Background: an optimization exercise with open tools, aiming at small area. Do not read the settings as production practice.
At most, simulation tests tie the RTL to the original design; equivalence was not proved.
Some runs may be left out. An edit can pass the tests and still lose a function that they never use.
The RTL of run 3 was laid out without a check of its function.
No activity file was given, so power comes from the tool's default toggle rates. The clock port is modelled as an ideal driver; clocking choices that lean on that would not hold on a real chip.

==> design.v <==
module alu(
    output[16 - 1:0] data_out,
	 output 							  valid_out,
	 output 							  cmd_out,
	 input [16 - 1:0] data_in,
	 input 							  valid_in,
	 input 							  cmd_in,
	 output 									 amm_read,
	 output[8 - 1:0] amm_address,
	 input [8 - 1:0] amm_readdata,
	 input 									 amm_waitrequest,
	 input[1:0] 							 amm_response,
	 input clk,
	 input rst_n
    );
	reg[2:0] state;
	reg[5:0] nof_operands; 				 
	reg[3:0] opcode; 						 
	reg[7:0] operand[0:63];				 
	reg error;								 
	reg[11:0] result;						 
	reg[5:0] last_index;					 
	reg[5:0] current_index;				 
	reg[5:0] nof;							 
	reg      first_indirect;			 
	reg[7:0] shiftop1, shiftop2;
	wire[1:0] mod = data_in[9:8];		 
	wire[7:0] operand_dir = data_in[7:0];
	wire[7:0] cur_address = operand[current_index];
	wire      bad_address = (cur_address > 'h0F && cur_address < 'h30) || (cur_address > 'h7F && cur_address < 'hA0);
	wire      payload_beat = valid_in && !cmd_in;
	always @(posedge clk) begin
		if(!rst_n) begin
			state <= 3'd0;
		end
		else begin
		case(state)
			3'd0: begin
						if(cmd_in == 1 && valid_in == 1) begin
							opcode <= data_in[11:8];
							nof_operands <= data_in[5:0];
							nof <= data_in[5:0];
							last_index <= 0;
							current_index <= 0;
							first_indirect <= 0;
							shiftop1 <= 0;
							shiftop2 <= 0;
							error <= 0;
							result <= (data_in[11:8] == 1) ? 12'hFFF : 12'h000;
							state <= 3'd1;
							if(data_in[5:0] == 0) begin
								error <= 1;
								state <= 3'd2;
							end
							if(data_in[5:0] != 1 && (data_in[11:8] == 4 || data_in[11:8] == 5 || data_in[11:8] == 6 || data_in[11:8] == 7)) begin
								error <= 1;
								state <= 3'd2;
							end
							if(data_in[5:0] != 2 && (data_in[11:8] == 8 || data_in[11:8] == 9))
								error <= 1;
						end
			end
			3'd1: begin
						if(payload_beat) begin
							if(mod == 2'b00) begin
								case(opcode)
									0: result <= result + operand_dir;
									1: result <= result & operand_dir;
									2:  result <= result | operand_dir;
									3: result <= result ^ operand_dir;
									4: result <= ~{4'b0, operand_dir};
									5: result <= operand_dir + 12'd1;
									6: result <= operand_dir - 12'd1;
									7: result <= ~{4'b0, operand_dir} + 12'd1;
									8, 9: begin
										if(nof == nof_operands) shiftop1 <= operand_dir;
										else shiftop2 <= operand_dir;
									end
									default: ;
								endcase
							end
							if(mod == 2'b01) begin
								operand[last_index] <= operand_dir;
								last_index <= last_index + 1;
								if(nof == nof_operands) first_indirect <= 1;
							end
							nof <= nof - 1;
							if(nof == 1) begin
								if(error || (last_index == 0 && mod != 2'b01))
									state <= 3'd2;
								else
									state <= 3'd4;
							end
						end
			end
			3'd4: begin
				if(bad_address) begin
					error <= 1;
					state <= 3'd2;
				end
				else if(amm_waitrequest == 0) begin
					if(amm_response != 2'b00) begin
						error <= 1;
						state <= 3'd2;
					end
					else begin
						current_index <= current_index + 1;
						case(opcode)
							0: result <= result + amm_readdata;
							1: result <= result & amm_readdata;
							2:  result <= result | amm_readdata;
							3: result <= result ^ amm_readdata;
							4: result <= ~{4'b0, amm_readdata};
							5: result <= amm_readdata + 12'd1;
							6: result <= amm_readdata - 12'd1;
							7: result <= ~{4'b0, amm_readdata} + 12'd1;
							8, 9: begin
								if(first_indirect && current_index == 0) shiftop1 <= amm_readdata;
								else shiftop2 <= amm_readdata;
							end
							default: ;
						endcase
						if(current_index + 1 == last_index)
							state <= 3'd2;
					end
				end
			end
			3'd2: state <= 3'd3;
			default: state <= 3'd0;
		endcase
		end
	end
	reg[16 - 1:0]  		reg_data_out;
	reg 							  		reg_valid_out;
	reg 							  		reg_cmd_out;
	reg[11:0]                     final_result;
	always @(*) begin
		final_result = result;
		if(opcode == 4 || opcode == 7)
			final_result = {4'b0, result[7:0]};
		if(opcode == 8)
			final_result = {4'b0, shiftop1} >> shiftop2;
		if(opcode == 9)
			final_result = {4'b0, shiftop1 << shiftop2};
		if(error == 1)
			final_result = 12'hBAD;
		reg_data_out = 0;
		reg_valid_out = 0;
		reg_cmd_out = 0;
		if(state == 3'd2) begin
			reg_data_out[4] = error;
			reg_data_out[3:0] = opcode;
			reg_valid_out = 1;
			reg_cmd_out = 1;
		end
		if(state == 3'd3) begin
			reg_data_out[11:0] = final_result;
			reg_valid_out = 1;
		end
	end
	assign data_out = reg_data_out;
	assign valid_out = reg_valid_out;
	assign cmd_out = reg_cmd_out;
	assign amm_address = cur_address;
	assign amm_read = (state == 3'd4) && !bad_address;
endmodule
==> run.sh <==
#!/bin/bash
# synth_recipe.tcl (not shown) runs the flow's synth.tcl, then flattens the netlist and writes it again
# the make line also repeats each setting of config.mk as NAME=value (left out here)
make -C /OpenROAD-flow-scripts/flow DESIGN_CONFIG=/design/flow/config.mk WORK_HOME=/design/flow/orfs CLKGATE_MAP_FILE= SYNTH_SCRIPT=/design/flow/synth_recipe.tcl finish
==> config.mk <==
export PLATFORM = sky130hd
export DESIGN_NAME = alu
export DESIGN_NICKNAME = alu
export VERILOG_FILES = /design/flow/design.v
export SDC_FILE = /design/flow/constraint.sdc
export NUM_CORES = 4
export LEC_CHECK = 0
export CAP_MARGIN = 20
export CORE_MARGIN = 2
export CORE_UTILIZATION = 40
export PLACE_DENSITY = 0.6
export SLEW_MARGIN = 20
==> constraint.sdc <==
create_clock -name core_clock -period 10.0 [get_ports {clk}]
set_input_delay 2.0000 -clock core_clock [delete_from_list [all_inputs] [get_ports {clk}]]
set_output_delay 2.0000 -clock core_clock [all_outputs]
set_load 0.01 [all_outputs]
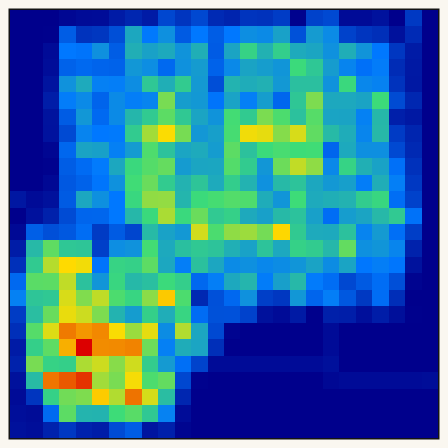
**Above:** run 1 (wire density map).
The die is cut into 26 by 26 equal tiles; dark blue is low, red is high, scaled to the fullest tile. Values are wire area over tile area, all layers added.
- tiles over half the peak: 15%
- densest ninth of the die: south-west
- nearly empty tiles: 21%
total detailed-routing wirelength: 67400 µm
WL/cell: 25.3 µm
global-route usage over all layers: 0.197
via count: 15.7k

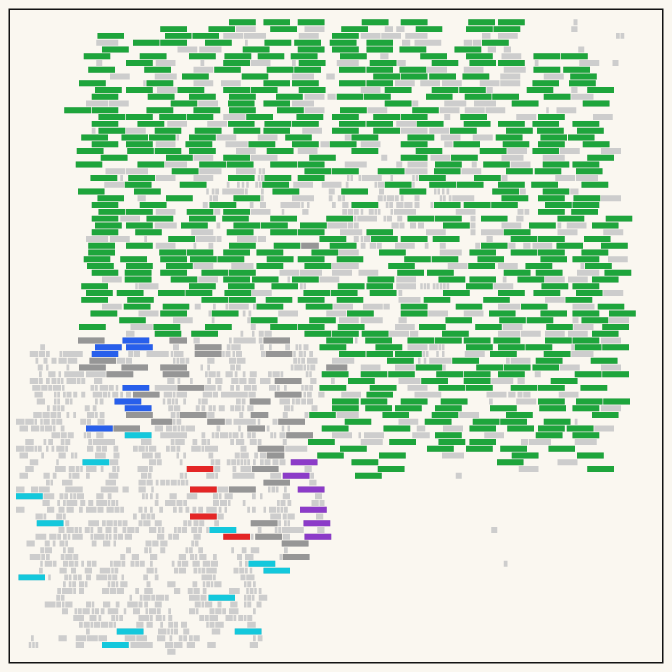
**Above:** run 1 (register map, names as in the netlist).
Other sequential cells in the stronger grey, the rest of the logic in the fainter grey.
- green: operand (flops 512)
- red: opcode (flops 4)
- purple: nof_operands (flops 6; where south)
- cyan: result (flops 12; where south-west)
- blue: shiftop2 (flops 8; where west)
- not coloured: 37
register cell area after layout: 17300 µm²
final core utilization: 0.453
sequential logic power: 2.77 mW
sequential portion of the cell area: 0.580

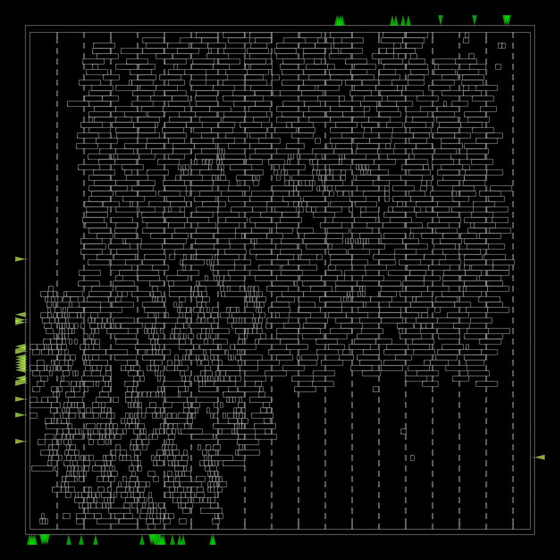
**Above:** run 1 (placement view).
Std-Cell Rows: 94
total core area: 65900 µm²

==> results.ini, run 1 <==
[outcome]
status=no timing/DRC/antenna violations

[sta]
worst_pin_slew_ns=1.02
maxClockFrequency_mhz=140
maxSlewViolCount=0
finalHoldViolCount=0
finalWorstSetupSlack_ns=2.85
finalHoldWorstSlack_ns=0.594
post-route-min-period_ns=7.15
rsz0062_at_grt=no
fin_crit_sh=0.715
final_total_negative_setup_slack_ns=0
finalSetupViolations=0

[synthesis]
synth_top_family_by_area=multiplexers
count_of_flip_flops_with_a_built_in_enable_after_synthesis=570
synth.lib_cells_used.distinct=83
synth_compound_area_frac=0.0652
synth.cell_area_um2=26600
synth.ff_latch_count=579
synthSimpleGateAreaFrac=0.0741
yosys_warnings=1
synth.mux.area_fraction=0.142
yosysSeqAreaShare=0.650

[cts]
tritoncts=done
cts.root.buffer_cell=sky130_fd_sc_hd__clkbuf_16
cts.htree.levels=2
cts_repair_resize_count=0
cts.sinks=579

[place]
hpwl_um=42500
port-buffer-count=49
gp_congestion=0.916
post-place-cells=2550

[power]
p_total_mw=5.58
power.static_leakage_nw=9.46

[cells_and_area]
clk_share=0.0661
multi_input_area_um2=8610
dominant-cell-class=sequential cells
num-nonclk-inverters=48
layout_commonest_cell=sky130_fd_sc_hd__edfxtp_1
layout_cells_excl_fill=2663
antennaDiodeCount=1
drive_above_1_share=0.170
final.clkbuf_count=69
multi_input_gate_share_of_the_layout_cell_area=0.288
syn2layout_area_growth_pct=12.1
n_multi_input_combinational_cell=979
seq_cells=579
final_net_count=1825
num-nonclk-buffers=80
final_cell_mix=sky130_fd_sc_hd__edfxtp_1, sky130_fd_sc_hd__nor2_1, sky130_fd_sc_hd__mux4_2, sky130_fd_sc_hd__nand2_1, sky130_fd_sc_hd__a21oi_1
num-fill-cells=5693

[global_routing]
grt_pass1_wl_um=99900
first_global_vias=15329
antenna_found_initial=1
grt_max_degree=75

[floorplan]
floorplan.tapcells=864
die_area_um2=68600
io_pins=58
dieHeight_um=262
initial_utilization=0.404

[critical_path]
critPathRequiredTime_ns=8.00
ff2ff_setup_slack_ns=5.15
biggest_fanout_along_the_worst_timing_path=40
critPathMaxStageDelay_ns=0.92
path_class=flip-flop to primary output
timing.critical_path.arrival_ns=5.15
start_kind=flip-flop
sequence_of_cells_on_the_critical_path=buf_4 -> mux4_2 -> a22oi_1 -> a311oi_1 -> nor4_1 -> nand2_1 -> mux2i_4 -> nor2_1 -> clkdlybuf4s50_1
critPathCaptureType=primary output
crit_family=buffers and inverters

[route]
dr_wl_met2_um=31700
drt_first_pass_iters=5
antenna_left=0
highest-signal-layer=met4
remaining_drcs=0
drt_iter0_markers=1735

[flow_run]
maxCapViolCount=0

[hold_path]
hold_start=current_index[1]
hold_path_depth=2

## run 1: state kept, by name (all words and copies together) (netlist names), 3 cells and up, named ones only
signal	count
current_index	6
last_index	6
nof	6
nof_operands	6
opcode	4
operand	512
result	12
shiftop1	8
shiftop2	8
state	3
## run 1: routing by layer
metal,global-route usage,vias up
met1,0.286,8095
met2,0.307,663
li1,-,6844
met5,0,-
met4,0.0571,0
met3,0.0326,108
## run 1: synthesized netlist by cell type, types with 10 or more instances
cell | instances | area, µm²
sky130_fd_sc_hd__nor3_1 | 30 | 150
sky130_fd_sc_hd__edfxtp_1 | 570 | 17100
sky130_fd_sc_hd__a211oi_1 | 10 | 75.1
sky130_fd_sc_hd__nand3_1 | 35 | 175
sky130_fd_sc_hd__buf_2 | 11 | 55.1
sky130_fd_sc_hd__mux2i_1 | 29 | 290
sky130_fd_sc_hd__or3_1 | 12 | 75.1
sky130_fd_sc_hd__xnor2_1 | 41 | 359
sky130_fd_sc_hd__a221oi_1 | 11 | 96.3
sky130_fd_sc_hd__a21oi_1 | 64 | 320
sky130_fd_sc_hd__nand2_1 | 93 | 349
sky130_fd_sc_hd__buf_6 | 12 | 135
sky130_fd_sc_hd__o22ai_1 | 38 | 238
sky130_fd_sc_hd__inv_1 | 45 | 169
sky130_fd_sc_hd__or4_1 | 10 | 75.1
sky130_fd_sc_hd__ha_1 | 44 | 551
sky130_fd_sc_hd__nor2_1 | 154 | 578
sky130_fd_sc_hd__nand2b_1 | 20 | 125
sky130_fd_sc_hd__xor2_1 | 15 | 131
sky130_fd_sc_hd__clkbuf_1 | 64 | 240
sky130_fd_sc_hd__nor4_1 | 15 | 93.8
sky130_fd_sc_hd__o21ai_0 | 57 | 285
sky130_fd_sc_hd__mux4_2 | 152 | 3420
## run 1: where the power goes
part | internal, mW | switching (mW) | total, mW
Combinational | 0.247 | 0.341 | 0.587
Clock | 1.25 | 0.967 | 2.22
Sequential | 2.70 | 0.0680 | 2.77
Total | 4.20 | 1.38 | 5.58
## run 1: how the worst max path moves through the flow
stage	from	end	cells after the start
floorplan	flip-flop	amm_address[0]	7
global placement	flip-flop	amm_read	9
detailed placement	flip-flop	amm_read	9
CTS	flip-flop	amm_read	9
global route	flip-flop	amm_read	9
finish	flip-flop	amm_read	9
--- run 2 (diff from run 1) ---
==> design.v (replaced) <==
module alu(
    output [15:0] data_out,
    output        valid_out,
    output        cmd_out,
    input  [15:0] data_in,
    input         valid_in,
    input         cmd_in,
    output        amm_read,
    output [7:0]  amm_address,
    input  [7:0]  amm_readdata,
    input         amm_waitrequest,
    input  [1:0]  amm_response,
    input clk,
    input rst_n
    );
    localparam S_IDLE = 3'd0, S_PAY = 3'd1, S_MEM = 3'd2, S_RH = 3'd3, S_RP = 3'd4;
    reg [2:0]  state;
    reg [3:0]  opcode;
    reg [5:0]  nof;           
    reg [5:0]  nshift;        
    reg        error;
    reg [11:0] result;
    reg        first_ind;     
    reg [7:0]  fifo [0:62];
    wire [3:0] hop = data_in[11:8];
    wire [5:0] hnof = data_in[5:0];
    wire [1:0] mod = data_in[9:8];
    wire [7:0] d = data_in[7:0];
    wire is_add  = opcode == 4'd0;
    wire is_and  = opcode == 4'd1;
    wire is_or   = opcode == 4'd2;
    wire is_xor  = opcode == 4'd3;
    wire is_not  = opcode == 4'd4;
    wire is_inc  = opcode == 4'd5;
    wire is_dec  = opcode == 4'd6;
    wire is_neg  = opcode == 4'd7;
    wire is_shr  = opcode == 4'd8;
    wire is_shl  = opcode == 4'd9;
    wire is_shift = is_shr | is_shl;
    wire is_unary = opcode[3:2] == 2'b01;
    wire [7:0] head = fifo[62];
    wire head_mark = head[7:5] == 3'b100;
    wire d_bad = (d > 8'h0F && d < 8'h30) || (d > 8'h7F && d < 8'hA0);
    wire in_mem = state == S_MEM;
    wire aligned = &nshift;
    wire reading = in_mem && aligned && !head_mark;
    wire rd_done = reading && !amm_waitrequest;
    wire rd_ok = rd_done && amm_response == 2'b00;
    wire payload_beat = state == S_PAY && valid_in && !cmd_in;
    wire ind_beat = payload_beat && mod == 2'b01;
    wire push = ind_beat && !error && !d_bad;
    wire shift = push || (in_mem && (!aligned || rd_ok));
    wire [7:0] opnd = in_mem ? amm_readdata : d;
    wire       apply = (payload_beat && mod == 2'b00) || rd_ok;
    wire       is_a = in_mem ? first_ind : (nof == 6'd2);
    wire [7:0] addend = is_neg ? ~opnd : opnd;
    wire [11:0] sum = result + {4'b0, addend};
    reg [11:0] init;
    always @(*) begin
        case (hop)
            4'd1, 4'd6: init = 12'hFFF;
            4'd4:       init = 12'h0FF;
            4'd5, 4'd7: init = 12'h001;
            default:    init = 12'h000;
        endcase
    end
    integer i;
    always @(posedge clk) begin
        if (shift) begin
            fifo[0] <= {d[7] | !push, d[6] & push, d[5] & push, d[4:0]};
            for (i = 1; i < 63; i = i + 1)
                fifo[i] <= fifo[i-1];
        end
    end
    always @(posedge clk) begin
        if (!rst_n) begin
            state <= S_IDLE;
        end else begin
            if (shift && !aligned) nshift <= nshift + 6'd1;
            case (state)
            S_IDLE: if (valid_in && cmd_in) begin
                opcode <= hop;
                nof <= hnof;
                nshift <= 6'd0;
                first_ind <= 1'b0;
                result <= init;
                error <= (hnof != 6'd2 && hop[3:1] == 3'b100);
                state <= S_PAY;
                if (hnof == 6'd0 || (hop[3:2] == 2'b01 && hnof != 6'd1)) begin
                    error <= 1'b1;
                    state <= S_RH;
                end
            end
            S_PAY: if (payload_beat) begin
                if (ind_beat && d_bad) error <= 1'b1;
                if (ind_beat && nof == 6'd2) first_ind <= 1'b1;
                if (mod[1] && is_unary) result <= 12'h000;
                nof <= nof - 6'd1;
                if (nof == 6'd1) state <= S_MEM;
            end
            S_MEM: begin
                if (in_mem && aligned && head_mark) state <= S_RH;
                if (rd_done) begin
                    if (amm_response != 2'b00) begin
                        error <= 1'b1;
                        state <= S_RH;
                    end else
                        first_ind <= 1'b0;
                end
            end
            S_RH: state <= S_RP;
            default: state <= S_IDLE;
            endcase
            if (apply) begin
                if (is_add | is_inc | is_dec | is_neg) result <= sum;
                if (is_and) result <= result & {4'b0, opnd};
                if (is_or)  result <= result | {4'b0, opnd};
                if (is_xor | is_not) result <= result ^ {4'b0, opnd};
                if (is_shift) begin
                    if (is_a) result[7:0] <= opnd;
                    else result[11:8] <= {|opnd[7:3], opnd[2:0]};
                end
            end
        end
    end
    wire [7:0] sh_a = result[7:0];
    wire [2:0] sh_b = result[10:8];
    wire [7:0] shr_v = sh_a >> sh_b;
    wire [7:0] shl_v = sh_a << sh_b;
    wire [7:0] sh_v = result[11] ? 8'h00 : (is_shr ? shr_v : shl_v);
    wire [11:0] final_result = error    ? 12'hBAD :
                               is_shift ? {4'b0, sh_v} :
                               {result[11:8] & {4{~is_neg}}, result[7:0]};
    wire is_rh = state == S_RH;
    assign valid_out = is_rh || state == S_RP;
    assign cmd_out = is_rh;
    assign data_out = {4'b0, final_result[11:5] & {7{~is_rh}},
                       is_rh ? {error, opcode} : final_result[4:0]};
    assign amm_address = head;
    assign amm_read = reading;
endmodule
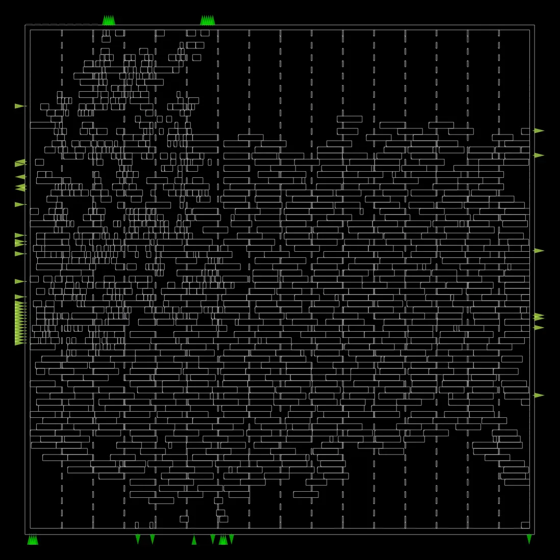
**Above:** run 2 (placement view).
Std-Cell Rows: 81
number of tap cells added at floorplan: 622
FILL cells: 4109
Seq Cell Count: 537
final core utilization: 0.460

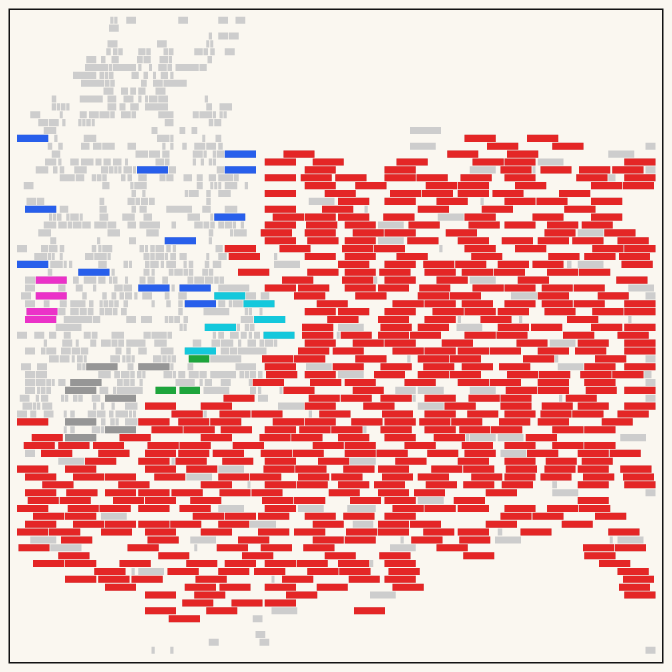
**Above:** run 2 (register map, names as in the netlist).
Other sequential cells in the stronger grey, the rest of the logic in the fainter grey.
- cyan: nshift (flops 6)
- green: state (flops 3)
- magenta: opcode (flops 4; where west)
- blue: result (flops 12)
- red: fifo (flops 504)
register cell area after layout: 16100 µm²
sequential portion of the cell area: 0.720
sequential logic power: 2.57 mW

==> run 2 against run 1 <==
Sequential power is 7.2% lower. Synthesized area fell by 26%. Die area fell by 26%. Design area shrank 25%. Register-to-register slack gained 0.38 ns. Worst setup slack better by 1.7 ns. Non-clock buffer count is 20 lower. Clock-buffer cell count is 2 higher. Largest cell class unchanged. Largest power group unchanged.
==> results.ini, run 2 <==
[global_routing]
first_global_vias=8789  ; -43%
antenna_found_initial=0  ; -1
grt_pass1_wl_um=48900  ; -51%
grt_max_degree=222  ; +200%

[sta]
rsz0062_at_grt=no
fin_crit_sh=0.546  ; -0.169
finalSetupViolations=0  ; unchanged
worst_pin_slew_ns=1.07  ; +0.0540 ns
post-route-min-period_ns=5.46  ; -1.69 ns
maxClockFrequency_mhz=183  ; +31%
maxSlewViolCount=0  ; unchanged
max-slew-margin-rel=0.284
final_total_negative_setup_slack_ns=0  ; unchanged

[cells_and_area]
layout_commonest_cell=sky130_fd_sc_hd__edfxtp_1
syn2layout_area_growth_pct=14.3
largest_register_ffs=504  ; -1.6%
biggestRegsByFlops=fifo x504, result x12
drive_above_1_share=0.101  ; -0.0692
final_net_count=1181  ; -35%
registers.top_by_ff_count=fifo

[critical_path]
start_kind=flip-flop
path_class=flip-flop to primary output
worst-path-stages=6  ; -3
biggest_fanout_along_the_worst_timing_path=15  ; -63%
crit_family=simple AND/OR/NAND/NOR gates
critPathCaptureType=primary output
timing.critical_path.arrival_ns=3.46  ; -1.69 ns
sequence_of_cells_on_the_critical_path=nor4b_2 -> nand2_1 -> a22oi_1 -> a221oi_1 -> o21ai_0 -> clkdlybuf4s50_1
ff2ff_setup_slack_ns=5.53  ; +0.38 ns
critPathRequiredTime_ns=8.00  ; about the same
critPathMaxStageDelay_ns=0.86  ; -0.06 ns

[floorplan]
dieHeight_um=225  ; -14%
coreArea_um2=48600  ; -26%
initial_utilization=0.402  ; -0.00181

[route]
drt_first_pass_iters=6  ; +1
antenna_left=0  ; unchanged
drt_iter0_markers=899  ; -48%
remaining_drcs=0  ; unchanged

[cts]
tritoncts=done
cts_repair_resize_count=0  ; unchanged
cts_hold_repair.buffers=0
cts.htree.levels=2  ; unchanged
cts.sinks=537  ; -7.3%
cts.root.buffer_cell=sky130_fd_sc_hd__clkbuf_16

[synthesis]
area_fraction_of_the_dominant_cell_type_after_synthesis=0.819  ; +0.176
ys_top_cells_by_area=sky130_fd_sc_hd__edfxtp_1, sky130_fd_sc_hd__ha_1, sky130_fd_sc_hd__a21oi_1, sky130_fd_sc_hd__nand2_1, sky130_fd_sc_hd__mux2i_1
synth.cell_area_um2=19600  ; -26%
yosysSeqAreaShare=0.822  ; +0.173
synth.lib_cells_used.distinct=84  ; +1.2%
count_of_flip_flops_with_a_built_in_enable_after_synthesis=534  ; -6.3%
synth.ff_latch_count=537  ; -7.3%
synth_top_cells_by_count=sky130_fd_sc_hd__edfxtp_1, sky130_fd_sc_hd__nand2_1, sky130_fd_sc_hd__a21oi_1
yosys_warnings=2  ; +1
dominant_cell_by_count_in_the_synthesized_netlist=sky130_fd_sc_hd__edfxtp_1
postSynthCellCount=1044

[power]
p_total_mw=4.61  ; -17%
power.static_leakage_nw=6.76  ; -28%

[place]
gp_congestion=0.896  ; -2.2%
post-place-cells=1689  ; -34%
port-buffer-count=49  ; unchanged
hpwl_um=17600  ; -59%

[outcome]
status=no timing/DRC/antenna violations

[hold_path]
hold_path_depth=0  ; -2

[flow_run]
maxCapViolCount=0  ; unchanged

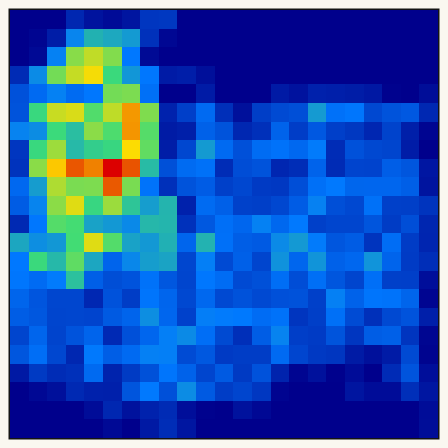
**Above:** run 2 (wire density map).
The die is cut into 23 by 23 equal tiles; dark blue is low, red is high, scaled to the fullest tile. Values are wire area over tile area, all layers added.
- nearly empty tiles: 23%
- densest ninth of the die: west
- fullest tile: 0.55
- mean over tiles: 0.099
via count: 9127
global-route usage over all layers: 0.123
WL/cell: 17.5 µm
total detailed-routing wirelength: 31100 µm

run 2: changes by cell type after synthesis, moves of 19 or more:
cell / change
sky130_fd_sc_hd__nor2_1: -116
sky130_fd_sc_hd__nand3_1: -25
sky130_fd_sc_hd__mux4_2: -144
sky130_fd_sc_hd__xnor2_1: -27
sky130_fd_sc_hd__clkbuf_1: -44
sky130_fd_sc_hd__o21ai_0: -24
sky130_fd_sc_hd__o22ai_1: -33
sky130_fd_sc_hd__edfxtp_1: -36
sky130_fd_sc_hd__nand2_1: -38
sky130_fd_sc_hd__a21oi_1: -19
run 2: power breakdown:
group	switching, mW	internal (mW)	total, mW
sequential	0.0381	2.53	2.57
combinational	0.146	0.0945	0.241
clock	0.763	1.03	1.80
total	0.947	3.66	4.61
run 2: metal layers:
layer	track usage	vias up	routed length [µm]
met3	0.0282	72	1830
met5	0	-	0
met1	0.176	4547	14500
met2	0.180	260	13800
met4	0.0530	0	978
li1	-	4248	-
run 2: logic make-up (layout without fill, tap and decap cells):
kind of cell    after synthesis  count (layout)  share of synthesized area
other cells                   1               4                   0.000192
buf+inv                      69             180                     0.0160
flops                       537             537                      0.822
mux                          28              28                     0.0196
fa+ha+maj                    30              30                     0.0196
simple gates                183             183                     0.0502
xor+xnor                     22              22                    0.00984
compound gates              174             174                     0.0624
run 2: worst max-delay path by stage:
| stage | startpoint | to | slack, ns |
|---|---|---|---|
| after floorplan | valid_in | fifo[0][0] | 0.58 |
| after global placement | valid_in | fifo[57][6] | 4.38 |
| after detailed placement | valid_in | fifo[62][4] | 4.29 |
| after CTS | opcode[0] | data_out[0] | 4.57 |
| after global routing | opcode[0] | data_out[3] | 4.36 |
| final | opcode[0] | data_out[0] | 4.54 |
run 2: through the flow:
stage,hold slack [ns],setup WS [ns]
2_1_floorplan,0.400,0.577
3_3_place_gp,0.400,4.38
3_5_place_dp,0.405,4.29
4_1_cts,0.400,4.57
5_1_grt,0.409,4.36
6_report,0.405,4.54
run 2: cell type report:
| cell class | count | area [µm²] | area share |
|---|---|---|---|
| clock buffer | 71 | 1370 | 0.0614 |
| clock inverter | 19 | 191 | 0.00856 |
| inverter | 30 | 113 | 0.00503 |
| multi-input combinational | 441 | 3200 | 0.143 |
| sequential | 537 | 16100 | 0.720 |
| tap | 622 | 778 | 0.0348 |
| timing repair buffer | 60 | 618 | 0.0276 |
==> run 3: a larger rewrite; changed files in full <==
==> design.v <==
module alu(
    output [15:0] data_out,
    output        valid_out,
    output        cmd_out,
    input  [15:0] data_in,
    input         valid_in,
    input         cmd_in,
    output        amm_read,
    output [7:0]  amm_address,
    input  [7:0]  amm_readdata,
    input         amm_waitrequest,
    input  [1:0]  amm_response,
    input clk,
    input rst_n
    );
    localparam S_IDLE = 3'd0, S_PAY = 3'd1, S_MEM = 3'd2, S_RH = 3'd3, S_RP = 3'd4;
    reg [2:0]  state;
    reg [3:0]  opcode;
    reg [5:0]  nof;           
    reg [5:0]  nshift;        
    reg        error;
    reg [11:0] result;
    reg        first_ind;     
    reg [7:0]  fifo [0:62];
    wire [3:0] hop = data_in[11:8];
    wire [5:0] hnof = data_in[5:0];
    wire [1:0] mod = data_in[9:8];
    wire [7:0] d = data_in[7:0];
    wire is_add  = opcode == 4'd0;
    wire is_and  = opcode == 4'd1;
    wire is_or   = opcode == 4'd2;
    wire is_xor  = opcode == 4'd3;
    wire is_not  = opcode == 4'd4;
    wire is_inc  = opcode == 4'd5;
    wire is_dec  = opcode == 4'd6;
    wire is_neg  = opcode == 4'd7;
    wire is_shr  = opcode == 4'd8;
    wire is_shl  = opcode == 4'd9;
    wire is_shift = is_shr | is_shl;
    wire [7:0] head = fifo[62];
    wire head_mark = head[7:5] == 3'b100;
    wire d_bad = (d > 8'h0F && d < 8'h30) || (d > 8'h7F && d < 8'hA0);
    wire in_mem = state == S_MEM;
    wire aligned = nshift == 6'b100000;
    wire reading = in_mem && aligned && !head_mark;
    wire rd_done = reading && !amm_waitrequest;
    wire rd_ok = rd_done && amm_response == 2'b00;
    wire payload_beat = state == S_PAY && valid_in && !cmd_in;
    wire ind_beat = payload_beat && mod == 2'b01;
    wire push = ind_beat && !error && !d_bad;
    wire shift = push || (in_mem && (!aligned || rd_ok));
    wire sh_step = in_mem && aligned && head_mark && is_shift && !error && nof != 6'd0;
    wire [7:0] opnd = in_mem ? amm_readdata : d;
    wire       apply = (payload_beat && mod == 2'b00) || rd_ok;
    wire       is_a = in_mem ? first_ind : (nof == 6'd2);
    wire        inv = is_not | is_neg;
    wire        addm = is_add | is_inc | is_dec | is_neg;
    wire [11:0] aa = result | {12{is_dec}};
    wire [11:0] bb = {4'b0, opnd ^ {8{inv}}};
    wire [11:0] xx = aa ^ bb;
    wire [11:0] gg = aa & bb;
    wire [12:0] cc;
    assign cc[0] = is_inc | is_neg;
    genvar k;
    generate for (k = 0; k < 12; k = k + 1) begin : g_add
        assign cc[k+1] = addm & (gg[k] | (xx[k] & cc[k]));
    end endgenerate
    wire [11:0] lg = is_and ? gg : is_or ? (xx | gg) : xx;
    wire [11:0] alu_out = lg ^ cc[11:0];
    wire        upd = !opcode[3] || (is_shift && is_a);
    wire [5:0] bsat = opnd[5:0] | {6{opnd[7] | opnd[6]}};
    integer i;
    always @(posedge clk) begin
        if (shift) begin
            fifo[0] <= {d[7] | !push, d[6] & push, d[5] & push, d[4:0]};
            for (i = 1; i < 63; i = i + 1)
                fifo[i] <= fifo[i-1];
        end
    end
    always @(posedge clk) begin
        if (!rst_n) begin
            state <= S_IDLE;
        end else begin
            if (shift && !aligned) nshift <= {nshift[4:0], nshift[5] ^ nshift[4] ^ (nshift[4:0] == 5'd0)};
            if (payload_beat || sh_step) nof <= nof - 6'd1;
            case (state)
            S_IDLE: if (valid_in && cmd_in) begin
                opcode <= hop;
                nof <= hnof;
                nshift <= 6'd0;
                first_ind <= 1'b0;
                result <= {12{hop == 4'd1}};
                error <= (hnof != 6'd2 && hop[3:1] == 3'b100);
                state <= S_PAY;
                if (hnof == 6'd0 || (hop[3:2] == 2'b01 && hnof != 6'd1)) begin
                    error <= 1'b1;
                    state <= S_RH;
                end
            end
            S_PAY: if (payload_beat) begin
                if (ind_beat && d_bad) error <= 1'b1;
                if (ind_beat && nof == 6'd2) first_ind <= 1'b1;
                if (nof == 6'd1) state <= S_MEM;
            end
            S_MEM: begin
                if (aligned && head_mark && !sh_step) state <= S_RH;
                if (rd_done) begin
                    if (amm_response != 2'b00) begin
                        error <= 1'b1;
                        state <= S_RH;
                    end else
                        first_ind <= 1'b0;
                end
            end
            S_RH: state <= S_RP;
            default: state <= S_IDLE;
            endcase
            if (apply) begin
                if (upd) result <= alu_out;
                if (is_shift && !is_a && (in_mem || nof == 6'd1)) nof <= bsat;
            end
            if (sh_step)
                result[7:0] <= is_shr ? {1'b0, result[7:1]} : {result[6:0], 1'b0};
        end
    end
    wire [11:0] final_result = error ? 12'hBAD :
                               {result[11:8] & {4{~is_neg}}, result[7:0]};
    wire is_rh = state == S_RH;
    assign valid_out = is_rh || state == S_RP;
    assign cmd_out = is_rh;
    assign data_out = {4'b0, final_result[11:5] & {7{~is_rh}},
                       is_rh ? {error, opcode} : final_result[4:0]};
    assign amm_address = head;
    assign amm_read = reading;
endmodule
==> config.mk <==
export PLATFORM = sky130hd
export DESIGN_NAME = alu
export DESIGN_NICKNAME = alu
export VERILOG_FILES = /design/flow/design.v
export SDC_FILE = /design/flow/constraint.sdc
export NUM_CORES = 4
export LEC_CHECK = 0
export CAP_MARGIN = 20
export CORE_MARGIN = 2
export CORE_UTILIZATION = 55
export CTS_BUF_LIST = sky130_fd_sc_hd__clkbuf_8
export CTS_CLUSTER_DIAMETER = 60
export CTS_CLUSTER_SIZE = 16
export PLACE_DENSITY = 0.65
export SLEW_MARGIN = 20
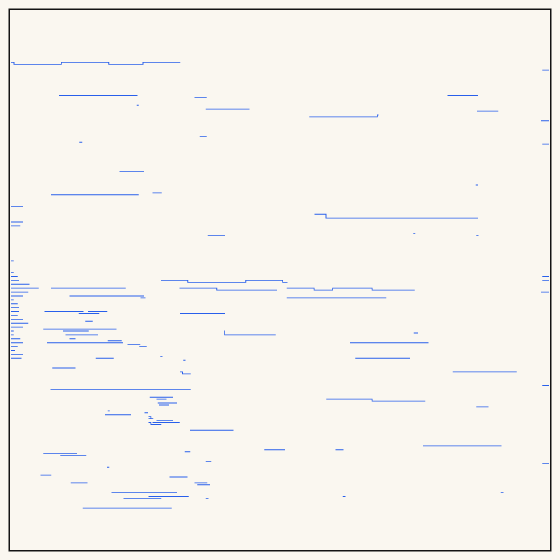
**Above:** run 3 (M3 wires).
- wire length on this layer: 1130 µm
- share of all routed wire: 4.6%
- main direction: horizontal
via count: 7976
total detailed-routing wirelength: 24800 µm
met3 Use GR: 0.0281

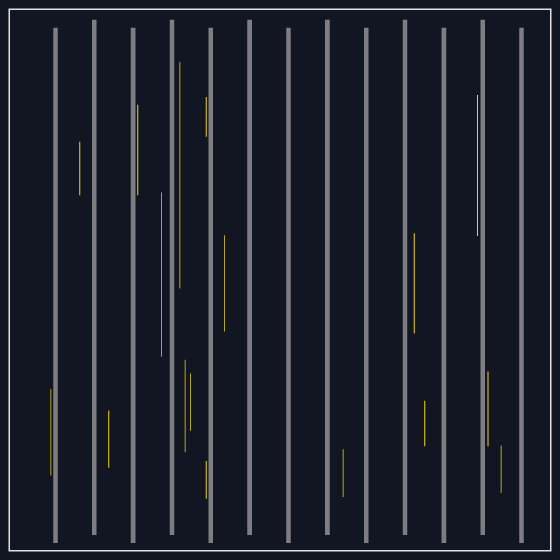
**Above:** run 3 (met4 routing).
Supply wires on this layer in grey.
- nets with wire on the layer: 9
- share of all routed wire: 2.0%
- longest straight run: 78.9 µm

==> run 3 against run 2 <==
Clock-buffer cell count shrank 29. Cell count shrank 17%. Flip-flop and latch count is the same. Still clean on timing, DRC and antenna.
==> results.ini, run 3 <==
[outcome]
status=no timing/DRC/antenna violations

[cells_and_area]
biggestRegsByFlops=fifo x504, result x12
drive_above_1_share=0.0743  ; -0.0267
registers.top_by_ff_count=fifo
syn2layout_area_growth_pct=9.11
largest_register_ffs=504  ; unchanged
layout_commonest_cell=sky130_fd_sc_hd__edfxtp_1
num-fill-cells=2383  ; -42%
final-seq-area_um2=16100  ; unchanged

[critical_path]
critPathMaxStageDelay_ns=0.78  ; -0.08 ns
start_kind=flip-flop
timing.critical_path.arrival_ns=2.86  ; -0.60 ns
critPathCaptureType=primary output
path_class=flip-flop to primary output
biggest_fanout_along_the_worst_timing_path=14  ; -1
ff2ff_setup_slack_ns=6.13  ; +0.60 ns

[synthesis]
yosys_warnings=2  ; unchanged
dominant_cell_by_count_in_the_synthesized_netlist=sky130_fd_sc_hd__edfxtp_1
synth.cell_area_um2=18800  ; -4.2%
yosysSeqAreaShare=0.858  ; +0.0362
synth.ff_latch_count=537  ; unchanged
postSynthCellCount=944  ; -9.6%
area_fraction_of_the_dominant_cell_type_after_synthesis=0.855  ; +0.0361
ys_top_cells_by_area=sky130_fd_sc_hd__edfxtp_1, sky130_fd_sc_hd__ha_1, sky130_fd_sc_hd__mux2i_1, sky130_fd_sc_hd__nand2_1, sky130_fd_sc_hd__a21oi_1
synth.lib_cells_used.distinct=66  ; -21%

[cts]
cts.root.buffer_cell=sky130_fd_sc_hd__clkbuf_8
tritoncts=done

[route]
met3_wl_post_dr_um=1130  ; -38%
drt_iter0_markers=625  ; -30%
drt_first_pass_iters=5  ; -1

[global_routing]
grt_usage=0.139  ; +0.0169
grt_max_degree=213  ; -4.1%
antenna_found_initial=0  ; unchanged
first_global_vias=7474  ; -15%

[power]
seqPwrFrac=0.671  ; +0.113
power.net_switching_uw=770  ; -19%
power.static_leakage_nw=6.25  ; -7.5%
pwr-share-clk=0.281  ; -0.109
combinational_cell_fraction_of_total_power=0.048  ; -0.004
netSwitchingFraction=0.202  ; -0.00347
power_report.internal_total_mw=3.04  ; -17%

[sta]
finalWorstSetupSlack_ns=5.14  ; +0.605 ns
fin_crit_sh=0.486  ; -0.0605
max-slew-margin-rel=0.274  ; -0.0108
maxClockFrequency_mhz=206  ; +12%
finalSetupViolations=0  ; unchanged

[place]
post-place-cells=1421  ; -16%
hpwl_um=13700  ; -22%
pre_cts_slack_ns=4.29  ; -0.00173 ns

[floorplan]
dieHeight_um=189  ; -16%

[hold_path]
hold_path_depth=0  ; unchanged

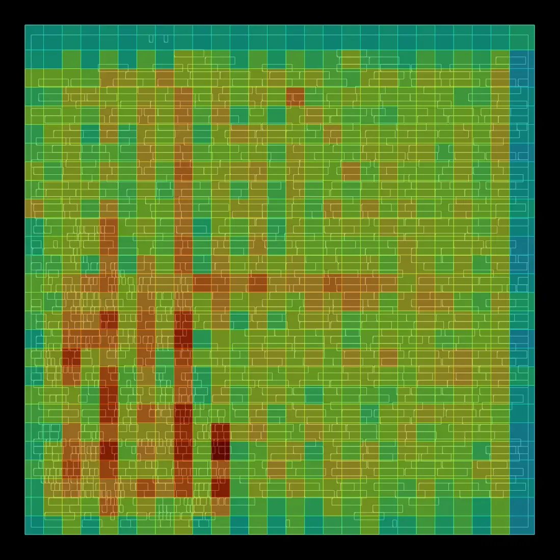
**Above:** run 3 (routing congestion).
final core utilization: 0.610
met1 GRT Util: 0.225

run 3: cell count changes after synthesis, moves of 8 or more:
cell                       before  now
sky130_fd_sc_hd__nor3_1        16    7
sky130_fd_sc_hd__o21ai_0       33   16
sky130_fd_sc_hd__mux4_2         8    0
sky130_fd_sc_hd__a21oi_1       45   29
sky130_fd_sc_hd__xnor2_1       14    6
sky130_fd_sc_hd__clkbuf_1      20   10
sky130_fd_sc_hd__ha_1          29   20
sky130_fd_sc_hd__nand2_1       55   43
run 3: final cells by class:
cell class,count,area share
clock buffer,42,0.0283
timing repair buffer,55,0.0284
clock inverter,7,0.00550
sequential,537,0.787
inverter,29,0.00532
tap,448,0.0274
multi-input combinational,353,0.118
run 3: worst max-delay path by stage:
stage          startpoint           to  slack, ns
2_1_floorplan      cmd_in   fifo[0][0]       0.47
3_5_place_dp     valid_in  fifo[60][4]       4.29
3_3_place_gp     valid_in  fifo[56][4]       4.37
4_1_cts          valid_in  fifo[60][3]       4.95
6_report         state[1]     amm_read       5.14
5_1_grt          state[1]     amm_read       4.90
run 3: kinds of logic after synthesis:
family | share of synthesized area
adders and majority gates | 0.0133
buffers and inverters | 0.0139
xor gates and xnor gates | 0.00934
AOI/OAI and AO/OA | 0.0424
muxes | 0.0117
DFF | 0.858
other | 0.000200
and+or+nand+nor | 0.0508
run 3: critical path, delay by kind of cell, from the launching register on:
kind | cells | cell delay, ns
buf+inv | 2 | 0.65
flops | 1 | 0.57
simple gates | 2 | 1.07
run 3: power groups by stage:
| stage | clock, mW | sequential (mW) | combinational, mW |
|---|---|---|---|
| global placement | 0 | 2.61 | 0.178 |
| detailed placement | 0 | 2.61 | 0.182 |
| CTS | 1.13 | 2.56 | 0.183 |
| finish | 1.07 | 2.56 | 0.183 |
| global route | 1.21 | 2.57 | 0.203 |
| floorplan | 0 | 2.63 | 0.130 |
run 3: layer usage:
| metal | track usage | vias up |
|---|---|---|
| met1 | 0.225 | 3971 |
| met4 | 0.0490 | 0 |
| met2 | 0.190 | 179 |
| met3 | 0.0281 | 43 |
| met5 | 0 | - |
| li1 | - | 3783 |
run 3: per-stage QoR:
stage / hold slack (ns) / area [µm²]
6_report: 0.416 / 20500
5_1_grt: 0.424 / 20500
4_1_cts: 0.419 / 20400
3_5_place_dp: 0.405 / 19700
3_3_place_gp: 0.402 / 19700
2_1_floorplan: 0.400 / 18800
--- run 4 (diff from run 3) ---
--- a/design.v
+++ b/design.v
@@ -55,7 +55,7 @@
     wire       is_a = in_mem ? first_ind : (nof == 6'd2);
     wire        inv = is_not | is_neg;
     wire        addm = is_add | is_inc | is_dec | is_neg;
-    wire [11:0] aa = result | {12{is_dec}};
+    wire [11:0] aa = result;
     wire [11:0] bb = {4'b0, opnd ^ {8{inv}}};
     wire [11:0] xx = aa ^ bb;
     wire [11:0] gg = aa & bb;
@@ -89,7 +89,7 @@
                 nof <= hnof;
                 nshift <= 6'd0;
                 first_ind <= 1'b0;
-                result <= {12{hop == 4'd1}};
+                result <= {12{hop == 4'd1 || hop == 4'd6}};
                 error <= (hnof != 6'd2 && hop[3:1] == 3'b100);
                 state <= S_PAY;
                 if (hnof == 6'd0 || (hop[3:2] == 2'b01 && hnof != 6'd1)) begin
@@ -101,6 +101,7 @@
                 if (ind_beat && d_bad) error <= 1'b1;
                 if (ind_beat && nof == 6'd2) first_ind <= 1'b1;
                 if (nof == 6'd1) state <= S_MEM;
+                if (mod[1] && opcode[3:2] == 2'b01) result <= 12'h000;
             end
             S_MEM: begin
                 if (aligned && head_mark && !sh_step) state <= S_RH;
==> flow/run.sh (new file) <==
#!/bin/bash
# Standard layout, with the port buffers made from the smallest buffer cell
# and a clock tree without dummy loads.
set -e
cat >> config.mk <<'EOC'
export BUFFER_PORTS_ARGS = -buffer_cell sky130_fd_sc_hd__buf_1
export CTS_ARGS = -sink_clustering_enable -repair_clock_nets -dont_use_dummy_load -buf_list sky130_fd_sc_hd__clkbuf_16 -sink_clustering_size 30 -sink_clustering_max_diameter 100
EOC
bash standard.sh > standard.log 2>&1
==> standard.sh (new file) <==
#!/bin/bash
# synth_recipe.tcl (not shown) runs the flow's synth.tcl, then flattens the netlist and writes it again
# the make line also repeats each setting of config.mk as NAME=value (left out here)
make -C /OpenROAD-flow-scripts/flow DESIGN_CONFIG=/design/flow/config.mk WORK_HOME=/design/flow/orfs CLKGATE_MAP_FILE= SYNTH_SCRIPT=/design/flow/synth_recipe.tcl "${@:-finish}"
--- a/config.mk
+++ b/config.mk
@@ -8,8 +8,7 @@
 export CAP_MARGIN = 20
 export CORE_MARGIN = 2
 export CORE_UTILIZATION = 55
-export CTS_BUF_LIST = sky130_fd_sc_hd__clkbuf_8
-export CTS_CLUSTER_DIAMETER = 60
-export CTS_CLUSTER_SIZE = 16
 export PLACE_DENSITY = 0.65
 export SLEW_MARGIN = 20
+export BUFFER_PORTS_ARGS = -buffer_cell sky130_fd_sc_hd__buf_1
+export CTS_ARGS = -sink_clustering_enable -repair_clock_nets -dont_use_dummy_load -buf_list sky130_fd_sc_hd__clkbuf_16 -sink_clustering_size 30 -sink_clustering_max_diameter 100
removed: run.sh
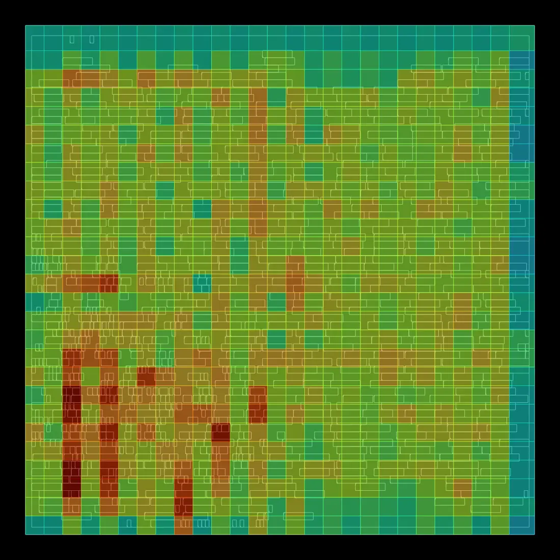
**Above:** run 4 (routing congestion).
Global Route met2 Usage: 0.212
global-route usage over all layers: 0.144
met1 GRT Util: 0.231

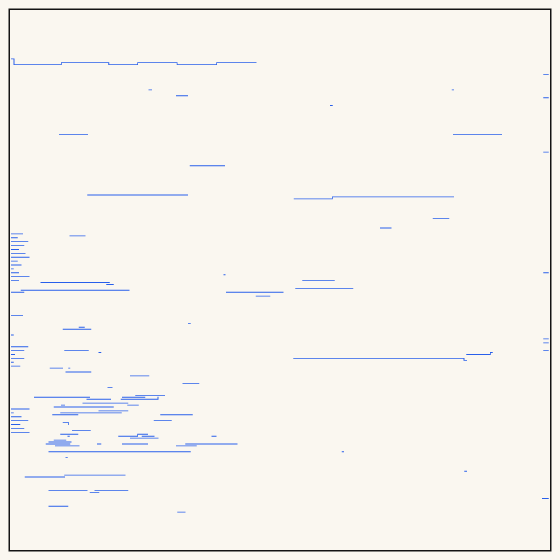
**Above:** run 4 (M3 wires).
- longest straight run: 59.5 µm
- wire length on this layer: 981 µm
- nets with wire on the layer: 84
- main direction: horizontal
total detailed-routing wirelength: 25700 µm
met3 Use GR: 0.0197
via count: 7950

==> run 4 against run 3 <==
Via count is 0.33% lower. Sequential power is 6% higher. Register-to-register slack worse by 0.04 ns. Cell count is 1.2% lower. Routed wire length is 3.9% higher. Global-route usage is 0.49 points higher. Critical endpoint is now fifo[29][4]. Largest power group unchanged.
==> results.ini, run 4 <==
[synthesis]
ys_top_cells_by_area=sky130_fd_sc_hd__edfxtp_1, sky130_fd_sc_hd__ha_1, sky130_fd_sc_hd__mux2i_1, sky130_fd_sc_hd__nor2_1, sky130_fd_sc_hd__nand2_1
synthSimpleGateAreaFrac=0.0525  ; +0.00173
synth.lib_cells_used.distinct=79  ; +20%
area_fraction_of_the_dominant_cell_type_after_synthesis=0.854  ; -0.00108
synth_top_family_by_area=simple AND/OR/NAND/NOR gates
synth-xor-area-share=0.00746  ; -0.00188
postSynthCellCount=946  ; +0.21%
yosys_warnings=2  ; unchanged
ys_dominant_reg_cell=sky130_fd_sc_hd__edfxtp_1
synth_compound_area_frac=0.0449  ; +0.00255
yosysSeqAreaShare=0.857  ; -0.00109
synth.cell_area_um2=18800  ; +0.13%
adder_and_majority_cell_fraction_of_the_synthesized_area=0.0133  ; -0.0000169

[sta]
finalSetupViolations=0  ; unchanged
finalWorstSetupSlack_ns=5.30  ; +0.161 ns
max-slew-margin-rel=0.337  ; +0.0630
maxClockFrequency_mhz=213  ; +3.4%
fin_crit_sh=0.470  ; -0.0161
finalHoldWorstSlack_ns=0.344  ; -0.0723 ns

[cells_and_area]
area_of_all_placed_cells_without_fillers_um2=20100  ; -1.7%
registers.top_by_ff_count=fifo
syn2layout_area_growth_pct=7.14
num-fill-cells=2401  ; +0.76%
largest_register_ffs=504  ; unchanged
drive_above_1_share=0.0597  ; -0.0146

[critical_path]
critPathMaxStageDelay_ns=0.63  ; -0.15 ns
critPathCaptureType=flip-flop
path_class=primary input to flip-flop
biggest_fanout_along_the_worst_timing_path=158  ; +144
start_kind=primary input

[global_routing]
antenna_found_initial=0  ; unchanged
globalRoute.busiestLayer=met1
first_global_vias=7572  ; +1.3%
grt_max_degree=240  ; +13%

[floorplan]
die_area_um2=35600
dieHeight_um=189  ; about the same

[route]
drt_iter0_markers=697  ; +12%
drt_first_pass_iters=5  ; unchanged

[place]
post-place-cells=1429  ; +0.56%
pre_cts_slack_ns=4.38  ; +0.0901 ns
post_placement_cell_area_um2=19500  ; -1.1%

[outcome]
status=no timing/DRC/antenna violations

[cts]
cts.root.buffer_cell=sky130_fd_sc_hd__clkbuf_16

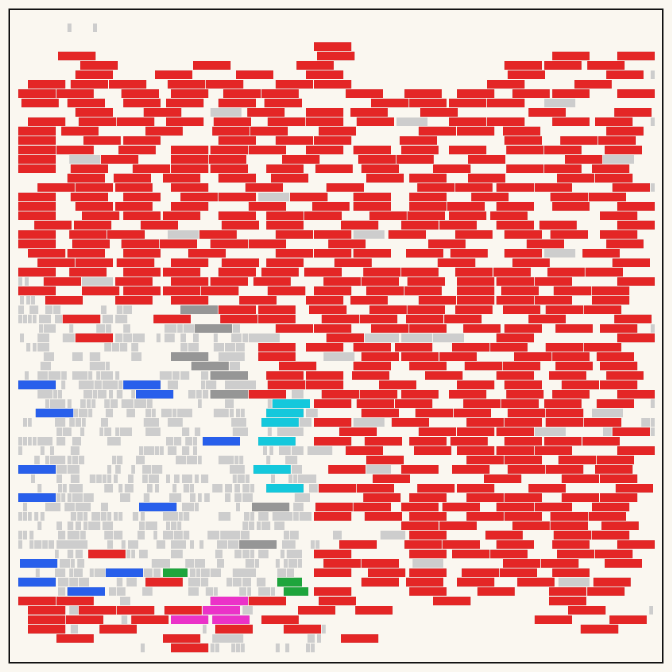
**Above:** run 4 (register map, names as in the netlist).
Other sequential cells in the stronger grey, the rest of the logic in the fainter grey.
- magenta: opcode (flops 4)
- green: state (flops 3)
- red: fifo (flops 504; where all over the die)
- cyan: nshift (flops 6)
- blue: result (flops 12)
- not coloured: 8
final core utilization: 0.598
sequential portion of the cell area: 0.800
sequential logic power: 2.71 mW

## run 4: worst paths after layout
| check | from | to | slack, ns | depth (start not counted) |
|---|---|---|---|---|
| setup reg to reg | opcode[0] | result[7] | 6.09 | 12 |
| hold reg to reg | fifo[16][5] | fifo[17][5] | 0.34 | 0 |
| setup / recovery | valid_in | fifo[29][4] | 5.30 | 8 |
| hold / removal | fifo[16][5] | fifo[17][5] | 0.34 | 0 |
## run 4: cell families after synthesis
family | count (synthesis)
flip-flops | 537
AND/OR/NAND/NOR | 178
AO/OA/AOI/OAI | 118
buffers and inverters | 55
multiplexers | 21
adder cells (fa/ha/maj) | 20
XOR/XNOR | 16
other | 1
## run 4: worst max-delay path: cells and delay by family
kind	cells	cell delay, ns
AOI/OAI and AO/OA	1	0.13
and+or+nand+nor	3	1.14
buffers and inverters	4	1.38
## run 4: layer usage
metal  wire length (µm)  up-vias  part of all wire
met5                  0        -                 0
met4                569        0             0.022
met3                980       36             0.038
met2              11400      167              0.44
met1              12800     3978              0.50
li1                   -     3769                 -
## run 4: area by class of cell
class / count / area, µm² / area share
multi-input combinational: 357 / 2470 / 0.123
tap: 448 / 561 / 0.0279
sequential: 537 / 16100 / 0.800
clock buffer: 22 / 551 / 0.0274
timing repair buffer: 60 / 325 / 0.0162
inverter: 29 / 113 / 0.00560
## run 4: power breakdown
group	switching, mW	internal [mW]
registers	0.0511	2.66
clock network	0.582	0.397
logic	0.188	0.0833
--- run 5 (diff from run 4) ---
==> flow/run.sh (replaced) <==
#!/bin/bash
# Standard layout, with the port buffers made from the smallest buffer cell
# and a clock tree without dummy loads.
set -e
cat >> config.mk <<'EOC'
export BUFFER_PORTS_ARGS = -buffer_cell sky130_fd_sc_hd__buf_1
export CTS_ARGS = -sink_clustering_enable -repair_clock_nets -dont_use_dummy_load -buf_list sky130_fd_sc_hd__clkbuf_8 -sink_clustering_size 20 -sink_clustering_max_diameter 80
EOC
bash standard.sh > standard.log 2>&1
--- a/config.mk
+++ b/config.mk
@@ -11,4 +11,4 @@
 export PLACE_DENSITY = 0.65
 export SLEW_MARGIN = 20
 export BUFFER_PORTS_ARGS = -buffer_cell sky130_fd_sc_hd__buf_1
-export CTS_ARGS = -sink_clustering_enable -repair_clock_nets -dont_use_dummy_load -buf_list sky130_fd_sc_hd__clkbuf_16 -sink_clustering_size 30 -sink_clustering_max_diameter 100
+export CTS_ARGS = -sink_clustering_enable -repair_clock_nets -dont_use_dummy_load -buf_list sky130_fd_sc_hd__clkbuf_8 -sink_clustering_size 20 -sink_clustering_max_diameter 80
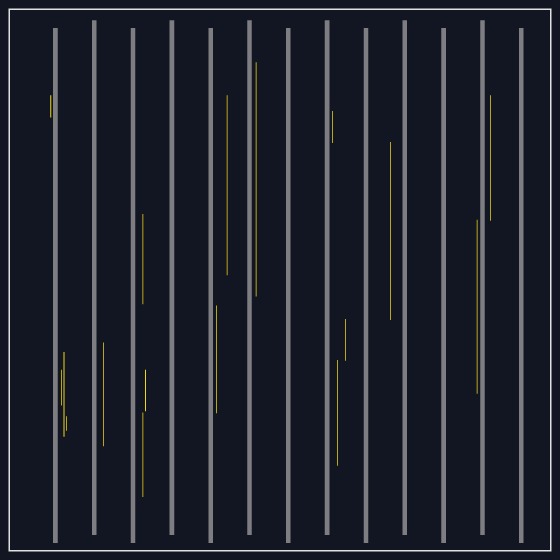
**Above:** run 5 (met4 routing).
Supply wires on this layer in grey.
- share of all routed wire: 2.2%
- main direction: vertical
- wire length on this layer: 574 µm
total detailed-routing wirelength: 25900 µm
via count: 8072

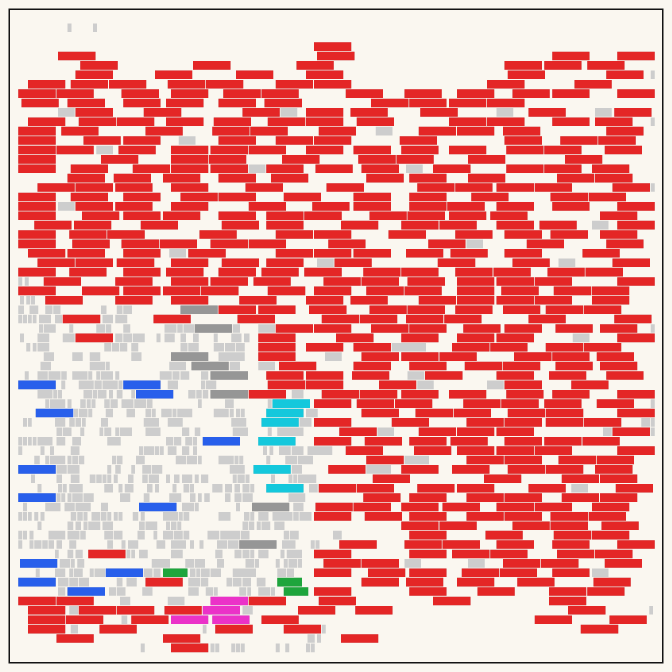
**Above:** run 5 (register map, names as in the netlist).
Other sequential cells in the stronger grey, the rest of the logic in the fainter grey.
- red: fifo (flops 504; where all over the die)
- cyan: nshift (flops 6)
- green: state (flops 3)
- magenta: opcode (flops 4)
- blue: result (flops 12)
- not coloured: 8
sequential portion of the cell area: 0.805
final core utilization: 0.595

==> run 5 against run 4 <==
Critical endpoint is now fifo[30][4]. Largest power group unchanged. Worst hold slack gained 0.070 ns. Register-to-register slack is essentially flat. Via count grew 1.5%. First-iteration DRC count grew 14%. Die area is the same. Sequential power is essentially flat. Maximum frequency grew 2.1%. Synthesized cell count is the same. Highest routed layer unchanged. Still clean.
==> results.ini, run 5 <==
[global_routing]
antenna_found_initial=0  ; unchanged
first_global_vias=7650  ; +1.0%
grt_max_degree=240  ; unchanged

[cells_and_area]
layout_cells_excl_fill=1462
registers.top_by_ff_count=fifo
drive_above_1_share=0.0680  ; +0.00835
largest_register_ffs=504  ; unchanged
biggestRegsByFlops=fifo x504, result x12
syn2layout_area_growth_pct=6.48
final_net_count=1067

[route]
highest-signal-layer=met4
met3_wl_post_dr_um=1220  ; +24%
dr_wl_met2_um=11300  ; -0.48%
m1WireLength_um=12800  ; -0.36%
antenna_left=0
drt_first_pass_iters=5  ; unchanged
drt_iter0_markers=793  ; +14%

[sta]
finalHoldWorstSlack_ns=0.414  ; +0.0704 ns
rsz0062_at_grt=no
final.setup_skew_ns=0.0632
finalWorstSetupSlack_ns=5.40  ; +0.0972 ns
fin_crit_sh=0.460  ; -0.00972
max-slew-margin-rel=0.360  ; +0.0230
worst_pin_slew_ns=0.959
finalSetupViolations=0  ; unchanged
maxSlewViolCount=0
maxClockFrequency_mhz=217  ; +2.1%

[flow_run]
maxCapViolCount=0

[synthesis]
synth.largest_area_cell=sky130_fd_sc_hd__edfxtp_1
count_of_flip_flops_with_a_built_in_enable_after_synthesis=534
postSynthCellCount=946  ; unchanged
synth.ff_latch_count=537
ys_dominant_reg_cell=sky130_fd_sc_hd__edfxtp_1
area_fraction_of_the_dominant_cell_type_after_synthesis=0.854  ; unchanged
synth.lib_cells_used.distinct=79  ; unchanged
ys_top_cells_by_area=sky130_fd_sc_hd__edfxtp_1, sky130_fd_sc_hd__ha_1, sky130_fd_sc_hd__mux2i_1, sky130_fd_sc_hd__nor2_1, sky130_fd_sc_hd__nand2_1
synth.cell_area_um2=18800  ; unchanged
dominant_cell_by_count_in_the_synthesized_netlist=sky130_fd_sc_hd__edfxtp_1
yosys_warnings=2  ; unchanged
yosysSeqAreaShare=0.857  ; unchanged

[power]
power.ir.vdd_worst_uv=150
pwr_density_cell_nw_per_um2=192

[cts]
tritoncts=done
cts.sinks=537
cts_made_buffers=31
clk_pin_slew_worst_paths_ns=0.12
clock_latency_ns=0.60
cts_repair_resize_count=0
cts.root.buffer_cell=sky130_fd_sc_hd__clkbuf_8

[place]
pre_cts_slack_ns=4.38  ; unchanged
post-place-cells=1429  ; unchanged

[floorplan]
io_pins=58
rows=67
die_area_um2=35600  ; unchanged
floorplan.die.width_um=189
initial_utilization=0.559
dieHeight_um=189  ; unchanged

[hold_path]
min_path_type=flip-flop to flip-flop

[outcome]
status=no timing/DRC/antenna violations

[critical_path]
path_class=primary input to flip-flop
critPathRequiredTime_ns=10.24
start_kind=primary input
biggest_fanout_along_the_worst_timing_path=159  ; +0.63%
critPathMaxStageDelay_ns=0.62  ; about the same
timing.critical_path.arrival_ns=4.84
critPathCaptureType=flip-flop

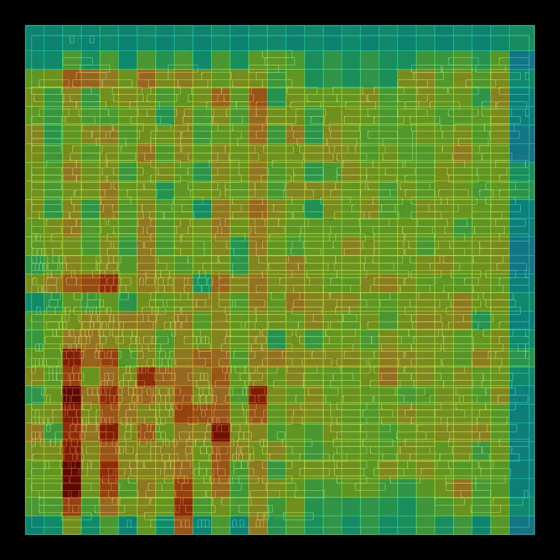
**Above:** run 5 (routing congestion).
met3 Use GR: 0.0209
Global Route met2 Usage: 0.210
WL/cell: 17.7 µm
met1 GRT Util: 0.233
global-route usage over all layers: 0.145

==> run 5: stage by stage <==
step	utilization	cell area (µm²)
after CTS	0.593	19900
after global placement	0.581	19500
final	0.595	20000
after detailed placement	0.581	19500
after global routing	0.595	20000
after floorplan	-	18800
==> run 5: final timing paths <==
kind	startpoint	slack (ns)	endpoint	cells after the start
worst max-delay path	valid_in	5.40	fifo[30][4]	8
worst min-delay path	fifo[5][0]	0.41	fifo[6][0]	0
worst max register to register	state[1]	6.09	result[7]	12
worst min register to register	fifo[5][0]	0.41	fifo[6][0]	0
==> run 5: worst max-delay path: cells and delay by family <==
| family | cells | cell delay (ns) |
|---|---|---|
| compound gates | 1 | 0.13 |
| buf+inv | 4 | 1.39 |
| simple gates | 3 | 1.13 |
==> run 5: kinds of logic (layout without fill, tap and decap cells) <==
kind of cell / after synthesis / after routing / synth area share
flip-flops: 537 / 537 / 0.857
AND/OR/NAND/NOR: 178 / 178 / 0.0525
AO/OA/AOI/OAI: 118 / 118 / 0.0449
buffers and inverters: 55 / 120 / 0.0131
multiplexers: 21 / 21 / 0.0112
adder cells (fa/ha/maj): 20 / 20 / 0.0133
XOR/XNOR: 16 / 16 / 0.00746
other: 1 / 4 / 0.000200
==> run 5: report_power, final <==
group / internal (mW) / switching, mW
logic: 0.0832 / 0.189
registers: 2.65 / 0.0509
clock network: 0.278 / 0.574
==> run 5: cell type report <==
cell class	count	area (µm²)
fillers	2414	13600
inverters	29	113
well taps	448	561
repair buffers	60	325
multi-input cells	357	2470
flip-flops and latches	537	16100
clock buffers	31	427
==> run 5: layer usage <==
metal | track usage | vias up
li1 | - | 3790
met1 | 0.233 | 4035
met2 | 0.210 | 205
met3 | 0.0209 | 42
met4 | 0.0424 | 0
met5 | 0 | -
--- run 6 (diff from run 5) ---
==> flow/run.sh (replaced) <==
#!/bin/bash
# Standard layout, with the port buffers made from the smallest buffer cell
# and a clock tree without dummy loads.
set -e
cat >> config.mk <<'EOC'
export BUFFER_PORTS_ARGS = -buffer_cell sky130_fd_sc_hd__buf_1
export CTS_ARGS = -sink_clustering_enable -repair_clock_nets -dont_use_dummy_load -buf_list sky130_fd_sc_hd__clkbuf_8 -sink_clustering_size 16 -sink_clustering_max_diameter 60
EOC
bash standard.sh > standard.log 2>&1
--- a/config.mk
+++ b/config.mk
@@ -11,4 +11,4 @@
 export PLACE_DENSITY = 0.65
 export SLEW_MARGIN = 20
 export BUFFER_PORTS_ARGS = -buffer_cell sky130_fd_sc_hd__buf_1
-export CTS_ARGS = -sink_clustering_enable -repair_clock_nets -dont_use_dummy_load -buf_list sky130_fd_sc_hd__clkbuf_8 -sink_clustering_size 20 -sink_clustering_max_diameter 80
+export CTS_ARGS = -sink_clustering_enable -repair_clock_nets -dont_use_dummy_load -buf_list sky130_fd_sc_hd__clkbuf_8 -sink_clustering_size 16 -sink_clustering_max_diameter 60
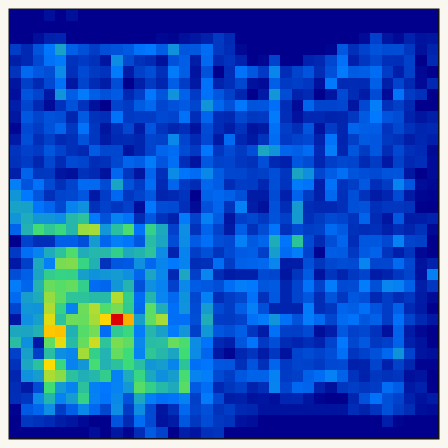
**Above:** run 6 (wire density map).
The die is cut into 38 by 38 equal tiles; dark blue is low, red is high, scaled to the fullest tile. Values are wire area over tile area, all layers added.
- mean over tiles: 0.12
- nearly empty tiles: 14%
- tiles over half the peak: 3.5%
- densest ninth of the die: south-west
WL/cell: 17.8 µm
via count: 8104
total detailed-routing wirelength: 26300 µm

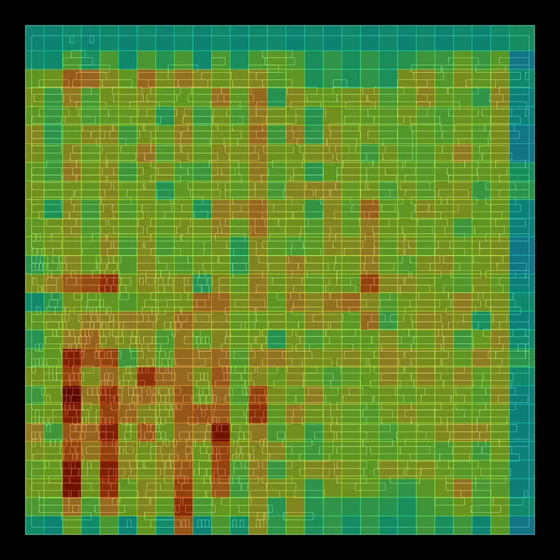
**Above:** run 6 (routing congestion).
global-route usage over all layers: 0.149
met1 GRT Util: 0.234

==> run 6 against run 5 <==
Combinational power hardly changed. Synthesized area stayed put. Maximum frequency fell by 1.6%. First-iteration DRC count fell by 11%. Largest cell class unchanged.
==> results.ini, run 6 <==
[sta]
maxSlewViolCount=0  ; unchanged
finalHoldWorstSlack_ns=0.389  ; -0.0253 ns
rsz0062_at_grt=no
final.setup_skew_ns=0.0498  ; -0.0134 ns
fin_crit_sh=0.467  ; +0.00745
maxClockFrequency_mhz=214  ; -1.6%

[route]
drt_iter0_markers=704  ; -11%

[cts]
tritoncts=done
cts_made_buffers=41  ; +32%
cts.root.buffer_cell=sky130_fd_sc_hd__clkbuf_8
cts_repair_resize_count=0  ; unchanged

[floorplan]
initial_utilization=0.559  ; unchanged
io_pins=58  ; unchanged
dieHeight_um=189  ; unchanged
rows=67  ; unchanged

[synthesis]
synth.cell_area_um2=18800  ; unchanged
synth_top_family_by_area=simple AND/OR/NAND/NOR gates
synth-xor-area-share=0.00746  ; unchanged
synth.mux.area_fraction=0.0112  ; unchanged
adder_and_majority_cell_fraction_of_the_synthesized_area=0.0133  ; unchanged
area_fraction_of_the_dominant_cell_type_after_synthesis=0.854  ; unchanged
synth.lib_cells_used.distinct=79  ; unchanged
ys_dominant_reg_cell=sky130_fd_sc_hd__edfxtp_1
ys_top_cells_by_area=sky130_fd_sc_hd__edfxtp_1, sky130_fd_sc_hd__ha_1, sky130_fd_sc_hd__mux2i_1, sky130_fd_sc_hd__nor2_1, sky130_fd_sc_hd__nand2_1
postSynthCellCount=946  ; unchanged
count_of_flip_flops_with_a_built_in_enable_after_synthesis=534  ; unchanged

[outcome]
status=no timing/DRC/antenna violations

[global_routing]
antenna_found_initial=0  ; unchanged

[critical_path]
crit_family=buffers and inverters
critPathCaptureType=flip-flop
regToRegEndpoint=result[7]
worst-path-stages=8  ; unchanged
worst-r2r-cell-count=12  ; unchanged
start_kind=primary input
reg2reg_from=opcode[0]
path_buf_inv=4  ; unchanged
crit_end=fifo[47][4]
critPathLaunch=valid_in
timing.critical_path.arrival_ns=4.86  ; +0.02 ns

[cells_and_area]
multi_input_area_um2=2470  ; unchanged
biggestRegsByFlops=fifo x504, result x12
largest_register_ffs=504  ; unchanged
area_of_all_placed_cells_without_fillers_um2=20100  ; +0.69%
registers.top_by_ff_count=fifo
drive_above_1_share=0.0771  ; +0.00910

[power]
power_report.internal_total_mw=3.11  ; +3.0%
combinational_cell_fraction_of_total_power=0.069  ; -0.002
netSwitchingFraction=0.215  ; +0.00199
pwr-share-clk=0.247  ; +0.025
seqPwrFrac=0.684  ; -0.022

[hold_path]
hold_path_depth=0  ; unchanged

[flow_run]
maxCapViolCount=0  ; unchanged

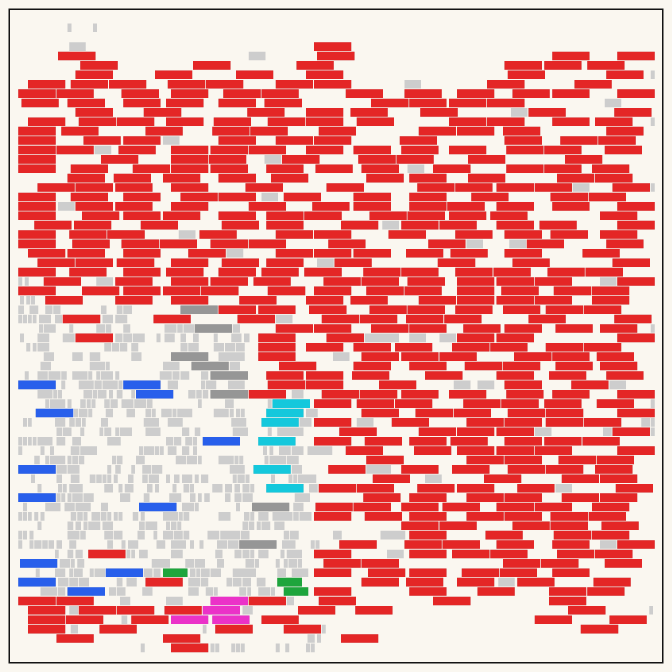
**Above:** run 6 (register map, names as in the netlist).
Other sequential cells in the stronger grey, the rest of the logic in the fainter grey.
- green: state (flops 3)
- magenta: opcode (flops 4)
- blue: result (flops 12)
- cyan: nshift (flops 6)
- red: fifo (flops 504; where all over the die)
- not coloured: 8
final core utilization: 0.599
sequential portion of the cell area: 0.800

==> run 6: cell counts after synthesis <==
Identical to the previous run, type by type.
==> run 6: power by group through the flow <==
stage	clock [mW]	combinational [mW]	sequential, mW
after floorplan	0	0.202	2.80
after global placement	0	0.260	2.75
after detailed placement	0	0.267	2.76
after CTS	1.03	0.267	2.71
after global routing	1.10	0.304	2.72
final	0.978	0.272	2.71
==> run 6: kinds of logic (layout without fill, tap and decap cells) <==
| family | count (synthesis) | after routing |
|---|---|---|
| AO/OA/AOI/OAI | 118 | 118 |
| XOR/XNOR | 16 | 16 |
| adder cells (fa/ha/maj) | 20 | 20 |
| buffers and inverters | 55 | 130 |
| flip-flops | 537 | 537 |
| multiplexers | 21 | 21 |
| other | 1 | 4 |
| AND/OR/NAND/NOR | 178 | 178 |
==> run 6: worst reg2reg max path, cell delays in order (launching register included) <==
cell and delay (ns):
sky130_fd_sc_hd__edfxtp_1 0.62, sky130_fd_sc_hd__xor2_1 0.25, sky130_fd_sc_hd__nor3b_1 0.26, sky130_fd_sc_hd__buf_4 0.24
sky130_fd_sc_hd__xnor2_1 0.20, sky130_fd_sc_hd__inv_1 0.09, sky130_fd_sc_hd__ha_1 0.33, sky130_fd_sc_hd__and4b_1 0.23
sky130_fd_sc_hd__o22ai_1 0.50, sky130_fd_sc_hd__o21ai_0 0.28, sky130_fd_sc_hd__o211ai_1 0.26, sky130_fd_sc_hd__a221oi_1 0.11
sky130_fd_sc_hd__a211o_1 0.29
==> run 6: layer usage <==
layer,up-vias,global-route usage,part of all wire
li1,3806,-,-
met5,-,0,0
met2,210,0.211,0.44
met3,51,0.0276,0.050
met1,4037,0.234,0.49
met4,0,0.0499,0.024
==> run 6: per-stage QoR <==
stage,worst slack (ns),total power [mW],setup TNS [ns],utilization,cells
floorplan,-0.624,3.00,-314.50,-,949
global placement,4.45,3.01,0,0.581,1429
detailed placement,4.38,3.03,0,0.581,1429
CTS,4.97,4.01,0,0.597,1470
global route,5.09,4.13,0,0.599,1472
finish,5.33,3.96,0,0.599,1472
==> run 6: area by class of cell <==
type | instances | area share
multi-input combinational | 357 | 0.123
timing repair buffer | 60 | 0.0162
sequential | 537 | 0.800
tap | 448 | 0.0278
inverter | 29 | 0.00559
clock buffer | 41 | 0.0280
--- run 7 (diff from run 6) ---
--- a/design.v
+++ b/design.v
@@ -29,7 +29,6 @@
     wire is_add  = opcode == 4'd0;
     wire is_and  = opcode == 4'd1;
     wire is_or   = opcode == 4'd2;
-    wire is_xor  = opcode == 4'd3;
     wire is_not  = opcode == 4'd4;
     wire is_inc  = opcode == 4'd5;
     wire is_dec  = opcode == 4'd6;
@@ -53,10 +52,11 @@
     wire [7:0] opnd = in_mem ? amm_readdata : d;
     wire       apply = (payload_beat && mod == 2'b00) || rd_ok;
     wire       is_a = in_mem ? first_ind : (nof == 6'd2);
+    wire       upd = !opcode[3] || (is_shift && is_a);   
     wire        inv = is_not | is_neg;
     wire        addm = is_add | is_inc | is_dec | is_neg;
     wire [11:0] aa = result;
-    wire [11:0] bb = {4'b0, opnd ^ {8{inv}}};
+    wire [11:0] bb = {4'b0, (opnd ^ {8{inv}}) & {8{upd}}};
     wire [11:0] xx = aa ^ bb;
     wire [11:0] gg = aa & bb;
     wire [12:0] cc;
@@ -67,7 +67,6 @@
     end endgenerate
     wire [11:0] lg = is_and ? gg : is_or ? (xx | gg) : xx;
     wire [11:0] alu_out = lg ^ cc[11:0];
-    wire        upd = !opcode[3] || (is_shift && is_a);
     wire [5:0] bsat = opnd[5:0] | {6{opnd[7] | opnd[6]}};
     integer i;
     always @(posedge clk) begin
@@ -117,7 +116,7 @@
             default: state <= S_IDLE;
             endcase
             if (apply) begin
-                if (upd) result <= alu_out;
+                result <= alu_out;
                 if (is_shift && !is_a && (in_mem || nof == 6'd1)) nof <= bsat;
             end
             if (sh_step)
==> flow/run.sh (replaced) <==
#!/bin/bash
# The standard layout (standard.sh) with three changes:
#  - synthesis maps the combinational logic with an area-oriented ABC script
#    (flow/synth_area.tcl, flow/abc_area.script); registers are unchanged;
#  - the port buffers use the smallest buffer cell;
#  - the clock tree uses clkbuf_8 clusters of at most 16 sinks and no dummy
#    loads.
# make's output goes to standard.log; each tool's log is under orfs/logs.
set -e
cat >> config.mk <<'EOC'
export BUFFER_PORTS_ARGS = -buffer_cell sky130_fd_sc_hd__buf_1
export CTS_ARGS = -sink_clustering_enable -repair_clock_nets -dont_use_dummy_load -buf_list sky130_fd_sc_hd__clkbuf_8 -sink_clustering_size 16 -sink_clustering_max_diameter 60
EOC
sed "s|SYNTH_SCRIPT=[^ ]*|SYNTH_SCRIPT=$PWD/flow/synth_area.tcl|" standard.sh > standard_area.sh
grep -q "SYNTH_SCRIPT=$PWD/flow/synth_area.tcl" standard_area.sh
bash standard_area.sh > standard.log 2>&1
==> flow/abc_area.script (new file) <==
&get -n
&st
&dch -f
&nf -a -R 1000
&put
mfs2
&get -n
&st
&dch -f
&nf -a -R 1000
&put
topo
stime -c
==> flow/synth_area.tcl (new file) <==
# The standard flow's synthesis (synth_recipe.tcl in the work folder) with one change:
# Yosys's abc maps the combinational logic with the area-oriented script
# abc_area.script next to this file instead of ORFS's abc_speed.script.
# Registers are mapped before abc runs, so they are the same as in the
# standard synthesis.
set area_abc_script [file join [file dirname [file normalize [info script]]] abc_area.script]
proc abc {args} {
    global area_abc_script
    set i [lsearch -exact $args -script]
    if { $i >= 0 } {
        set args [lreplace $args $i [expr {$i + 1}] -script $area_abc_script]
    }
    yosys abc {*}$args
}
source [file join [file dirname [file dirname [file normalize [info script]]]] synth_recipe.tcl]
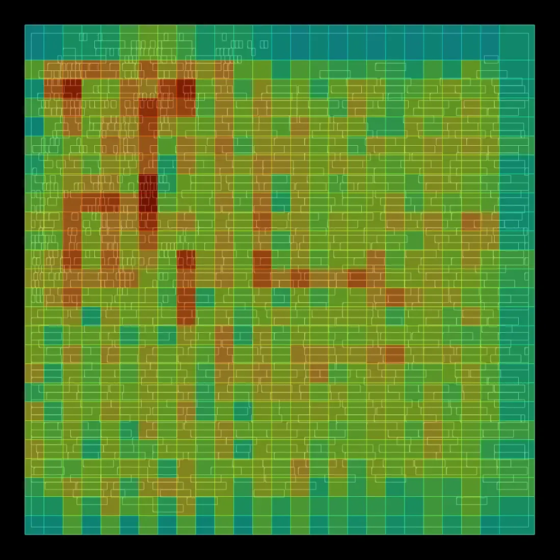
**Above:** run 7 (routing congestion).
Global Route met2 Usage: 0.197
met1 GRT Util: 0.219
final core utilization: 0.600

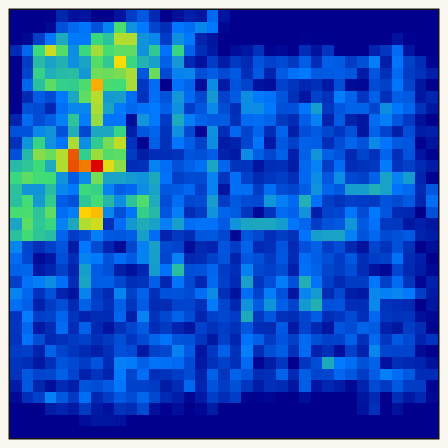
**Above:** run 7 (wire density map).
The die is cut into 37 by 37 equal tiles; dark blue is low, red is high, scaled to the fullest tile. Values are wire area over tile area, all layers added.
- tiles over half the peak: 4.2%
- mean over tiles: 0.11
- fullest tile: 0.64
- nearly empty tiles: 15%
total detailed-routing wirelength: 23400 µm
WL/cell: 16.7 µm
via count: 7484

==> run 7 against run 6 <==
Still clean. Clock-buffer cell count is the same. Worst setup slack lost 0.78 ns. Register-to-register slack lost 1.4 ns. Sequential share of layout area grew 2.7 points. Clock power shrank 1%. Critical path depth grew 15. Critical endpoint is now result[11].
==> results.ini, run 7 <==
[global_routing]
antenna_found_initial=0  ; unchanged
grt_pass1_wl_um=37200
globalRoute.busiestLayer=met1
grt_usage=0.139  ; -0.00948
grt_max_degree=241
global_route.overflow_total=0

[critical_path]
biggest_fanout_along_the_worst_timing_path=5
regToRegEndpoint=result[11]
sequence_of_cells_on_the_critical_path=buf_1 -> mux2i_1 -> xor2_1 -> nand2_1 -> ha_1 -> a21o_1 -> a21oi_1 -> nor2_1 -> a22o_1 -> and2_0 -> o21ai_0 -> nor2_1 -> o21ai_0 -> nand2b_1 -> a21oi_1 -> nand2_1 -> nand2_1 -> a21oi_1 -> nor2_1 -> and3_1 -> nand2_1 -> xnor2_1 -> o21ai_0
reg2reg_from=nof[3]
path_buf_inv=1  ; -3
start_kind=primary input
crit_end=result[11]
critPathLaunch=data_in[0]
ff2ff_setup_slack_ns=4.69
critPathCaptureType=flip-flop
worst-path-stages=23  ; +15
critPathRequiredTime_ns=10.22
crit_family=compound AO/OA/AOI/OAI gates
path_class=primary input to flip-flop
timing.critical_path.arrival_ns=5.67  ; +0.81 ns
most_common_cell_on_crit_path=sky130_fd_sc_hd__nand2_1
worst-r2r-cell-count=25  ; +13
worst_path_max_delay_cell=sky130_fd_sc_hd__ha_1

[sta]
finalHoldWorstSlack_ns=0.357  ; -0.0324 ns
fin_crit_sh=0.545  ; +0.0778
maxSlewViolCount=0  ; unchanged
finalWorstSetupSlack_ns=4.55  ; -0.778 ns
finalSetupViolations=0
maxClockFrequency_mhz=183  ; -14%
rsz0062_at_grt=no
post-route-min-period_ns=5.45
max-slew-margin-rel=0.259
final.setup_skew_ns=0.0661  ; +0.0163 ns
final_total_negative_setup_slack_ns=0  ; unchanged
worst_pin_slew_ns=1.10

[cells_and_area]
layout_cells_excl_fill=1406  ; -4.5%
biggestRegsByFlops=fifo x504, result x12
area_of_all_placed_cells_without_fillers_um2=19500  ; -3.3%
final_cell_mix=sky130_fd_sc_hd__edfxtp_1, sky130_fd_sc_hd__buf_1, sky130_fd_sc_hd__nand2_1, sky130_fd_sc_hd__nor2_1, sky130_fd_sc_hd__clkbuf_8
largest_register_ffs=504  ; unchanged
drive_above_1_share=0.0539  ; -0.0232
registers.top_by_ff_count=fifo
layout_commonest_cell=sky130_fd_sc_hd__edfxtp_1
antennaDiodeCount=0
syn2layout_area_growth_pct=7.76
final_net_count=1018

[synthesis]
synth.lib_cells_used.distinct=40  ; -49%
count_of_flip_flops_with_a_built_in_enable_after_synthesis=534  ; unchanged
synth.largest_area_cell=sky130_fd_sc_hd__edfxtp_1
synthArstFlopShare=0
yosysSeqAreaShare=0.891
yosys_warnings=2
synth.cell_area_um2=18100  ; -3.8%
area_fraction_of_the_dominant_cell_type_after_synthesis=0.888  ; +0.0335
ys_top_cells_by_area=sky130_fd_sc_hd__edfxtp_1, sky130_fd_sc_hd__ha_1, sky130_fd_sc_hd__nand2_1, sky130_fd_sc_hd__a21oi_1, sky130_fd_sc_hd__mux2i_1
synth_top_cells_by_count=sky130_fd_sc_hd__edfxtp_1, sky130_fd_sc_hd__nand2_1, sky130_fd_sc_hd__nor2_1
postSynthCellCount=867  ; -8.4%
synth.ff_latch_count=537
ys_dominant_reg_cell=sky130_fd_sc_hd__edfxtp_1

[power]
power_report.internal_total_mw=3.00  ; -3.5%
pwr_density_cell_nw_per_um2=193
p_total_mw=3.75  ; -5.2%
power.net_switching_uw=752
seqPwrFrac=0.698  ; +0.014
netSwitchingFraction=0.200  ; -0.0141
power.static_leakage_nw=5.69
combinational_cell_fraction_of_total_power=0.044  ; -0.025
power.ir.vdd_worst_uv=140
pwr-share-clk=0.258  ; +0.011

[route]
met3_wl_post_dr_um=1060  ; -20%
drt_iter0_markers=508  ; -28%
dr_wl_met2_um=10100  ; -12%
remaining_drcs=0
highest-signal-layer=met4
antenna_left=0
m1WireLength_um=11800  ; -8.4%
avgViaCountPerCell=5.32
drt_first_pass_iters=4

[flow_run]
maxCapViolCount=0  ; unchanged

[cts]
post_cts.repair.setup_buffers=0
cts.sinks=537
cts_hold_repair.buffers=0
cts_made_buffers=41  ; unchanged
cts.htree.levels=2
cts_repair_resize_count=0  ; unchanged
clk_pin_slew_worst_paths_ns=0.09
clock_latency_ns=0.56
tritoncts=done
cts.root.buffer_cell=sky130_fd_sc_hd__clkbuf_8

[hold_path]
min_delay_worst_endpoint=fifo[32][4]
min_path_type=flip-flop to flip-flop
hold_start=fifo[31][4]
hold_path_depth=0  ; unchanged

[place]
hpwl_um=12900
port-buffer-count=49
post_placement_cell_area_um2=18900
post-place-cells=1364  ; -4.5%
pre_cts_slack_ns=4.05  ; -0.330 ns
gp_congestion=0.845

[floorplan]
initial_utilization=0.557  ; -0.00182
die_area_um2=34300
floorplan.die.width_um=185
coreArea_um2=32500
rows=66  ; -1.5%
io_pins=58  ; unchanged
dieHeight_um=185  ; -1.9%

[outcome]
status=no timing/DRC/antenna violations

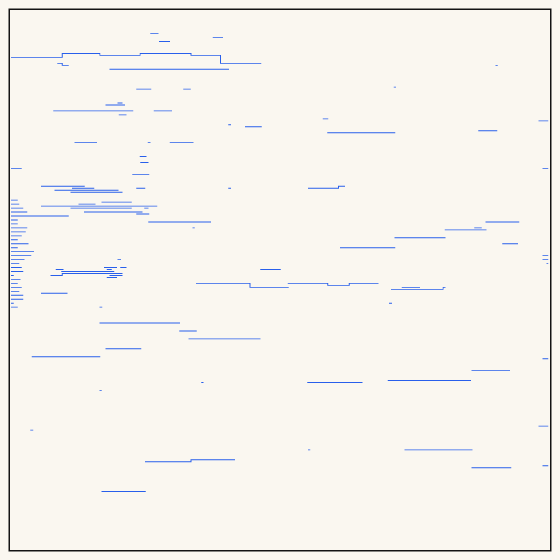
**Above:** run 7 (M3 wires).
- share of all routed wire: 4.5%
- main direction: horizontal
- longest straight run: 40.7 µm
- nets with wire on the layer: 78
- wire length on this layer: 1060 µm
met3 Use GR: 0.0279

-- run 7: changes by cell type in the layout (fill, tap and decap cells not counted), sizes merged, moves of 6 or more --
cell,before,now
a31oi,4,11
xor2,2,11
xnor2,14,3
clkinv,0,27
inv,28,0
a21oi,29,35
-- run 7: power groups by stage --
stage | Clock, mW | Combinational (mW) | Sequential (mW)
2_1_floorplan | 0 | 0.118 | 2.68
3_3_place_gp | 0 | 0.161 | 2.67
3_5_place_dp | 0 | 0.167 | 2.67
4_1_cts | 1.02 | 0.166 | 2.62
5_1_grt | 1.09 | 0.189 | 2.63
6_report | 0.966 | 0.167 | 2.62
-- run 7: logic make-up after synthesis --
family                   synth area share
flip-flops                          0.891
AO/OA/AOI/OAI                      0.0335
XOR/XNOR                          0.00679
adder cells (fa/ha/maj)            0.0145
multiplexers                      0.00886
other                            0.000208
buffers and inverters             0.00727
AND/OR/NAND/NOR                    0.0379
-- run 7: area by class of cell --
cell class | instances | area (µm²)
inverter | 27 | 101
fill | 2327 | 13000
clock buffer | 41 | 564
multi-input combinational | 302 | 1880
timing repair buffer | 57 | 277
tap | 442 | 553
sequential | 537 | 16100
-- run 7: worst register-to-register path: stages, from the launching register on --
cell and delay, ns:
sky130_fd_sc_hd__edfxtp_1 0.44, sky130_fd_sc_hd__nor2_1 0.31, sky130_fd_sc_hd__nand3_1 0.15, sky130_fd_sc_hd__nor2_1 0.12, sky130_fd_sc_hd__a21oi_1 0.08, sky130_fd_sc_hd__o31ai_1 0.70, sky130_fd_sc_hd__nand2_1 0.18, sky130_fd_sc_hd__ha_1 0.36
sky130_fd_sc_hd__a21o_1 0.22, sky130_fd_sc_hd__a21oi_1 0.15, sky130_fd_sc_hd__nor2_1 0.07, sky130_fd_sc_hd__a22o_1 0.22, sky130_fd_sc_hd__and2_0 0.16, sky130_fd_sc_hd__o21ai_0 0.21, sky130_fd_sc_hd__nor2_1 0.09, sky130_fd_sc_hd__o21ai_0 0.27
sky130_fd_sc_hd__nand2b_1 0.17, sky130_fd_sc_hd__a21oi_1 0.09, sky130_fd_sc_hd__nand2_1 0.12, sky130_fd_sc_hd__nand2_1 0.09, sky130_fd_sc_hd__a21oi_1 0.15, sky130_fd_sc_hd__nor2_1 0.09, sky130_fd_sc_hd__and3_1 0.25, sky130_fd_sc_hd__nand2_1 0.11
sky130_fd_sc_hd__xnor2_1 0.11, sky130_fd_sc_hd__o21ai_0 0.08
--- run 8 (diff from run 7) ---
--- a/flow/run.sh
+++ b/flow/run.sh
@@ -9,7 +9,7 @@
 set -e
 cat >> config.mk <<'EOC'
 export BUFFER_PORTS_ARGS = -buffer_cell sky130_fd_sc_hd__buf_1
-export CTS_ARGS = -sink_clustering_enable -repair_clock_nets -dont_use_dummy_load -buf_list sky130_fd_sc_hd__clkbuf_8 -sink_clustering_size 16 -sink_clustering_max_diameter 60
+export CTS_ARGS = -sink_clustering_enable -repair_clock_nets -dont_use_dummy_load -buf_list sky130_fd_sc_hd__clkbuf_16 -sink_clustering_size 36 -sink_clustering_max_diameter 70
 EOC
 sed "s|SYNTH_SCRIPT=[^ ]*|SYNTH_SCRIPT=$PWD/flow/synth_area.tcl|" standard.sh > standard_area.sh
 grep -q "SYNTH_SCRIPT=$PWD/flow/synth_area.tcl" standard_area.sh
==> config.mk (replaced) <==
export PLATFORM = sky130hd
export DESIGN_NAME = alu
export DESIGN_NICKNAME = alu
export VERILOG_FILES = /design/flow/design.v
export SDC_FILE = /design/flow/constraint.sdc
export NUM_CORES = 4
export LEC_CHECK = 0
export CAP_MARGIN = 20
export CORE_MARGIN = 2
export CORE_UTILIZATION = 70
export PLACE_DENSITY = 0.8
export SLEW_MARGIN = 20
export BUFFER_PORTS_ARGS = -buffer_cell sky130_fd_sc_hd__buf_1
export CTS_ARGS = -sink_clustering_enable -repair_clock_nets -dont_use_dummy_load -buf_list sky130_fd_sc_hd__clkbuf_16 -sink_clustering_size 36 -sink_clustering_max_diameter 70
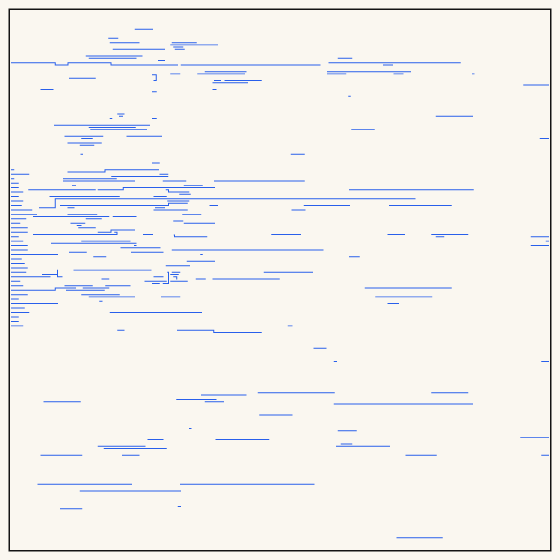
**Above:** run 8 (M3 wires).
- wire length on this layer: 2060 µm
- main direction: horizontal
- longest straight run: 110 µm
- nets with wire on the layer: 145
met3 Use GR: 0.0284
total detailed-routing wirelength: 29300 µm
via count: 7739

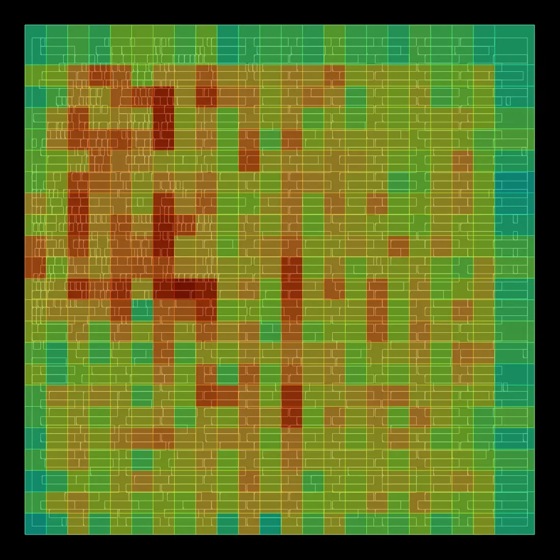
**Above:** run 8 (routing congestion).
Global Route met2 Usage: 0.357
busiest metal layer after global routing: met2

==> run 8 against run 7 <==
Still clean. Combinational power increased by 2%. Flip-flop and latch count unchanged. Synthesized cell count unchanged. First-iteration DRC count increased by 130%. Die area decreased by 21%. Synthesized area unchanged. Worst setup slack got worse by 0.047 ns. Sequential share of layout area increased by 0.83 points. Non-clock buffer count decreased by 1. Register-to-register slack got worse by 0.12 ns. Worst hold slack improved by 0.022 ns. Critical endpoint unchanged.
==> results.ini, run 8 <==
[global_routing]
global_route.overflow_total=0  ; unchanged
grt_max_degree=200  ; -17%
antenna_found_initial=2  ; +2
grt_pass1_wl_um=44400  ; +19%
grt_usage=0.225  ; +0.0860

[critical_path]
most_common_cell_on_crit_path=sky130_fd_sc_hd__nand2_1
path_buf_inv=1  ; unchanged
ff2ff_setup_slack_ns=4.57  ; -0.12 ns
start_kind=primary input
reg2reg_from=nof[3]
biggest_fanout_along_the_worst_timing_path=5  ; unchanged
regToRegEndpoint=result[11]
timing.critical_path.arrival_ns=5.72  ; +0.05 ns
worst_path_max_delay_cell=sky130_fd_sc_hd__ha_1
worst-r2r-cell-count=25  ; unchanged
critPathCaptureType=flip-flop
crit_family=simple AND/OR/NAND/NOR gates
sequence_of_cells_on_the_critical_path=buf_1 -> mux2i_1 -> xor2_1 -> nand2_1 -> ha_1 -> a21o_1 -> a21oi_1 -> nor2_1 -> a22o_1 -> and2_0 -> o21ai_0 -> nor2_1 -> o21ai_0 -> nand2b_1 -> a21oi_1 -> nand2_1 -> nand2_1 -> a21oi_1 -> nor2_1 -> and3_1 -> nand2_1 -> xnor2_1 -> o21ai_0
path_class=primary input to flip-flop

[synthesis]
area_fraction_of_the_dominant_cell_type_after_synthesis=0.888  ; unchanged
synthArstFlopShare=0  ; unchanged
synth.largest_area_cell=sky130_fd_sc_hd__edfxtp_1
yosysSeqAreaShare=0.891  ; unchanged
yosys_warnings=2  ; unchanged
synth.ff_latch_count=537  ; unchanged
postSynthCellCount=867  ; unchanged
count_of_flip_flops_with_a_built_in_enable_after_synthesis=534  ; unchanged
ys_top_cells_by_area=sky130_fd_sc_hd__edfxtp_1, sky130_fd_sc_hd__ha_1, sky130_fd_sc_hd__nand2_1, sky130_fd_sc_hd__a21oi_1, sky130_fd_sc_hd__mux2i_1
ys_dominant_reg_cell=sky130_fd_sc_hd__edfxtp_1
synth.lib_cells_used.distinct=40  ; unchanged
synth_top_cells_by_count=sky130_fd_sc_hd__edfxtp_1, sky130_fd_sc_hd__nand2_1, sky130_fd_sc_hd__nor2_1

[power]
pwr-share-clk=0.258  ; about the same
power.ir.vdd_worst_uv=155  ; +11%
combinational_cell_fraction_of_total_power=0.045  ; about the same
power_report.internal_total_mw=3.01  ; +0.44%
power.static_leakage_nw=5.64  ; -0.79%
netSwitchingFraction=0.202  ; +0.00165
pwr_density_cell_nw_per_um2=196  ; +1.7%

[hold_path]
min_path_type=flip-flop to flip-flop
hold_start=fifo[15][2]
min_delay_worst_endpoint=fifo[16][2]
hold_path_depth=0  ; unchanged

[cells_and_area]
final_net_count=997  ; -2.1%
drive_above_1_share=0.0329  ; -0.0211
largest_register_ffs=504  ; unchanged
num-fill-cells=1348  ; -42%
syn2layout_area_growth_pct=6.69
registers.top_by_ff_count=fifo
biggestRegsByFlops=fifo x504, result x12
antennaDiodeCount=0  ; unchanged
layout_commonest_cell=sky130_fd_sc_hd__edfxtp_1
final_core_utilization=0.763  ; +0.163
final_cell_mix=sky130_fd_sc_hd__edfxtp_1, sky130_fd_sc_hd__buf_1, sky130_fd_sc_hd__nand2_1, sky130_fd_sc_hd__nor2_1, sky130_fd_sc_hd__a21oi_1

[sta]
fin_crit_sh=0.550  ; +0.00473
rsz0062_at_grt=no
worst_pin_slew_ns=1.08  ; -0.0210 ns
maxClockFrequency_mhz=182  ; -0.86%
post-route-min-period_ns=5.50  ; +0.0473 ns
final.setup_skew_ns=0.0709  ; +0.00473 ns
finalHoldWorstSlack_ns=0.379  ; +0.0219 ns
finalSetupViolations=0  ; unchanged
maxSlewViolCount=0  ; unchanged
final_total_negative_setup_slack_ns=0  ; unchanged

[place]
port-buffer-count=49  ; unchanged
pre_cts_slack_ns=4.03  ; -0.0166 ns
hpwl_um=15900  ; +23%
gp_congestion=0.872  ; +3.2%
post_placement_cell_area_um2=18800  ; -0.68%

[outcome]
status=no timing/DRC/antenna violations

[cts]
cts_repair_resize_count=0  ; unchanged
cts_hold_repair.buffers=0  ; unchanged
cts.root.buffer_cell=sky130_fd_sc_hd__clkbuf_16
tritoncts=done
clock_latency_ns=0.55  ; about the same
clk_pin_slew_worst_paths_ns=0.12  ; +0.03 ns
cts.htree.levels=1  ; -1
cts.sinks=537  ; unchanged
cts_made_buffers=21  ; -49%

[floorplan]
io_pins=58  ; unchanged
rows=58  ; -12%
die_area_um2=27100  ; -21%
floorplan.die.width_um=165  ; -11%

[route]
routed_wire_length_per_instance_um=23.0  ; +38%
drt_iter0_markers=1184  ; +130%
drt_first_pass_iters=5  ; +1
remaining_drcs=0  ; unchanged

[flow_run]
maxCapViolCount=0  ; unchanged

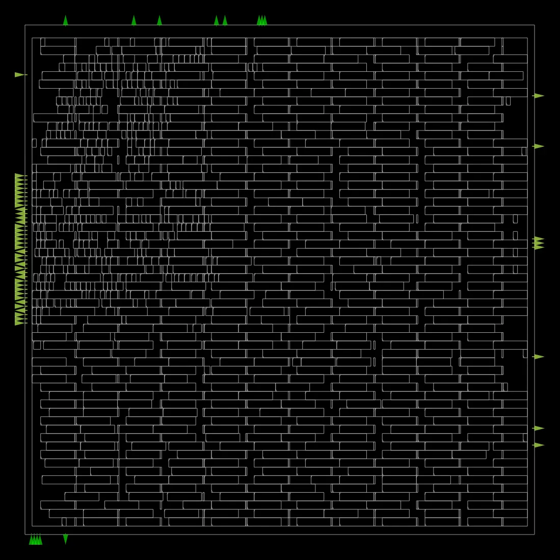
**Above:** run 8 (placement view).
number of tap cells added at floorplan: 330
sequential portion of the cell area: 0.835
total core area: 25300 µm²

## run 8: cell count changes in the layout (fill, tap and decap cells not counted), sizes merged
cell,previous run,this run
clkbuf,41,21
buf,57,56
## run 8: layer usage
layer  routed length [µm]  global-route usage  part of all wire  vias up
li1                     -                   -                 -     3502
met1                12400               0.348              0.42     3851
met2                14300               0.357              0.49      346
met3                 2060              0.0284             0.070       40
met4                  544              0.0510             0.019        0
met5                    0                   0                 0        -
## run 8: area by class of cell
| cell class | instances | area [µm²] | area share |
|---|---|---|---|
| inverters | 27 | 101 | 0.00526 |
| repair buffers | 56 | 262 | 0.0136 |
| flip-flops and latches | 537 | 16100 | 0.835 |
| multi-input cells | 302 | 1880 | 0.0975 |
| well taps | 330 | 413 | 0.0214 |
| clock buffers | 21 | 526 | 0.0273 |
## run 8: logic make-up after synthesis
logic type                 share of synthesized area
AOI/OAI and AO/OA                             0.0335
xor gates and xnor gates                     0.00679
adders and majority gates                     0.0145
buffers and inverters                        0.00727
DFF                                            0.891
muxes                                        0.00886
other                                       0.000208
and+or+nand+nor                               0.0379
## run 8: power by group through the flow
stage / clock, mW / combinational (mW) / sequential [mW]
after floorplan: 0 / 0.118 / 2.68
after global placement: 0 / 0.160 / 2.67
after detailed placement: 0 / 0.169 / 2.67
after CTS: 0.999 / 0.170 / 2.63
after global routing: 1.07 / 0.192 / 2.64
final: 0.974 / 0.171 / 2.63
## run 8: worst max path at each step
stage | startpoint | to | slack [ns] | cells after the start
final | data_in[0] | result[11] | 4.50 | 23
after CTS | data_in[0] | result[11] | 4.56 | 23
after floorplan | state[1] | nshift[3] | 2.29 | 8
after global routing | nof[3] | result[11] | 4.01 | 25
after global placement | data_in[0] | result[11] | 4.14 | 23
after detailed placement | data_in[0] | result[11] | 4.03 | 23
## run 8: stage by stage
stage                     instances  power (mW)
after global routing           1273        3.90
after floorplan                 870        2.79
final                          1273        3.77
after global placement         1252        2.83
after detailed placement       1252        2.84
after CTS                      1273        3.80
--- run 9 (diff from run 8) ---
--- a/flow/run.sh
+++ b/flow/run.sh
@@ -9,7 +9,7 @@
 set -e
 cat >> config.mk <<'EOC'
 export BUFFER_PORTS_ARGS = -buffer_cell sky130_fd_sc_hd__buf_1
-export CTS_ARGS = -sink_clustering_enable -repair_clock_nets -dont_use_dummy_load -buf_list sky130_fd_sc_hd__clkbuf_16 -sink_clustering_size 36 -sink_clustering_max_diameter 70
+export CTS_ARGS = -sink_clustering_enable -repair_clock_nets -dont_use_dummy_load -buf_list sky130_fd_sc_hd__clkbuf_8 -sink_clustering_size 20 -sink_clustering_max_diameter 50
 EOC
 sed "s|SYNTH_SCRIPT=[^ ]*|SYNTH_SCRIPT=$PWD/flow/synth_area.tcl|" standard.sh > standard_area.sh
 grep -q "SYNTH_SCRIPT=$PWD/flow/synth_area.tcl" standard_area.sh
--- a/config.mk
+++ b/config.mk
@@ -11,4 +11,4 @@
 export PLACE_DENSITY = 0.8
 export SLEW_MARGIN = 20
 export BUFFER_PORTS_ARGS = -buffer_cell sky130_fd_sc_hd__buf_1
-export CTS_ARGS = -sink_clustering_enable -repair_clock_nets -dont_use_dummy_load -buf_list sky130_fd_sc_hd__clkbuf_16 -sink_clustering_size 36 -sink_clustering_max_diameter 70
+export CTS_ARGS = -sink_clustering_enable -repair_clock_nets -dont_use_dummy_load -buf_list sky130_fd_sc_hd__clkbuf_8 -sink_clustering_size 20 -sink_clustering_max_diameter 50
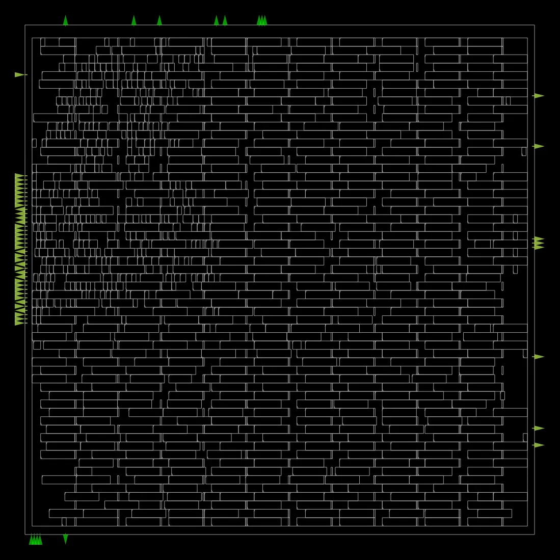
**Above:** run 9 (placement view).
final core utilization: 0.763
FILL cells: 1332
Layout Cells excl Fill: 1290

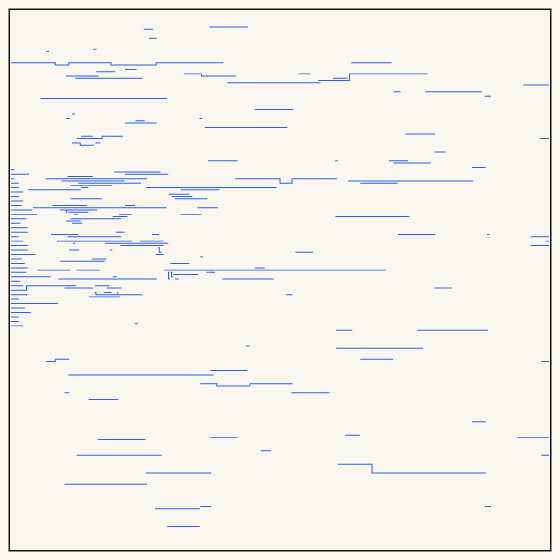
**Above:** run 9 (M3 wires).
- main direction: horizontal
- share of all routed wire: 6.5%
- longest straight run: 67.2 µm
total detailed-routing wirelength: 26500 µm
via count: 7624
met3 Use GR: 0.0382

==> run 9 against run 8 <==
Still clean. Flip-flop and latch count unchanged. First-iteration DRC count down 17%. Worst hold slack better by 0.00056 ns. Worst setup slack better by 0.039 ns. Critical path type unchanged.
==> results.ini, run 9 <==
[cts]
cts_repair_resize_count=0  ; unchanged
cts.htree.levels=2  ; +1
tritoncts=done
clock_latency_ns=0.56  ; about the same
cts.sinks=537  ; unchanged

[floorplan]
coreArea_um2=25300  ; unchanged
rows=58  ; unchanged
die_area_um2=27100  ; unchanged
floorplan.die.width_um=165  ; unchanged

[outcome]
status=no timing/DRC/antenna violations

[global_routing]
grt_pass1_wl_um=40900  ; -7.8%
global_route.overflow_total=0  ; unchanged
antenna_found_initial=2  ; unchanged
grt_usage=0.204  ; -0.0209
grt_max_degree=200  ; unchanged

[power]
p_total_mw=3.73  ; -1.3%
pwr_density_cell_nw_per_um2=193  ; -1.3%
power.static_leakage_nw=5.66  ; +0.26%
power.ir.vdd_worst_uv=144  ; -7.0%

[sta]
maxSlewViolCount=0  ; unchanged
fin_crit_sh=0.546  ; -0.00387
maxClockFrequency_mhz=183  ; +0.71%
worst_pin_slew_ns=1.07  ; -0.00552 ns
final.setup_skew_ns=0.0555  ; -0.0153 ns
post-route-min-period_ns=5.46  ; -0.0387 ns
finalSetupViolations=0  ; unchanged
final_total_negative_setup_slack_ns=0  ; unchanged
finalHoldWorstSlack_ns=0.379  ; +0.000562 ns
rsz0062_at_grt=no

[synthesis]
synthArstFlopShare=0  ; unchanged
count_of_flip_flops_with_a_built_in_enable_after_synthesis=534  ; unchanged
area_fraction_of_the_dominant_cell_type_after_synthesis=0.888  ; unchanged
postSynthCellCount=867  ; unchanged
yosys_warnings=2  ; unchanged
synth.ff_latch_count=537  ; unchanged
ys_top_cells_by_area=sky130_fd_sc_hd__edfxtp_1, sky130_fd_sc_hd__ha_1, sky130_fd_sc_hd__nand2_1, sky130_fd_sc_hd__a21oi_1, sky130_fd_sc_hd__mux2i_1
yosysSeqAreaShare=0.891  ; unchanged
synth.lib_cells_used.distinct=40  ; unchanged
synth.largest_area_cell=sky130_fd_sc_hd__edfxtp_1
ys_dominant_reg_cell=sky130_fd_sc_hd__edfxtp_1
postSynthAreaPerCell_um2=20.8

[cells_and_area]
multi_input_area_um2=1880  ; unchanged
final_cell_mix=sky130_fd_sc_hd__edfxtp_1, sky130_fd_sc_hd__buf_1, sky130_fd_sc_hd__nand2_1, sky130_fd_sc_hd__nor2_1, sky130_fd_sc_hd__clkbuf_8
final-seq-area_um2=16100  ; unchanged
layout_commonest_cell=sky130_fd_sc_hd__edfxtp_1
syn2layout_area_growth_pct=6.68  ; about the same
final_net_count=1014  ; +1.7%
registers.top_by_ff_count=fifo
biggestRegsByFlops=fifo x504, result x12
largest_register_ffs=504  ; unchanged
drive_above_1_share=0.0500  ; +0.0171

[place]
post_placement_cell_area_um2=18800  ; unchanged
pre_cts_slack_ns=4.03  ; unchanged
gp_congestion=0.872  ; unchanged
port-buffer-count=49  ; unchanged

[route]
drt_iter0_markers=980  ; -17%
routed_wire_length_per_instance_um=20.6  ; -11%
remaining_drcs=0  ; unchanged

[hold_path]
min_path_type=flip-flop to flip-flop

[critical_path]
most_common_cell_on_crit_path=sky130_fd_sc_hd__nand2_1
start_kind=primary input
biggest_fanout_along_the_worst_timing_path=5  ; unchanged
worst-r2r-cell-count=25  ; unchanged
critPathCaptureType=flip-flop
sequence_of_cells_on_the_critical_path=buf_1 -> mux2i_1 -> xor2_1 -> nand2_1 -> ha_1 -> a21o_1 -> a21oi_1 -> nor2_1 -> a22o_1 -> and2_0 -> o21ai_0 -> nor2_1 -> o21ai_0 -> nand2b_1 -> a21oi_1 -> nand2_1 -> nand2_1 -> a21oi_1 -> nor2_1 -> and3_1 -> nand2_1 -> xnor2_1 -> o21ai_0

[flow_run]
maxCapViolCount=0  ; unchanged

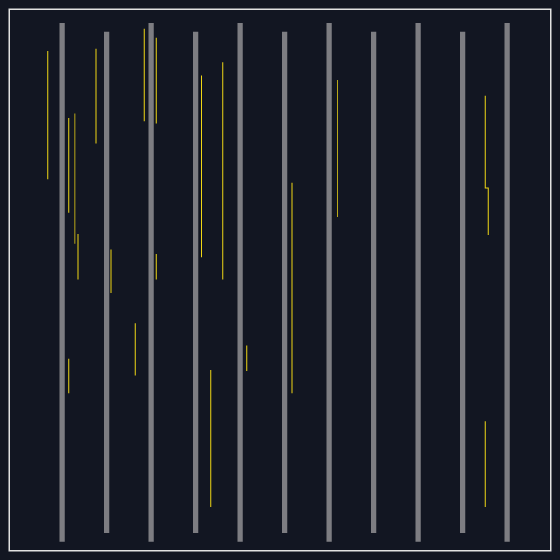
**Above:** run 9 (met4 routing).
Supply wires on this layer in grey.
- main direction: vertical
- nets with wire on the layer: 13

## run 9: cell counts after synthesis
Identical to the previous run, type by type.
## run 9: power breakdown
part,leakage [nW],internal (mW),switching [mW],total [mW]
combinational,0.851,0.0424,0.125,0.168
sequential,4.53,2.59,0.0377,2.62
clock,0.273,0.343,0.590,0.933
total,5.66,2.97,0.753,3.73
## run 9: routing by layer
metal	global-route usage	part of all wire
met4	0.0593	0.022
met3	0.0382	0.065
met1	0.319	0.45
met5	0	0
met2	0.305	0.46
## run 9: area by class of cell
type | instances | area share
clock buffer | 38 | 0.0271
inverter | 27 | 0.00526
multi-input combinational | 302 | 0.0975
sequential | 537 | 0.835
tap | 330 | 0.0214
timing repair buffer | 56 | 0.0136
## run 9: final timing paths
check                                 start     endpoint
worst min register to register  fifo[22][4]  fifo[23][4]
worst min-delay path            fifo[22][4]  fifo[23][4]
worst max register to register       nof[3]   result[11]
worst max-delay path             data_in[0]   result[11]
## run 9: worst max-delay path: cells and delay by family
family	cells	cell delay (ns)
adder cells (fa/ha/maj)	1	0.38
AO/OA/AOI/OAI	8	0.99
buffers and inverters	1	0.16
AND/OR/NAND/NOR	10	1.54
multiplexers	1	0.32
XOR/XNOR	2	0.33
## run 9: logic make-up (layout without fill, tap and decap cells)
logic type / after synthesis / count (layout) / synth area share
mux: 16 / 16 / 0.00886
fa+ha+maj: 21 / 21 / 0.0145
flops: 537 / 537 / 0.891
other cells: 1 / 4 / 0.000208
xor+xnor: 14 / 14 / 0.00679
compound gates: 100 / 100 / 0.0335
simple gates: 147 / 147 / 0.0379
buf+inv: 31 / 121 / 0.00727
--- run 10 (diff from run 9) ---
==> flow/run.sh (replaced) <==
#!/bin/bash
# The standard layout (standard.sh) with these changes:
#  - synthesis maps all the combinational logic with an area-oriented ABC
#    script (flow/synth_area.tcl, flow/abc_area.script) and does not map
#    adders to half/full-adder cells first (ADDER_MAP_FILE empty); registers
#    are mapped before abc runs, so they are the standard synthesis's;
#  - the port buffers use the smallest buffer cell;
#  - the clock tree uses clkbuf_8 clusters of at most 20 sinks within 50 um
#    and no dummy loads.
# make's output goes to standard.log; each tool's log is under orfs/logs.
set -e
cat >> config.mk <<'EOC'
export ADDER_MAP_FILE =
export BUFFER_PORTS_ARGS = -buffer_cell sky130_fd_sc_hd__buf_1
export CTS_ARGS = -sink_clustering_enable -repair_clock_nets -dont_use_dummy_load -buf_list sky130_fd_sc_hd__clkbuf_8 -sink_clustering_size 20 -sink_clustering_max_diameter 50
EOC
sed "s|SYNTH_SCRIPT=[^ ]*|SYNTH_SCRIPT=$PWD/flow/synth_area.tcl|" standard.sh > standard_area.sh
grep -q "SYNTH_SCRIPT=$PWD/flow/synth_area.tcl" standard_area.sh
bash standard_area.sh > standard.log 2>&1
==> flow/abc_area.script (replaced) <==
&get -n
&st
&syn2
&dch -f
&nf -a -R 1000
&put
mfs2
&get -n
&st
&dch -f
&nf -a -R 1000
&put
topo
stime -c
--- a/config.mk
+++ b/config.mk
@@ -10,5 +10,6 @@
 export CORE_UTILIZATION = 70
 export PLACE_DENSITY = 0.8
 export SLEW_MARGIN = 20
+export ADDER_MAP_FILE =
 export BUFFER_PORTS_ARGS = -buffer_cell sky130_fd_sc_hd__buf_1
 export CTS_ARGS = -sink_clustering_enable -repair_clock_nets -dont_use_dummy_load -buf_list sky130_fd_sc_hd__clkbuf_8 -sink_clustering_size 20 -sink_clustering_max_diameter 50
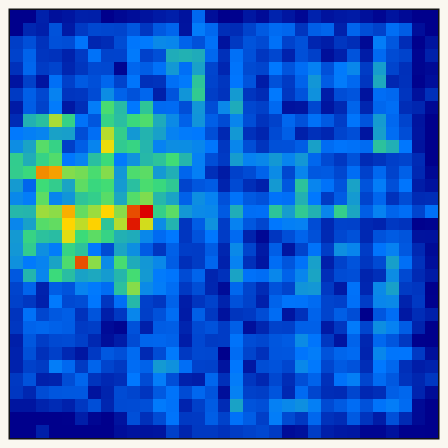
**Above:** run 10 (wire density map).
The die is cut into 33 by 33 equal tiles; dark blue is low, red is high, scaled to the fullest tile. Values are wire area over tile area, all layers added.
- densest ninth of the die: west
- tiles over half the peak: 4.6%
- fullest tile: 0.72
- nearly empty tiles: 5.1%
- mean over tiles: 0.14
- emptiest ninth of the die: south-west
WL/cell: 19.0 µm
global-route usage over all layers: 0.184

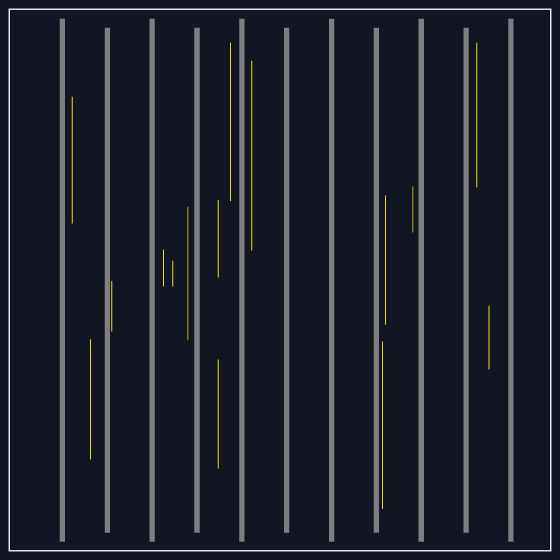
**Above:** run 10 (met4 routing).
Supply wires on this layer in grey.
- longest straight run: 57.1 µm
- nets with wire on the layer: 9
- share of all routed wire: 2.0%
via count: 7364
total detailed-routing wirelength: 24000 µm

==> run 10 against run 9 <==
Clock power about the same. Critical path depth decreased by 1. Synthesized cell count decreased by 3.0%. First-iteration DRC count decreased by 13%. Utilization decreased by 0.62 points. Clock-buffer cell count increased by 1. Die area decreased by 1.5%. Worst hold slack got worse by 0.011 ns. Power increased by 2.0%. Sequential power increased by 2%. Largest cell class unchanged. Largest power group unchanged.
==> results.ini, run 10 <==
[place]
gp_congestion=0.902  ; +3.5%
port-buffer-count=49  ; unchanged

[synthesis]
synth.ff_latch_count=537  ; unchanged
count_of_flip_flops_with_a_built_in_enable_after_synthesis=534  ; unchanged
synth.largest_area_cell=sky130_fd_sc_hd__edfxtp_1
postSynthCellCount=841  ; -3.0%
synthArstFlopShare=0  ; unchanged
postSynthAreaPerCell_um2=21.1  ; +1.5%
ys_top_cells_by_area=sky130_fd_sc_hd__edfxtp_1, sky130_fd_sc_hd__a21oi_1, sky130_fd_sc_hd__nor2_1, sky130_fd_sc_hd__xnor2_1, sky130_fd_sc_hd__nand2_1
yosys_warnings=2  ; unchanged

[critical_path]
biggest_fanout_along_the_worst_timing_path=4  ; -1
regToRegEndpoint=result[11]
crit_family=simple AND/OR/NAND/NOR gates
worst-r2r-cell-count=24  ; -4.0%
path_buf_inv=1  ; unchanged
reg2reg_from=nof[2]
most_common_cell_on_crit_path=sky130_fd_sc_hd__nand2_1
start_kind=primary input

[sta]
worst_pin_slew_ns=1.07  ; -0.00267 ns
post-route-min-period_ns=5.35  ; -0.109 ns
final.setup_skew_ns=0.0677  ; +0.0122 ns
maxClockFrequency_mhz=187  ; +2.0%
fin_crit_sh=0.535  ; -0.0109

[hold_path]
hold_start=fifo[0][6]
min_delay_worst_endpoint=fifo[1][6]

[cells_and_area]
syn2layout_area_growth_pct=6.57  ; about the same
registers.top_by_ff_count=fifo
layout_commonest_cell=sky130_fd_sc_hd__edfxtp_1
final_cell_mix=sky130_fd_sc_hd__edfxtp_1, sky130_fd_sc_hd__nor2_1, sky130_fd_sc_hd__buf_1, sky130_fd_sc_hd__a21oi_1, sky130_fd_sc_hd__nand2_1
largest_register_ffs=504  ; unchanged
num-fill-cells=1352  ; +1.5%
drive_above_1_share=0.0472  ; -0.00279
final_net_count=965  ; -4.8%

[floorplan]
floorplan.die.width_um=163  ; -0.77%
coreArea_um2=25000  ; -0.86%

[global_routing]
antenna_found_initial=1  ; -1
grt_pass1_wl_um=37100  ; -9.3%
global_route.overflow_total=0  ; unchanged

[outcome]
status=no timing/DRC/antenna violations

[cts]
clock_latency_ns=0.55  ; about the same
cts.sinks=537  ; unchanged

[power]
pwr_density_cell_nw_per_um2=201  ; +3.7%
p_total_mw=3.80  ; +2.0%

[route]
remaining_drcs=0  ; unchanged

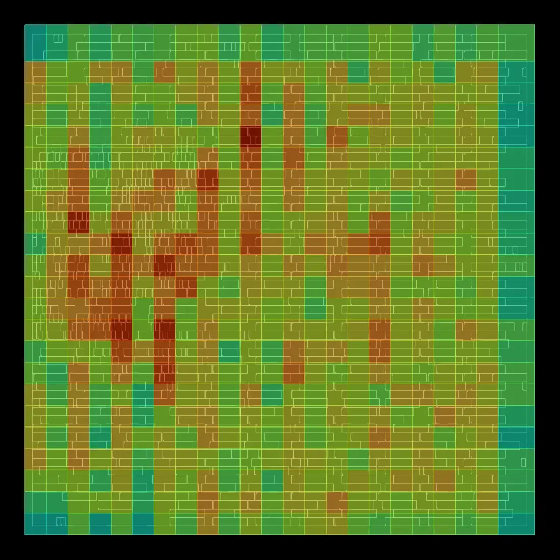
**Above:** run 10 (routing congestion).
final core utilization: 0.757
met3 Use GR: 0.0361

==> run 10: cell count changes after synthesis, moves of 6 or more <==
| cell | delta |
|---|---|
| sky130_fd_sc_hd__clkinv_1 | -18 |
| sky130_fd_sc_hd__o21ai_0 | +6 |
| sky130_fd_sc_hd__xnor2_1 | +15 |
| sky130_fd_sc_hd__ha_1 | -21 |
| sky130_fd_sc_hd__a31oi_1 | -8 |
| sky130_fd_sc_hd__nand2_1 | -7 |
| sky130_fd_sc_hd__nor2_1 | +18 |
| sky130_fd_sc_hd__a21oi_1 | +11 |
| sky130_fd_sc_hd__xor2_1 | -6 |
| sky130_fd_sc_hd__nor3_1 | -9 |
==> run 10: power by group <==
part	internal [mW]	switching [mW]
Clock	0.351	0.585
Combinational	0.0442	0.137
Sequential	2.63	0.0486
==> run 10: kinds of logic after synthesis <==
logic type / synth area share
other: 0.000211
AO/OA/AOI/OAI: 0.0324
adder cells (fa/ha/maj): 0.000563
XOR/XNOR: 0.0113
flip-flops: 0.905
multiplexers: 0.00788
buffers and inverters: 0.00359
AND/OR/NAND/NOR: 0.0389
==> run 10: final cells by class <==
cell class	count	area (µm²)	area share
Sequential cell	537	16100	0.849
Multi-Input combinational cell	294	1640	0.0863
Clock buffer	39	537	0.0283
Tap cell	330	413	0.0218
Timing Repair Buffer	53	221	0.0117
Inverter	9	50.0	0.00264
==> run 10: metal layers <==
| metal | vias to the layer above | global-route usage | part of all wire |
|---|---|---|---|
| met3 | 41 | 0.0361 | 0.062 |
| met4 | 0 | 0.0499 | 0.020 |
| li1 | 3432 | - | - |
| met1 | 3635 | 0.296 | 0.47 |
| met5 | - | 0 | 0 |
| met2 | 256 | 0.269 | 0.45 |
==> run 10: metrics by stage <==
step	setup WS [ns]	cells
after CTS	4.70	1262
after global routing	4.36	1262
after global placement	4.25	1223
final	4.65	1262
after floorplan	0.851	844
after detailed placement	4.09	1223
==> run 10: worst register-to-register path: cells and delay by family, from the launching register on <==
kind	cells	cell delay (ns)
AND/OR/NAND/NOR	14	2.64
AO/OA/AOI/OAI	8	1.52
flip-flops	1	0.46
XOR/XNOR	1	0.18
adder cells (fa/ha/maj)	1	0.21

==> notes/layouts.md <==
Pictures saved along the way, in no particular order.

Wire density map.
image #1
The die is cut into 38 by 38 equal tiles; dark blue is low, red is high, scaled to the fullest tile. Values are wire area over tile area, all layers added.
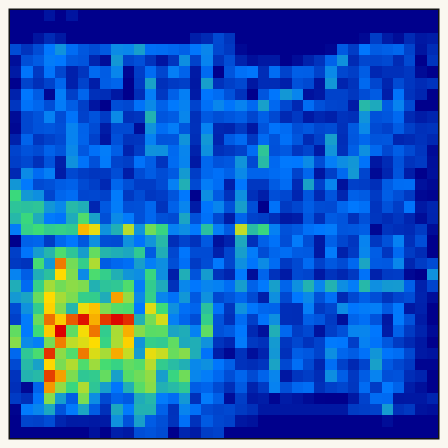
image #2
The die is cut into 33 by 33 equal tiles; dark blue is low, red is high, scaled to the fullest tile. Values are wire area over tile area, all layers added.
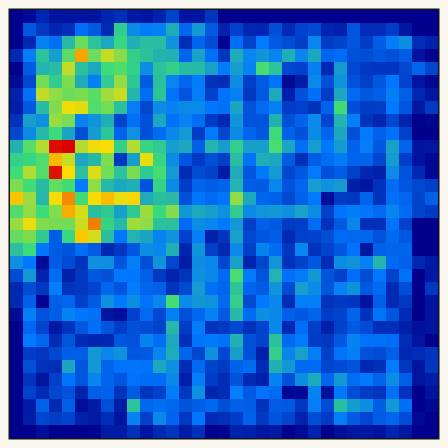
Run 9 is image #2.
Run 4 is image #1.

Key to image #2:
- fullest tile: 0.67
- densest ninth of the die: west
- tiles over half the peak: 7.9%
- mean over tiles: 0.16


## Gallery

Routing congestion.
panel A
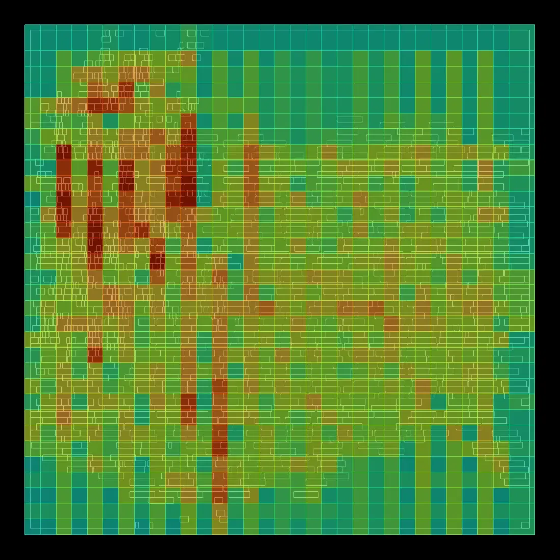
panel B
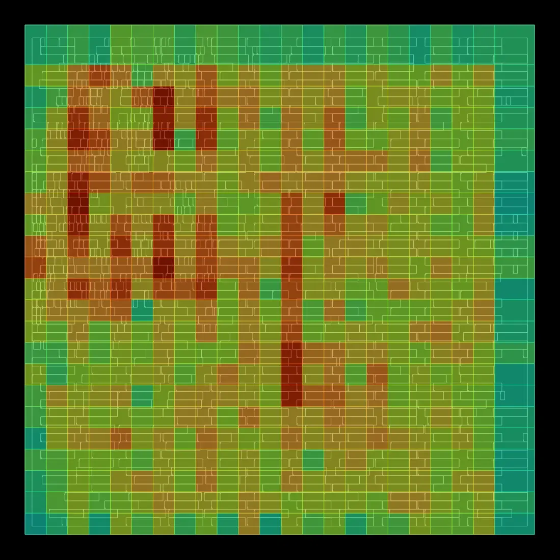
panel C
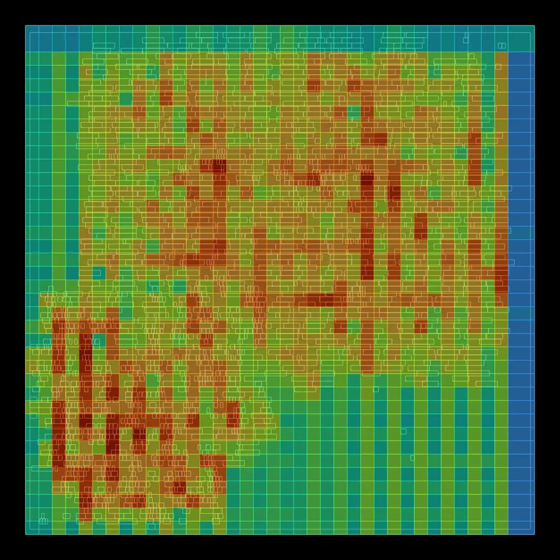
- least wire per cell: panel A
- highest utilization: panel B
| picture | from |
|---|---|
| panel B | run 9 |
| panel A | run 2 |
| panel C | run 1 |

afterwards: timing with drivers on the ports:
The flow's constraints put no driver on any port. The routed layouts listed below were extracted and timed again, unchanged, in two steps. Step 1 (the two cells are an assumption about what drives the block):
set clk [get_ports {clk}]
set_driving_cell -lib_cell sky130_fd_sc_hd__clkbuf_16 $clk
set_driving_cell -lib_cell sky130_fd_sc_hd__buf_2 [delete_from_list [all_inputs] $clk]
Step 2, shift: input delay + t, output delay - t, t = (earliest + latest rising clock arrival at the registers) / 2. This alone moves slack from input paths to output paths. Three values: no drivers, after step 1, after step 2; two values: the first two.
| run | t, ns | slack for setup (ns) | worst data-port slew with drivers (ns) | pins driven straight from the clock port |
|---|---|---|---|---|
| run 1 | 0.690 | 2.847 / 2.782 / 3.471 | 0.08 | 1 |
| run 2 | 0.613 | 4.536 / 4.480 / 4.089 | 0.08 | 1 |
| run 3 | 0.607 | 5.142 / 5.096 / 4.828 | 0.04 | 1 |
| run 4 | 0.572 | 5.303 / 5.332 / 4.760 | 0.05 | 1 |
| run 5 | 0.621 | 5.400 / 5.425 / 4.804 | 0.04 | 1 |
| run 6 | 0.589 | 5.325 / 5.352 / 4.763 | 0.04 | 1 |
| run 7 | 0.576 | 4.547 / 4.576 / 4.000 | 0.03 | 1 |
| run 8 | 0.573 | 4.500 / 4.533 / 3.960 | 0.04 | 1 |
| run 9 | 0.581 | 4.539 / 4.564 / 3.983 | 0.04 | 1 |
| run 10 | 0.574 | 4.647 / 4.669 / 4.095 | 0.04 | 1 |
After both steps setup and hold are still met in every run listed. The setup slack of run 5, which loses most, moves by +0.025 ns with the drivers and by -0.596 ns with both steps.
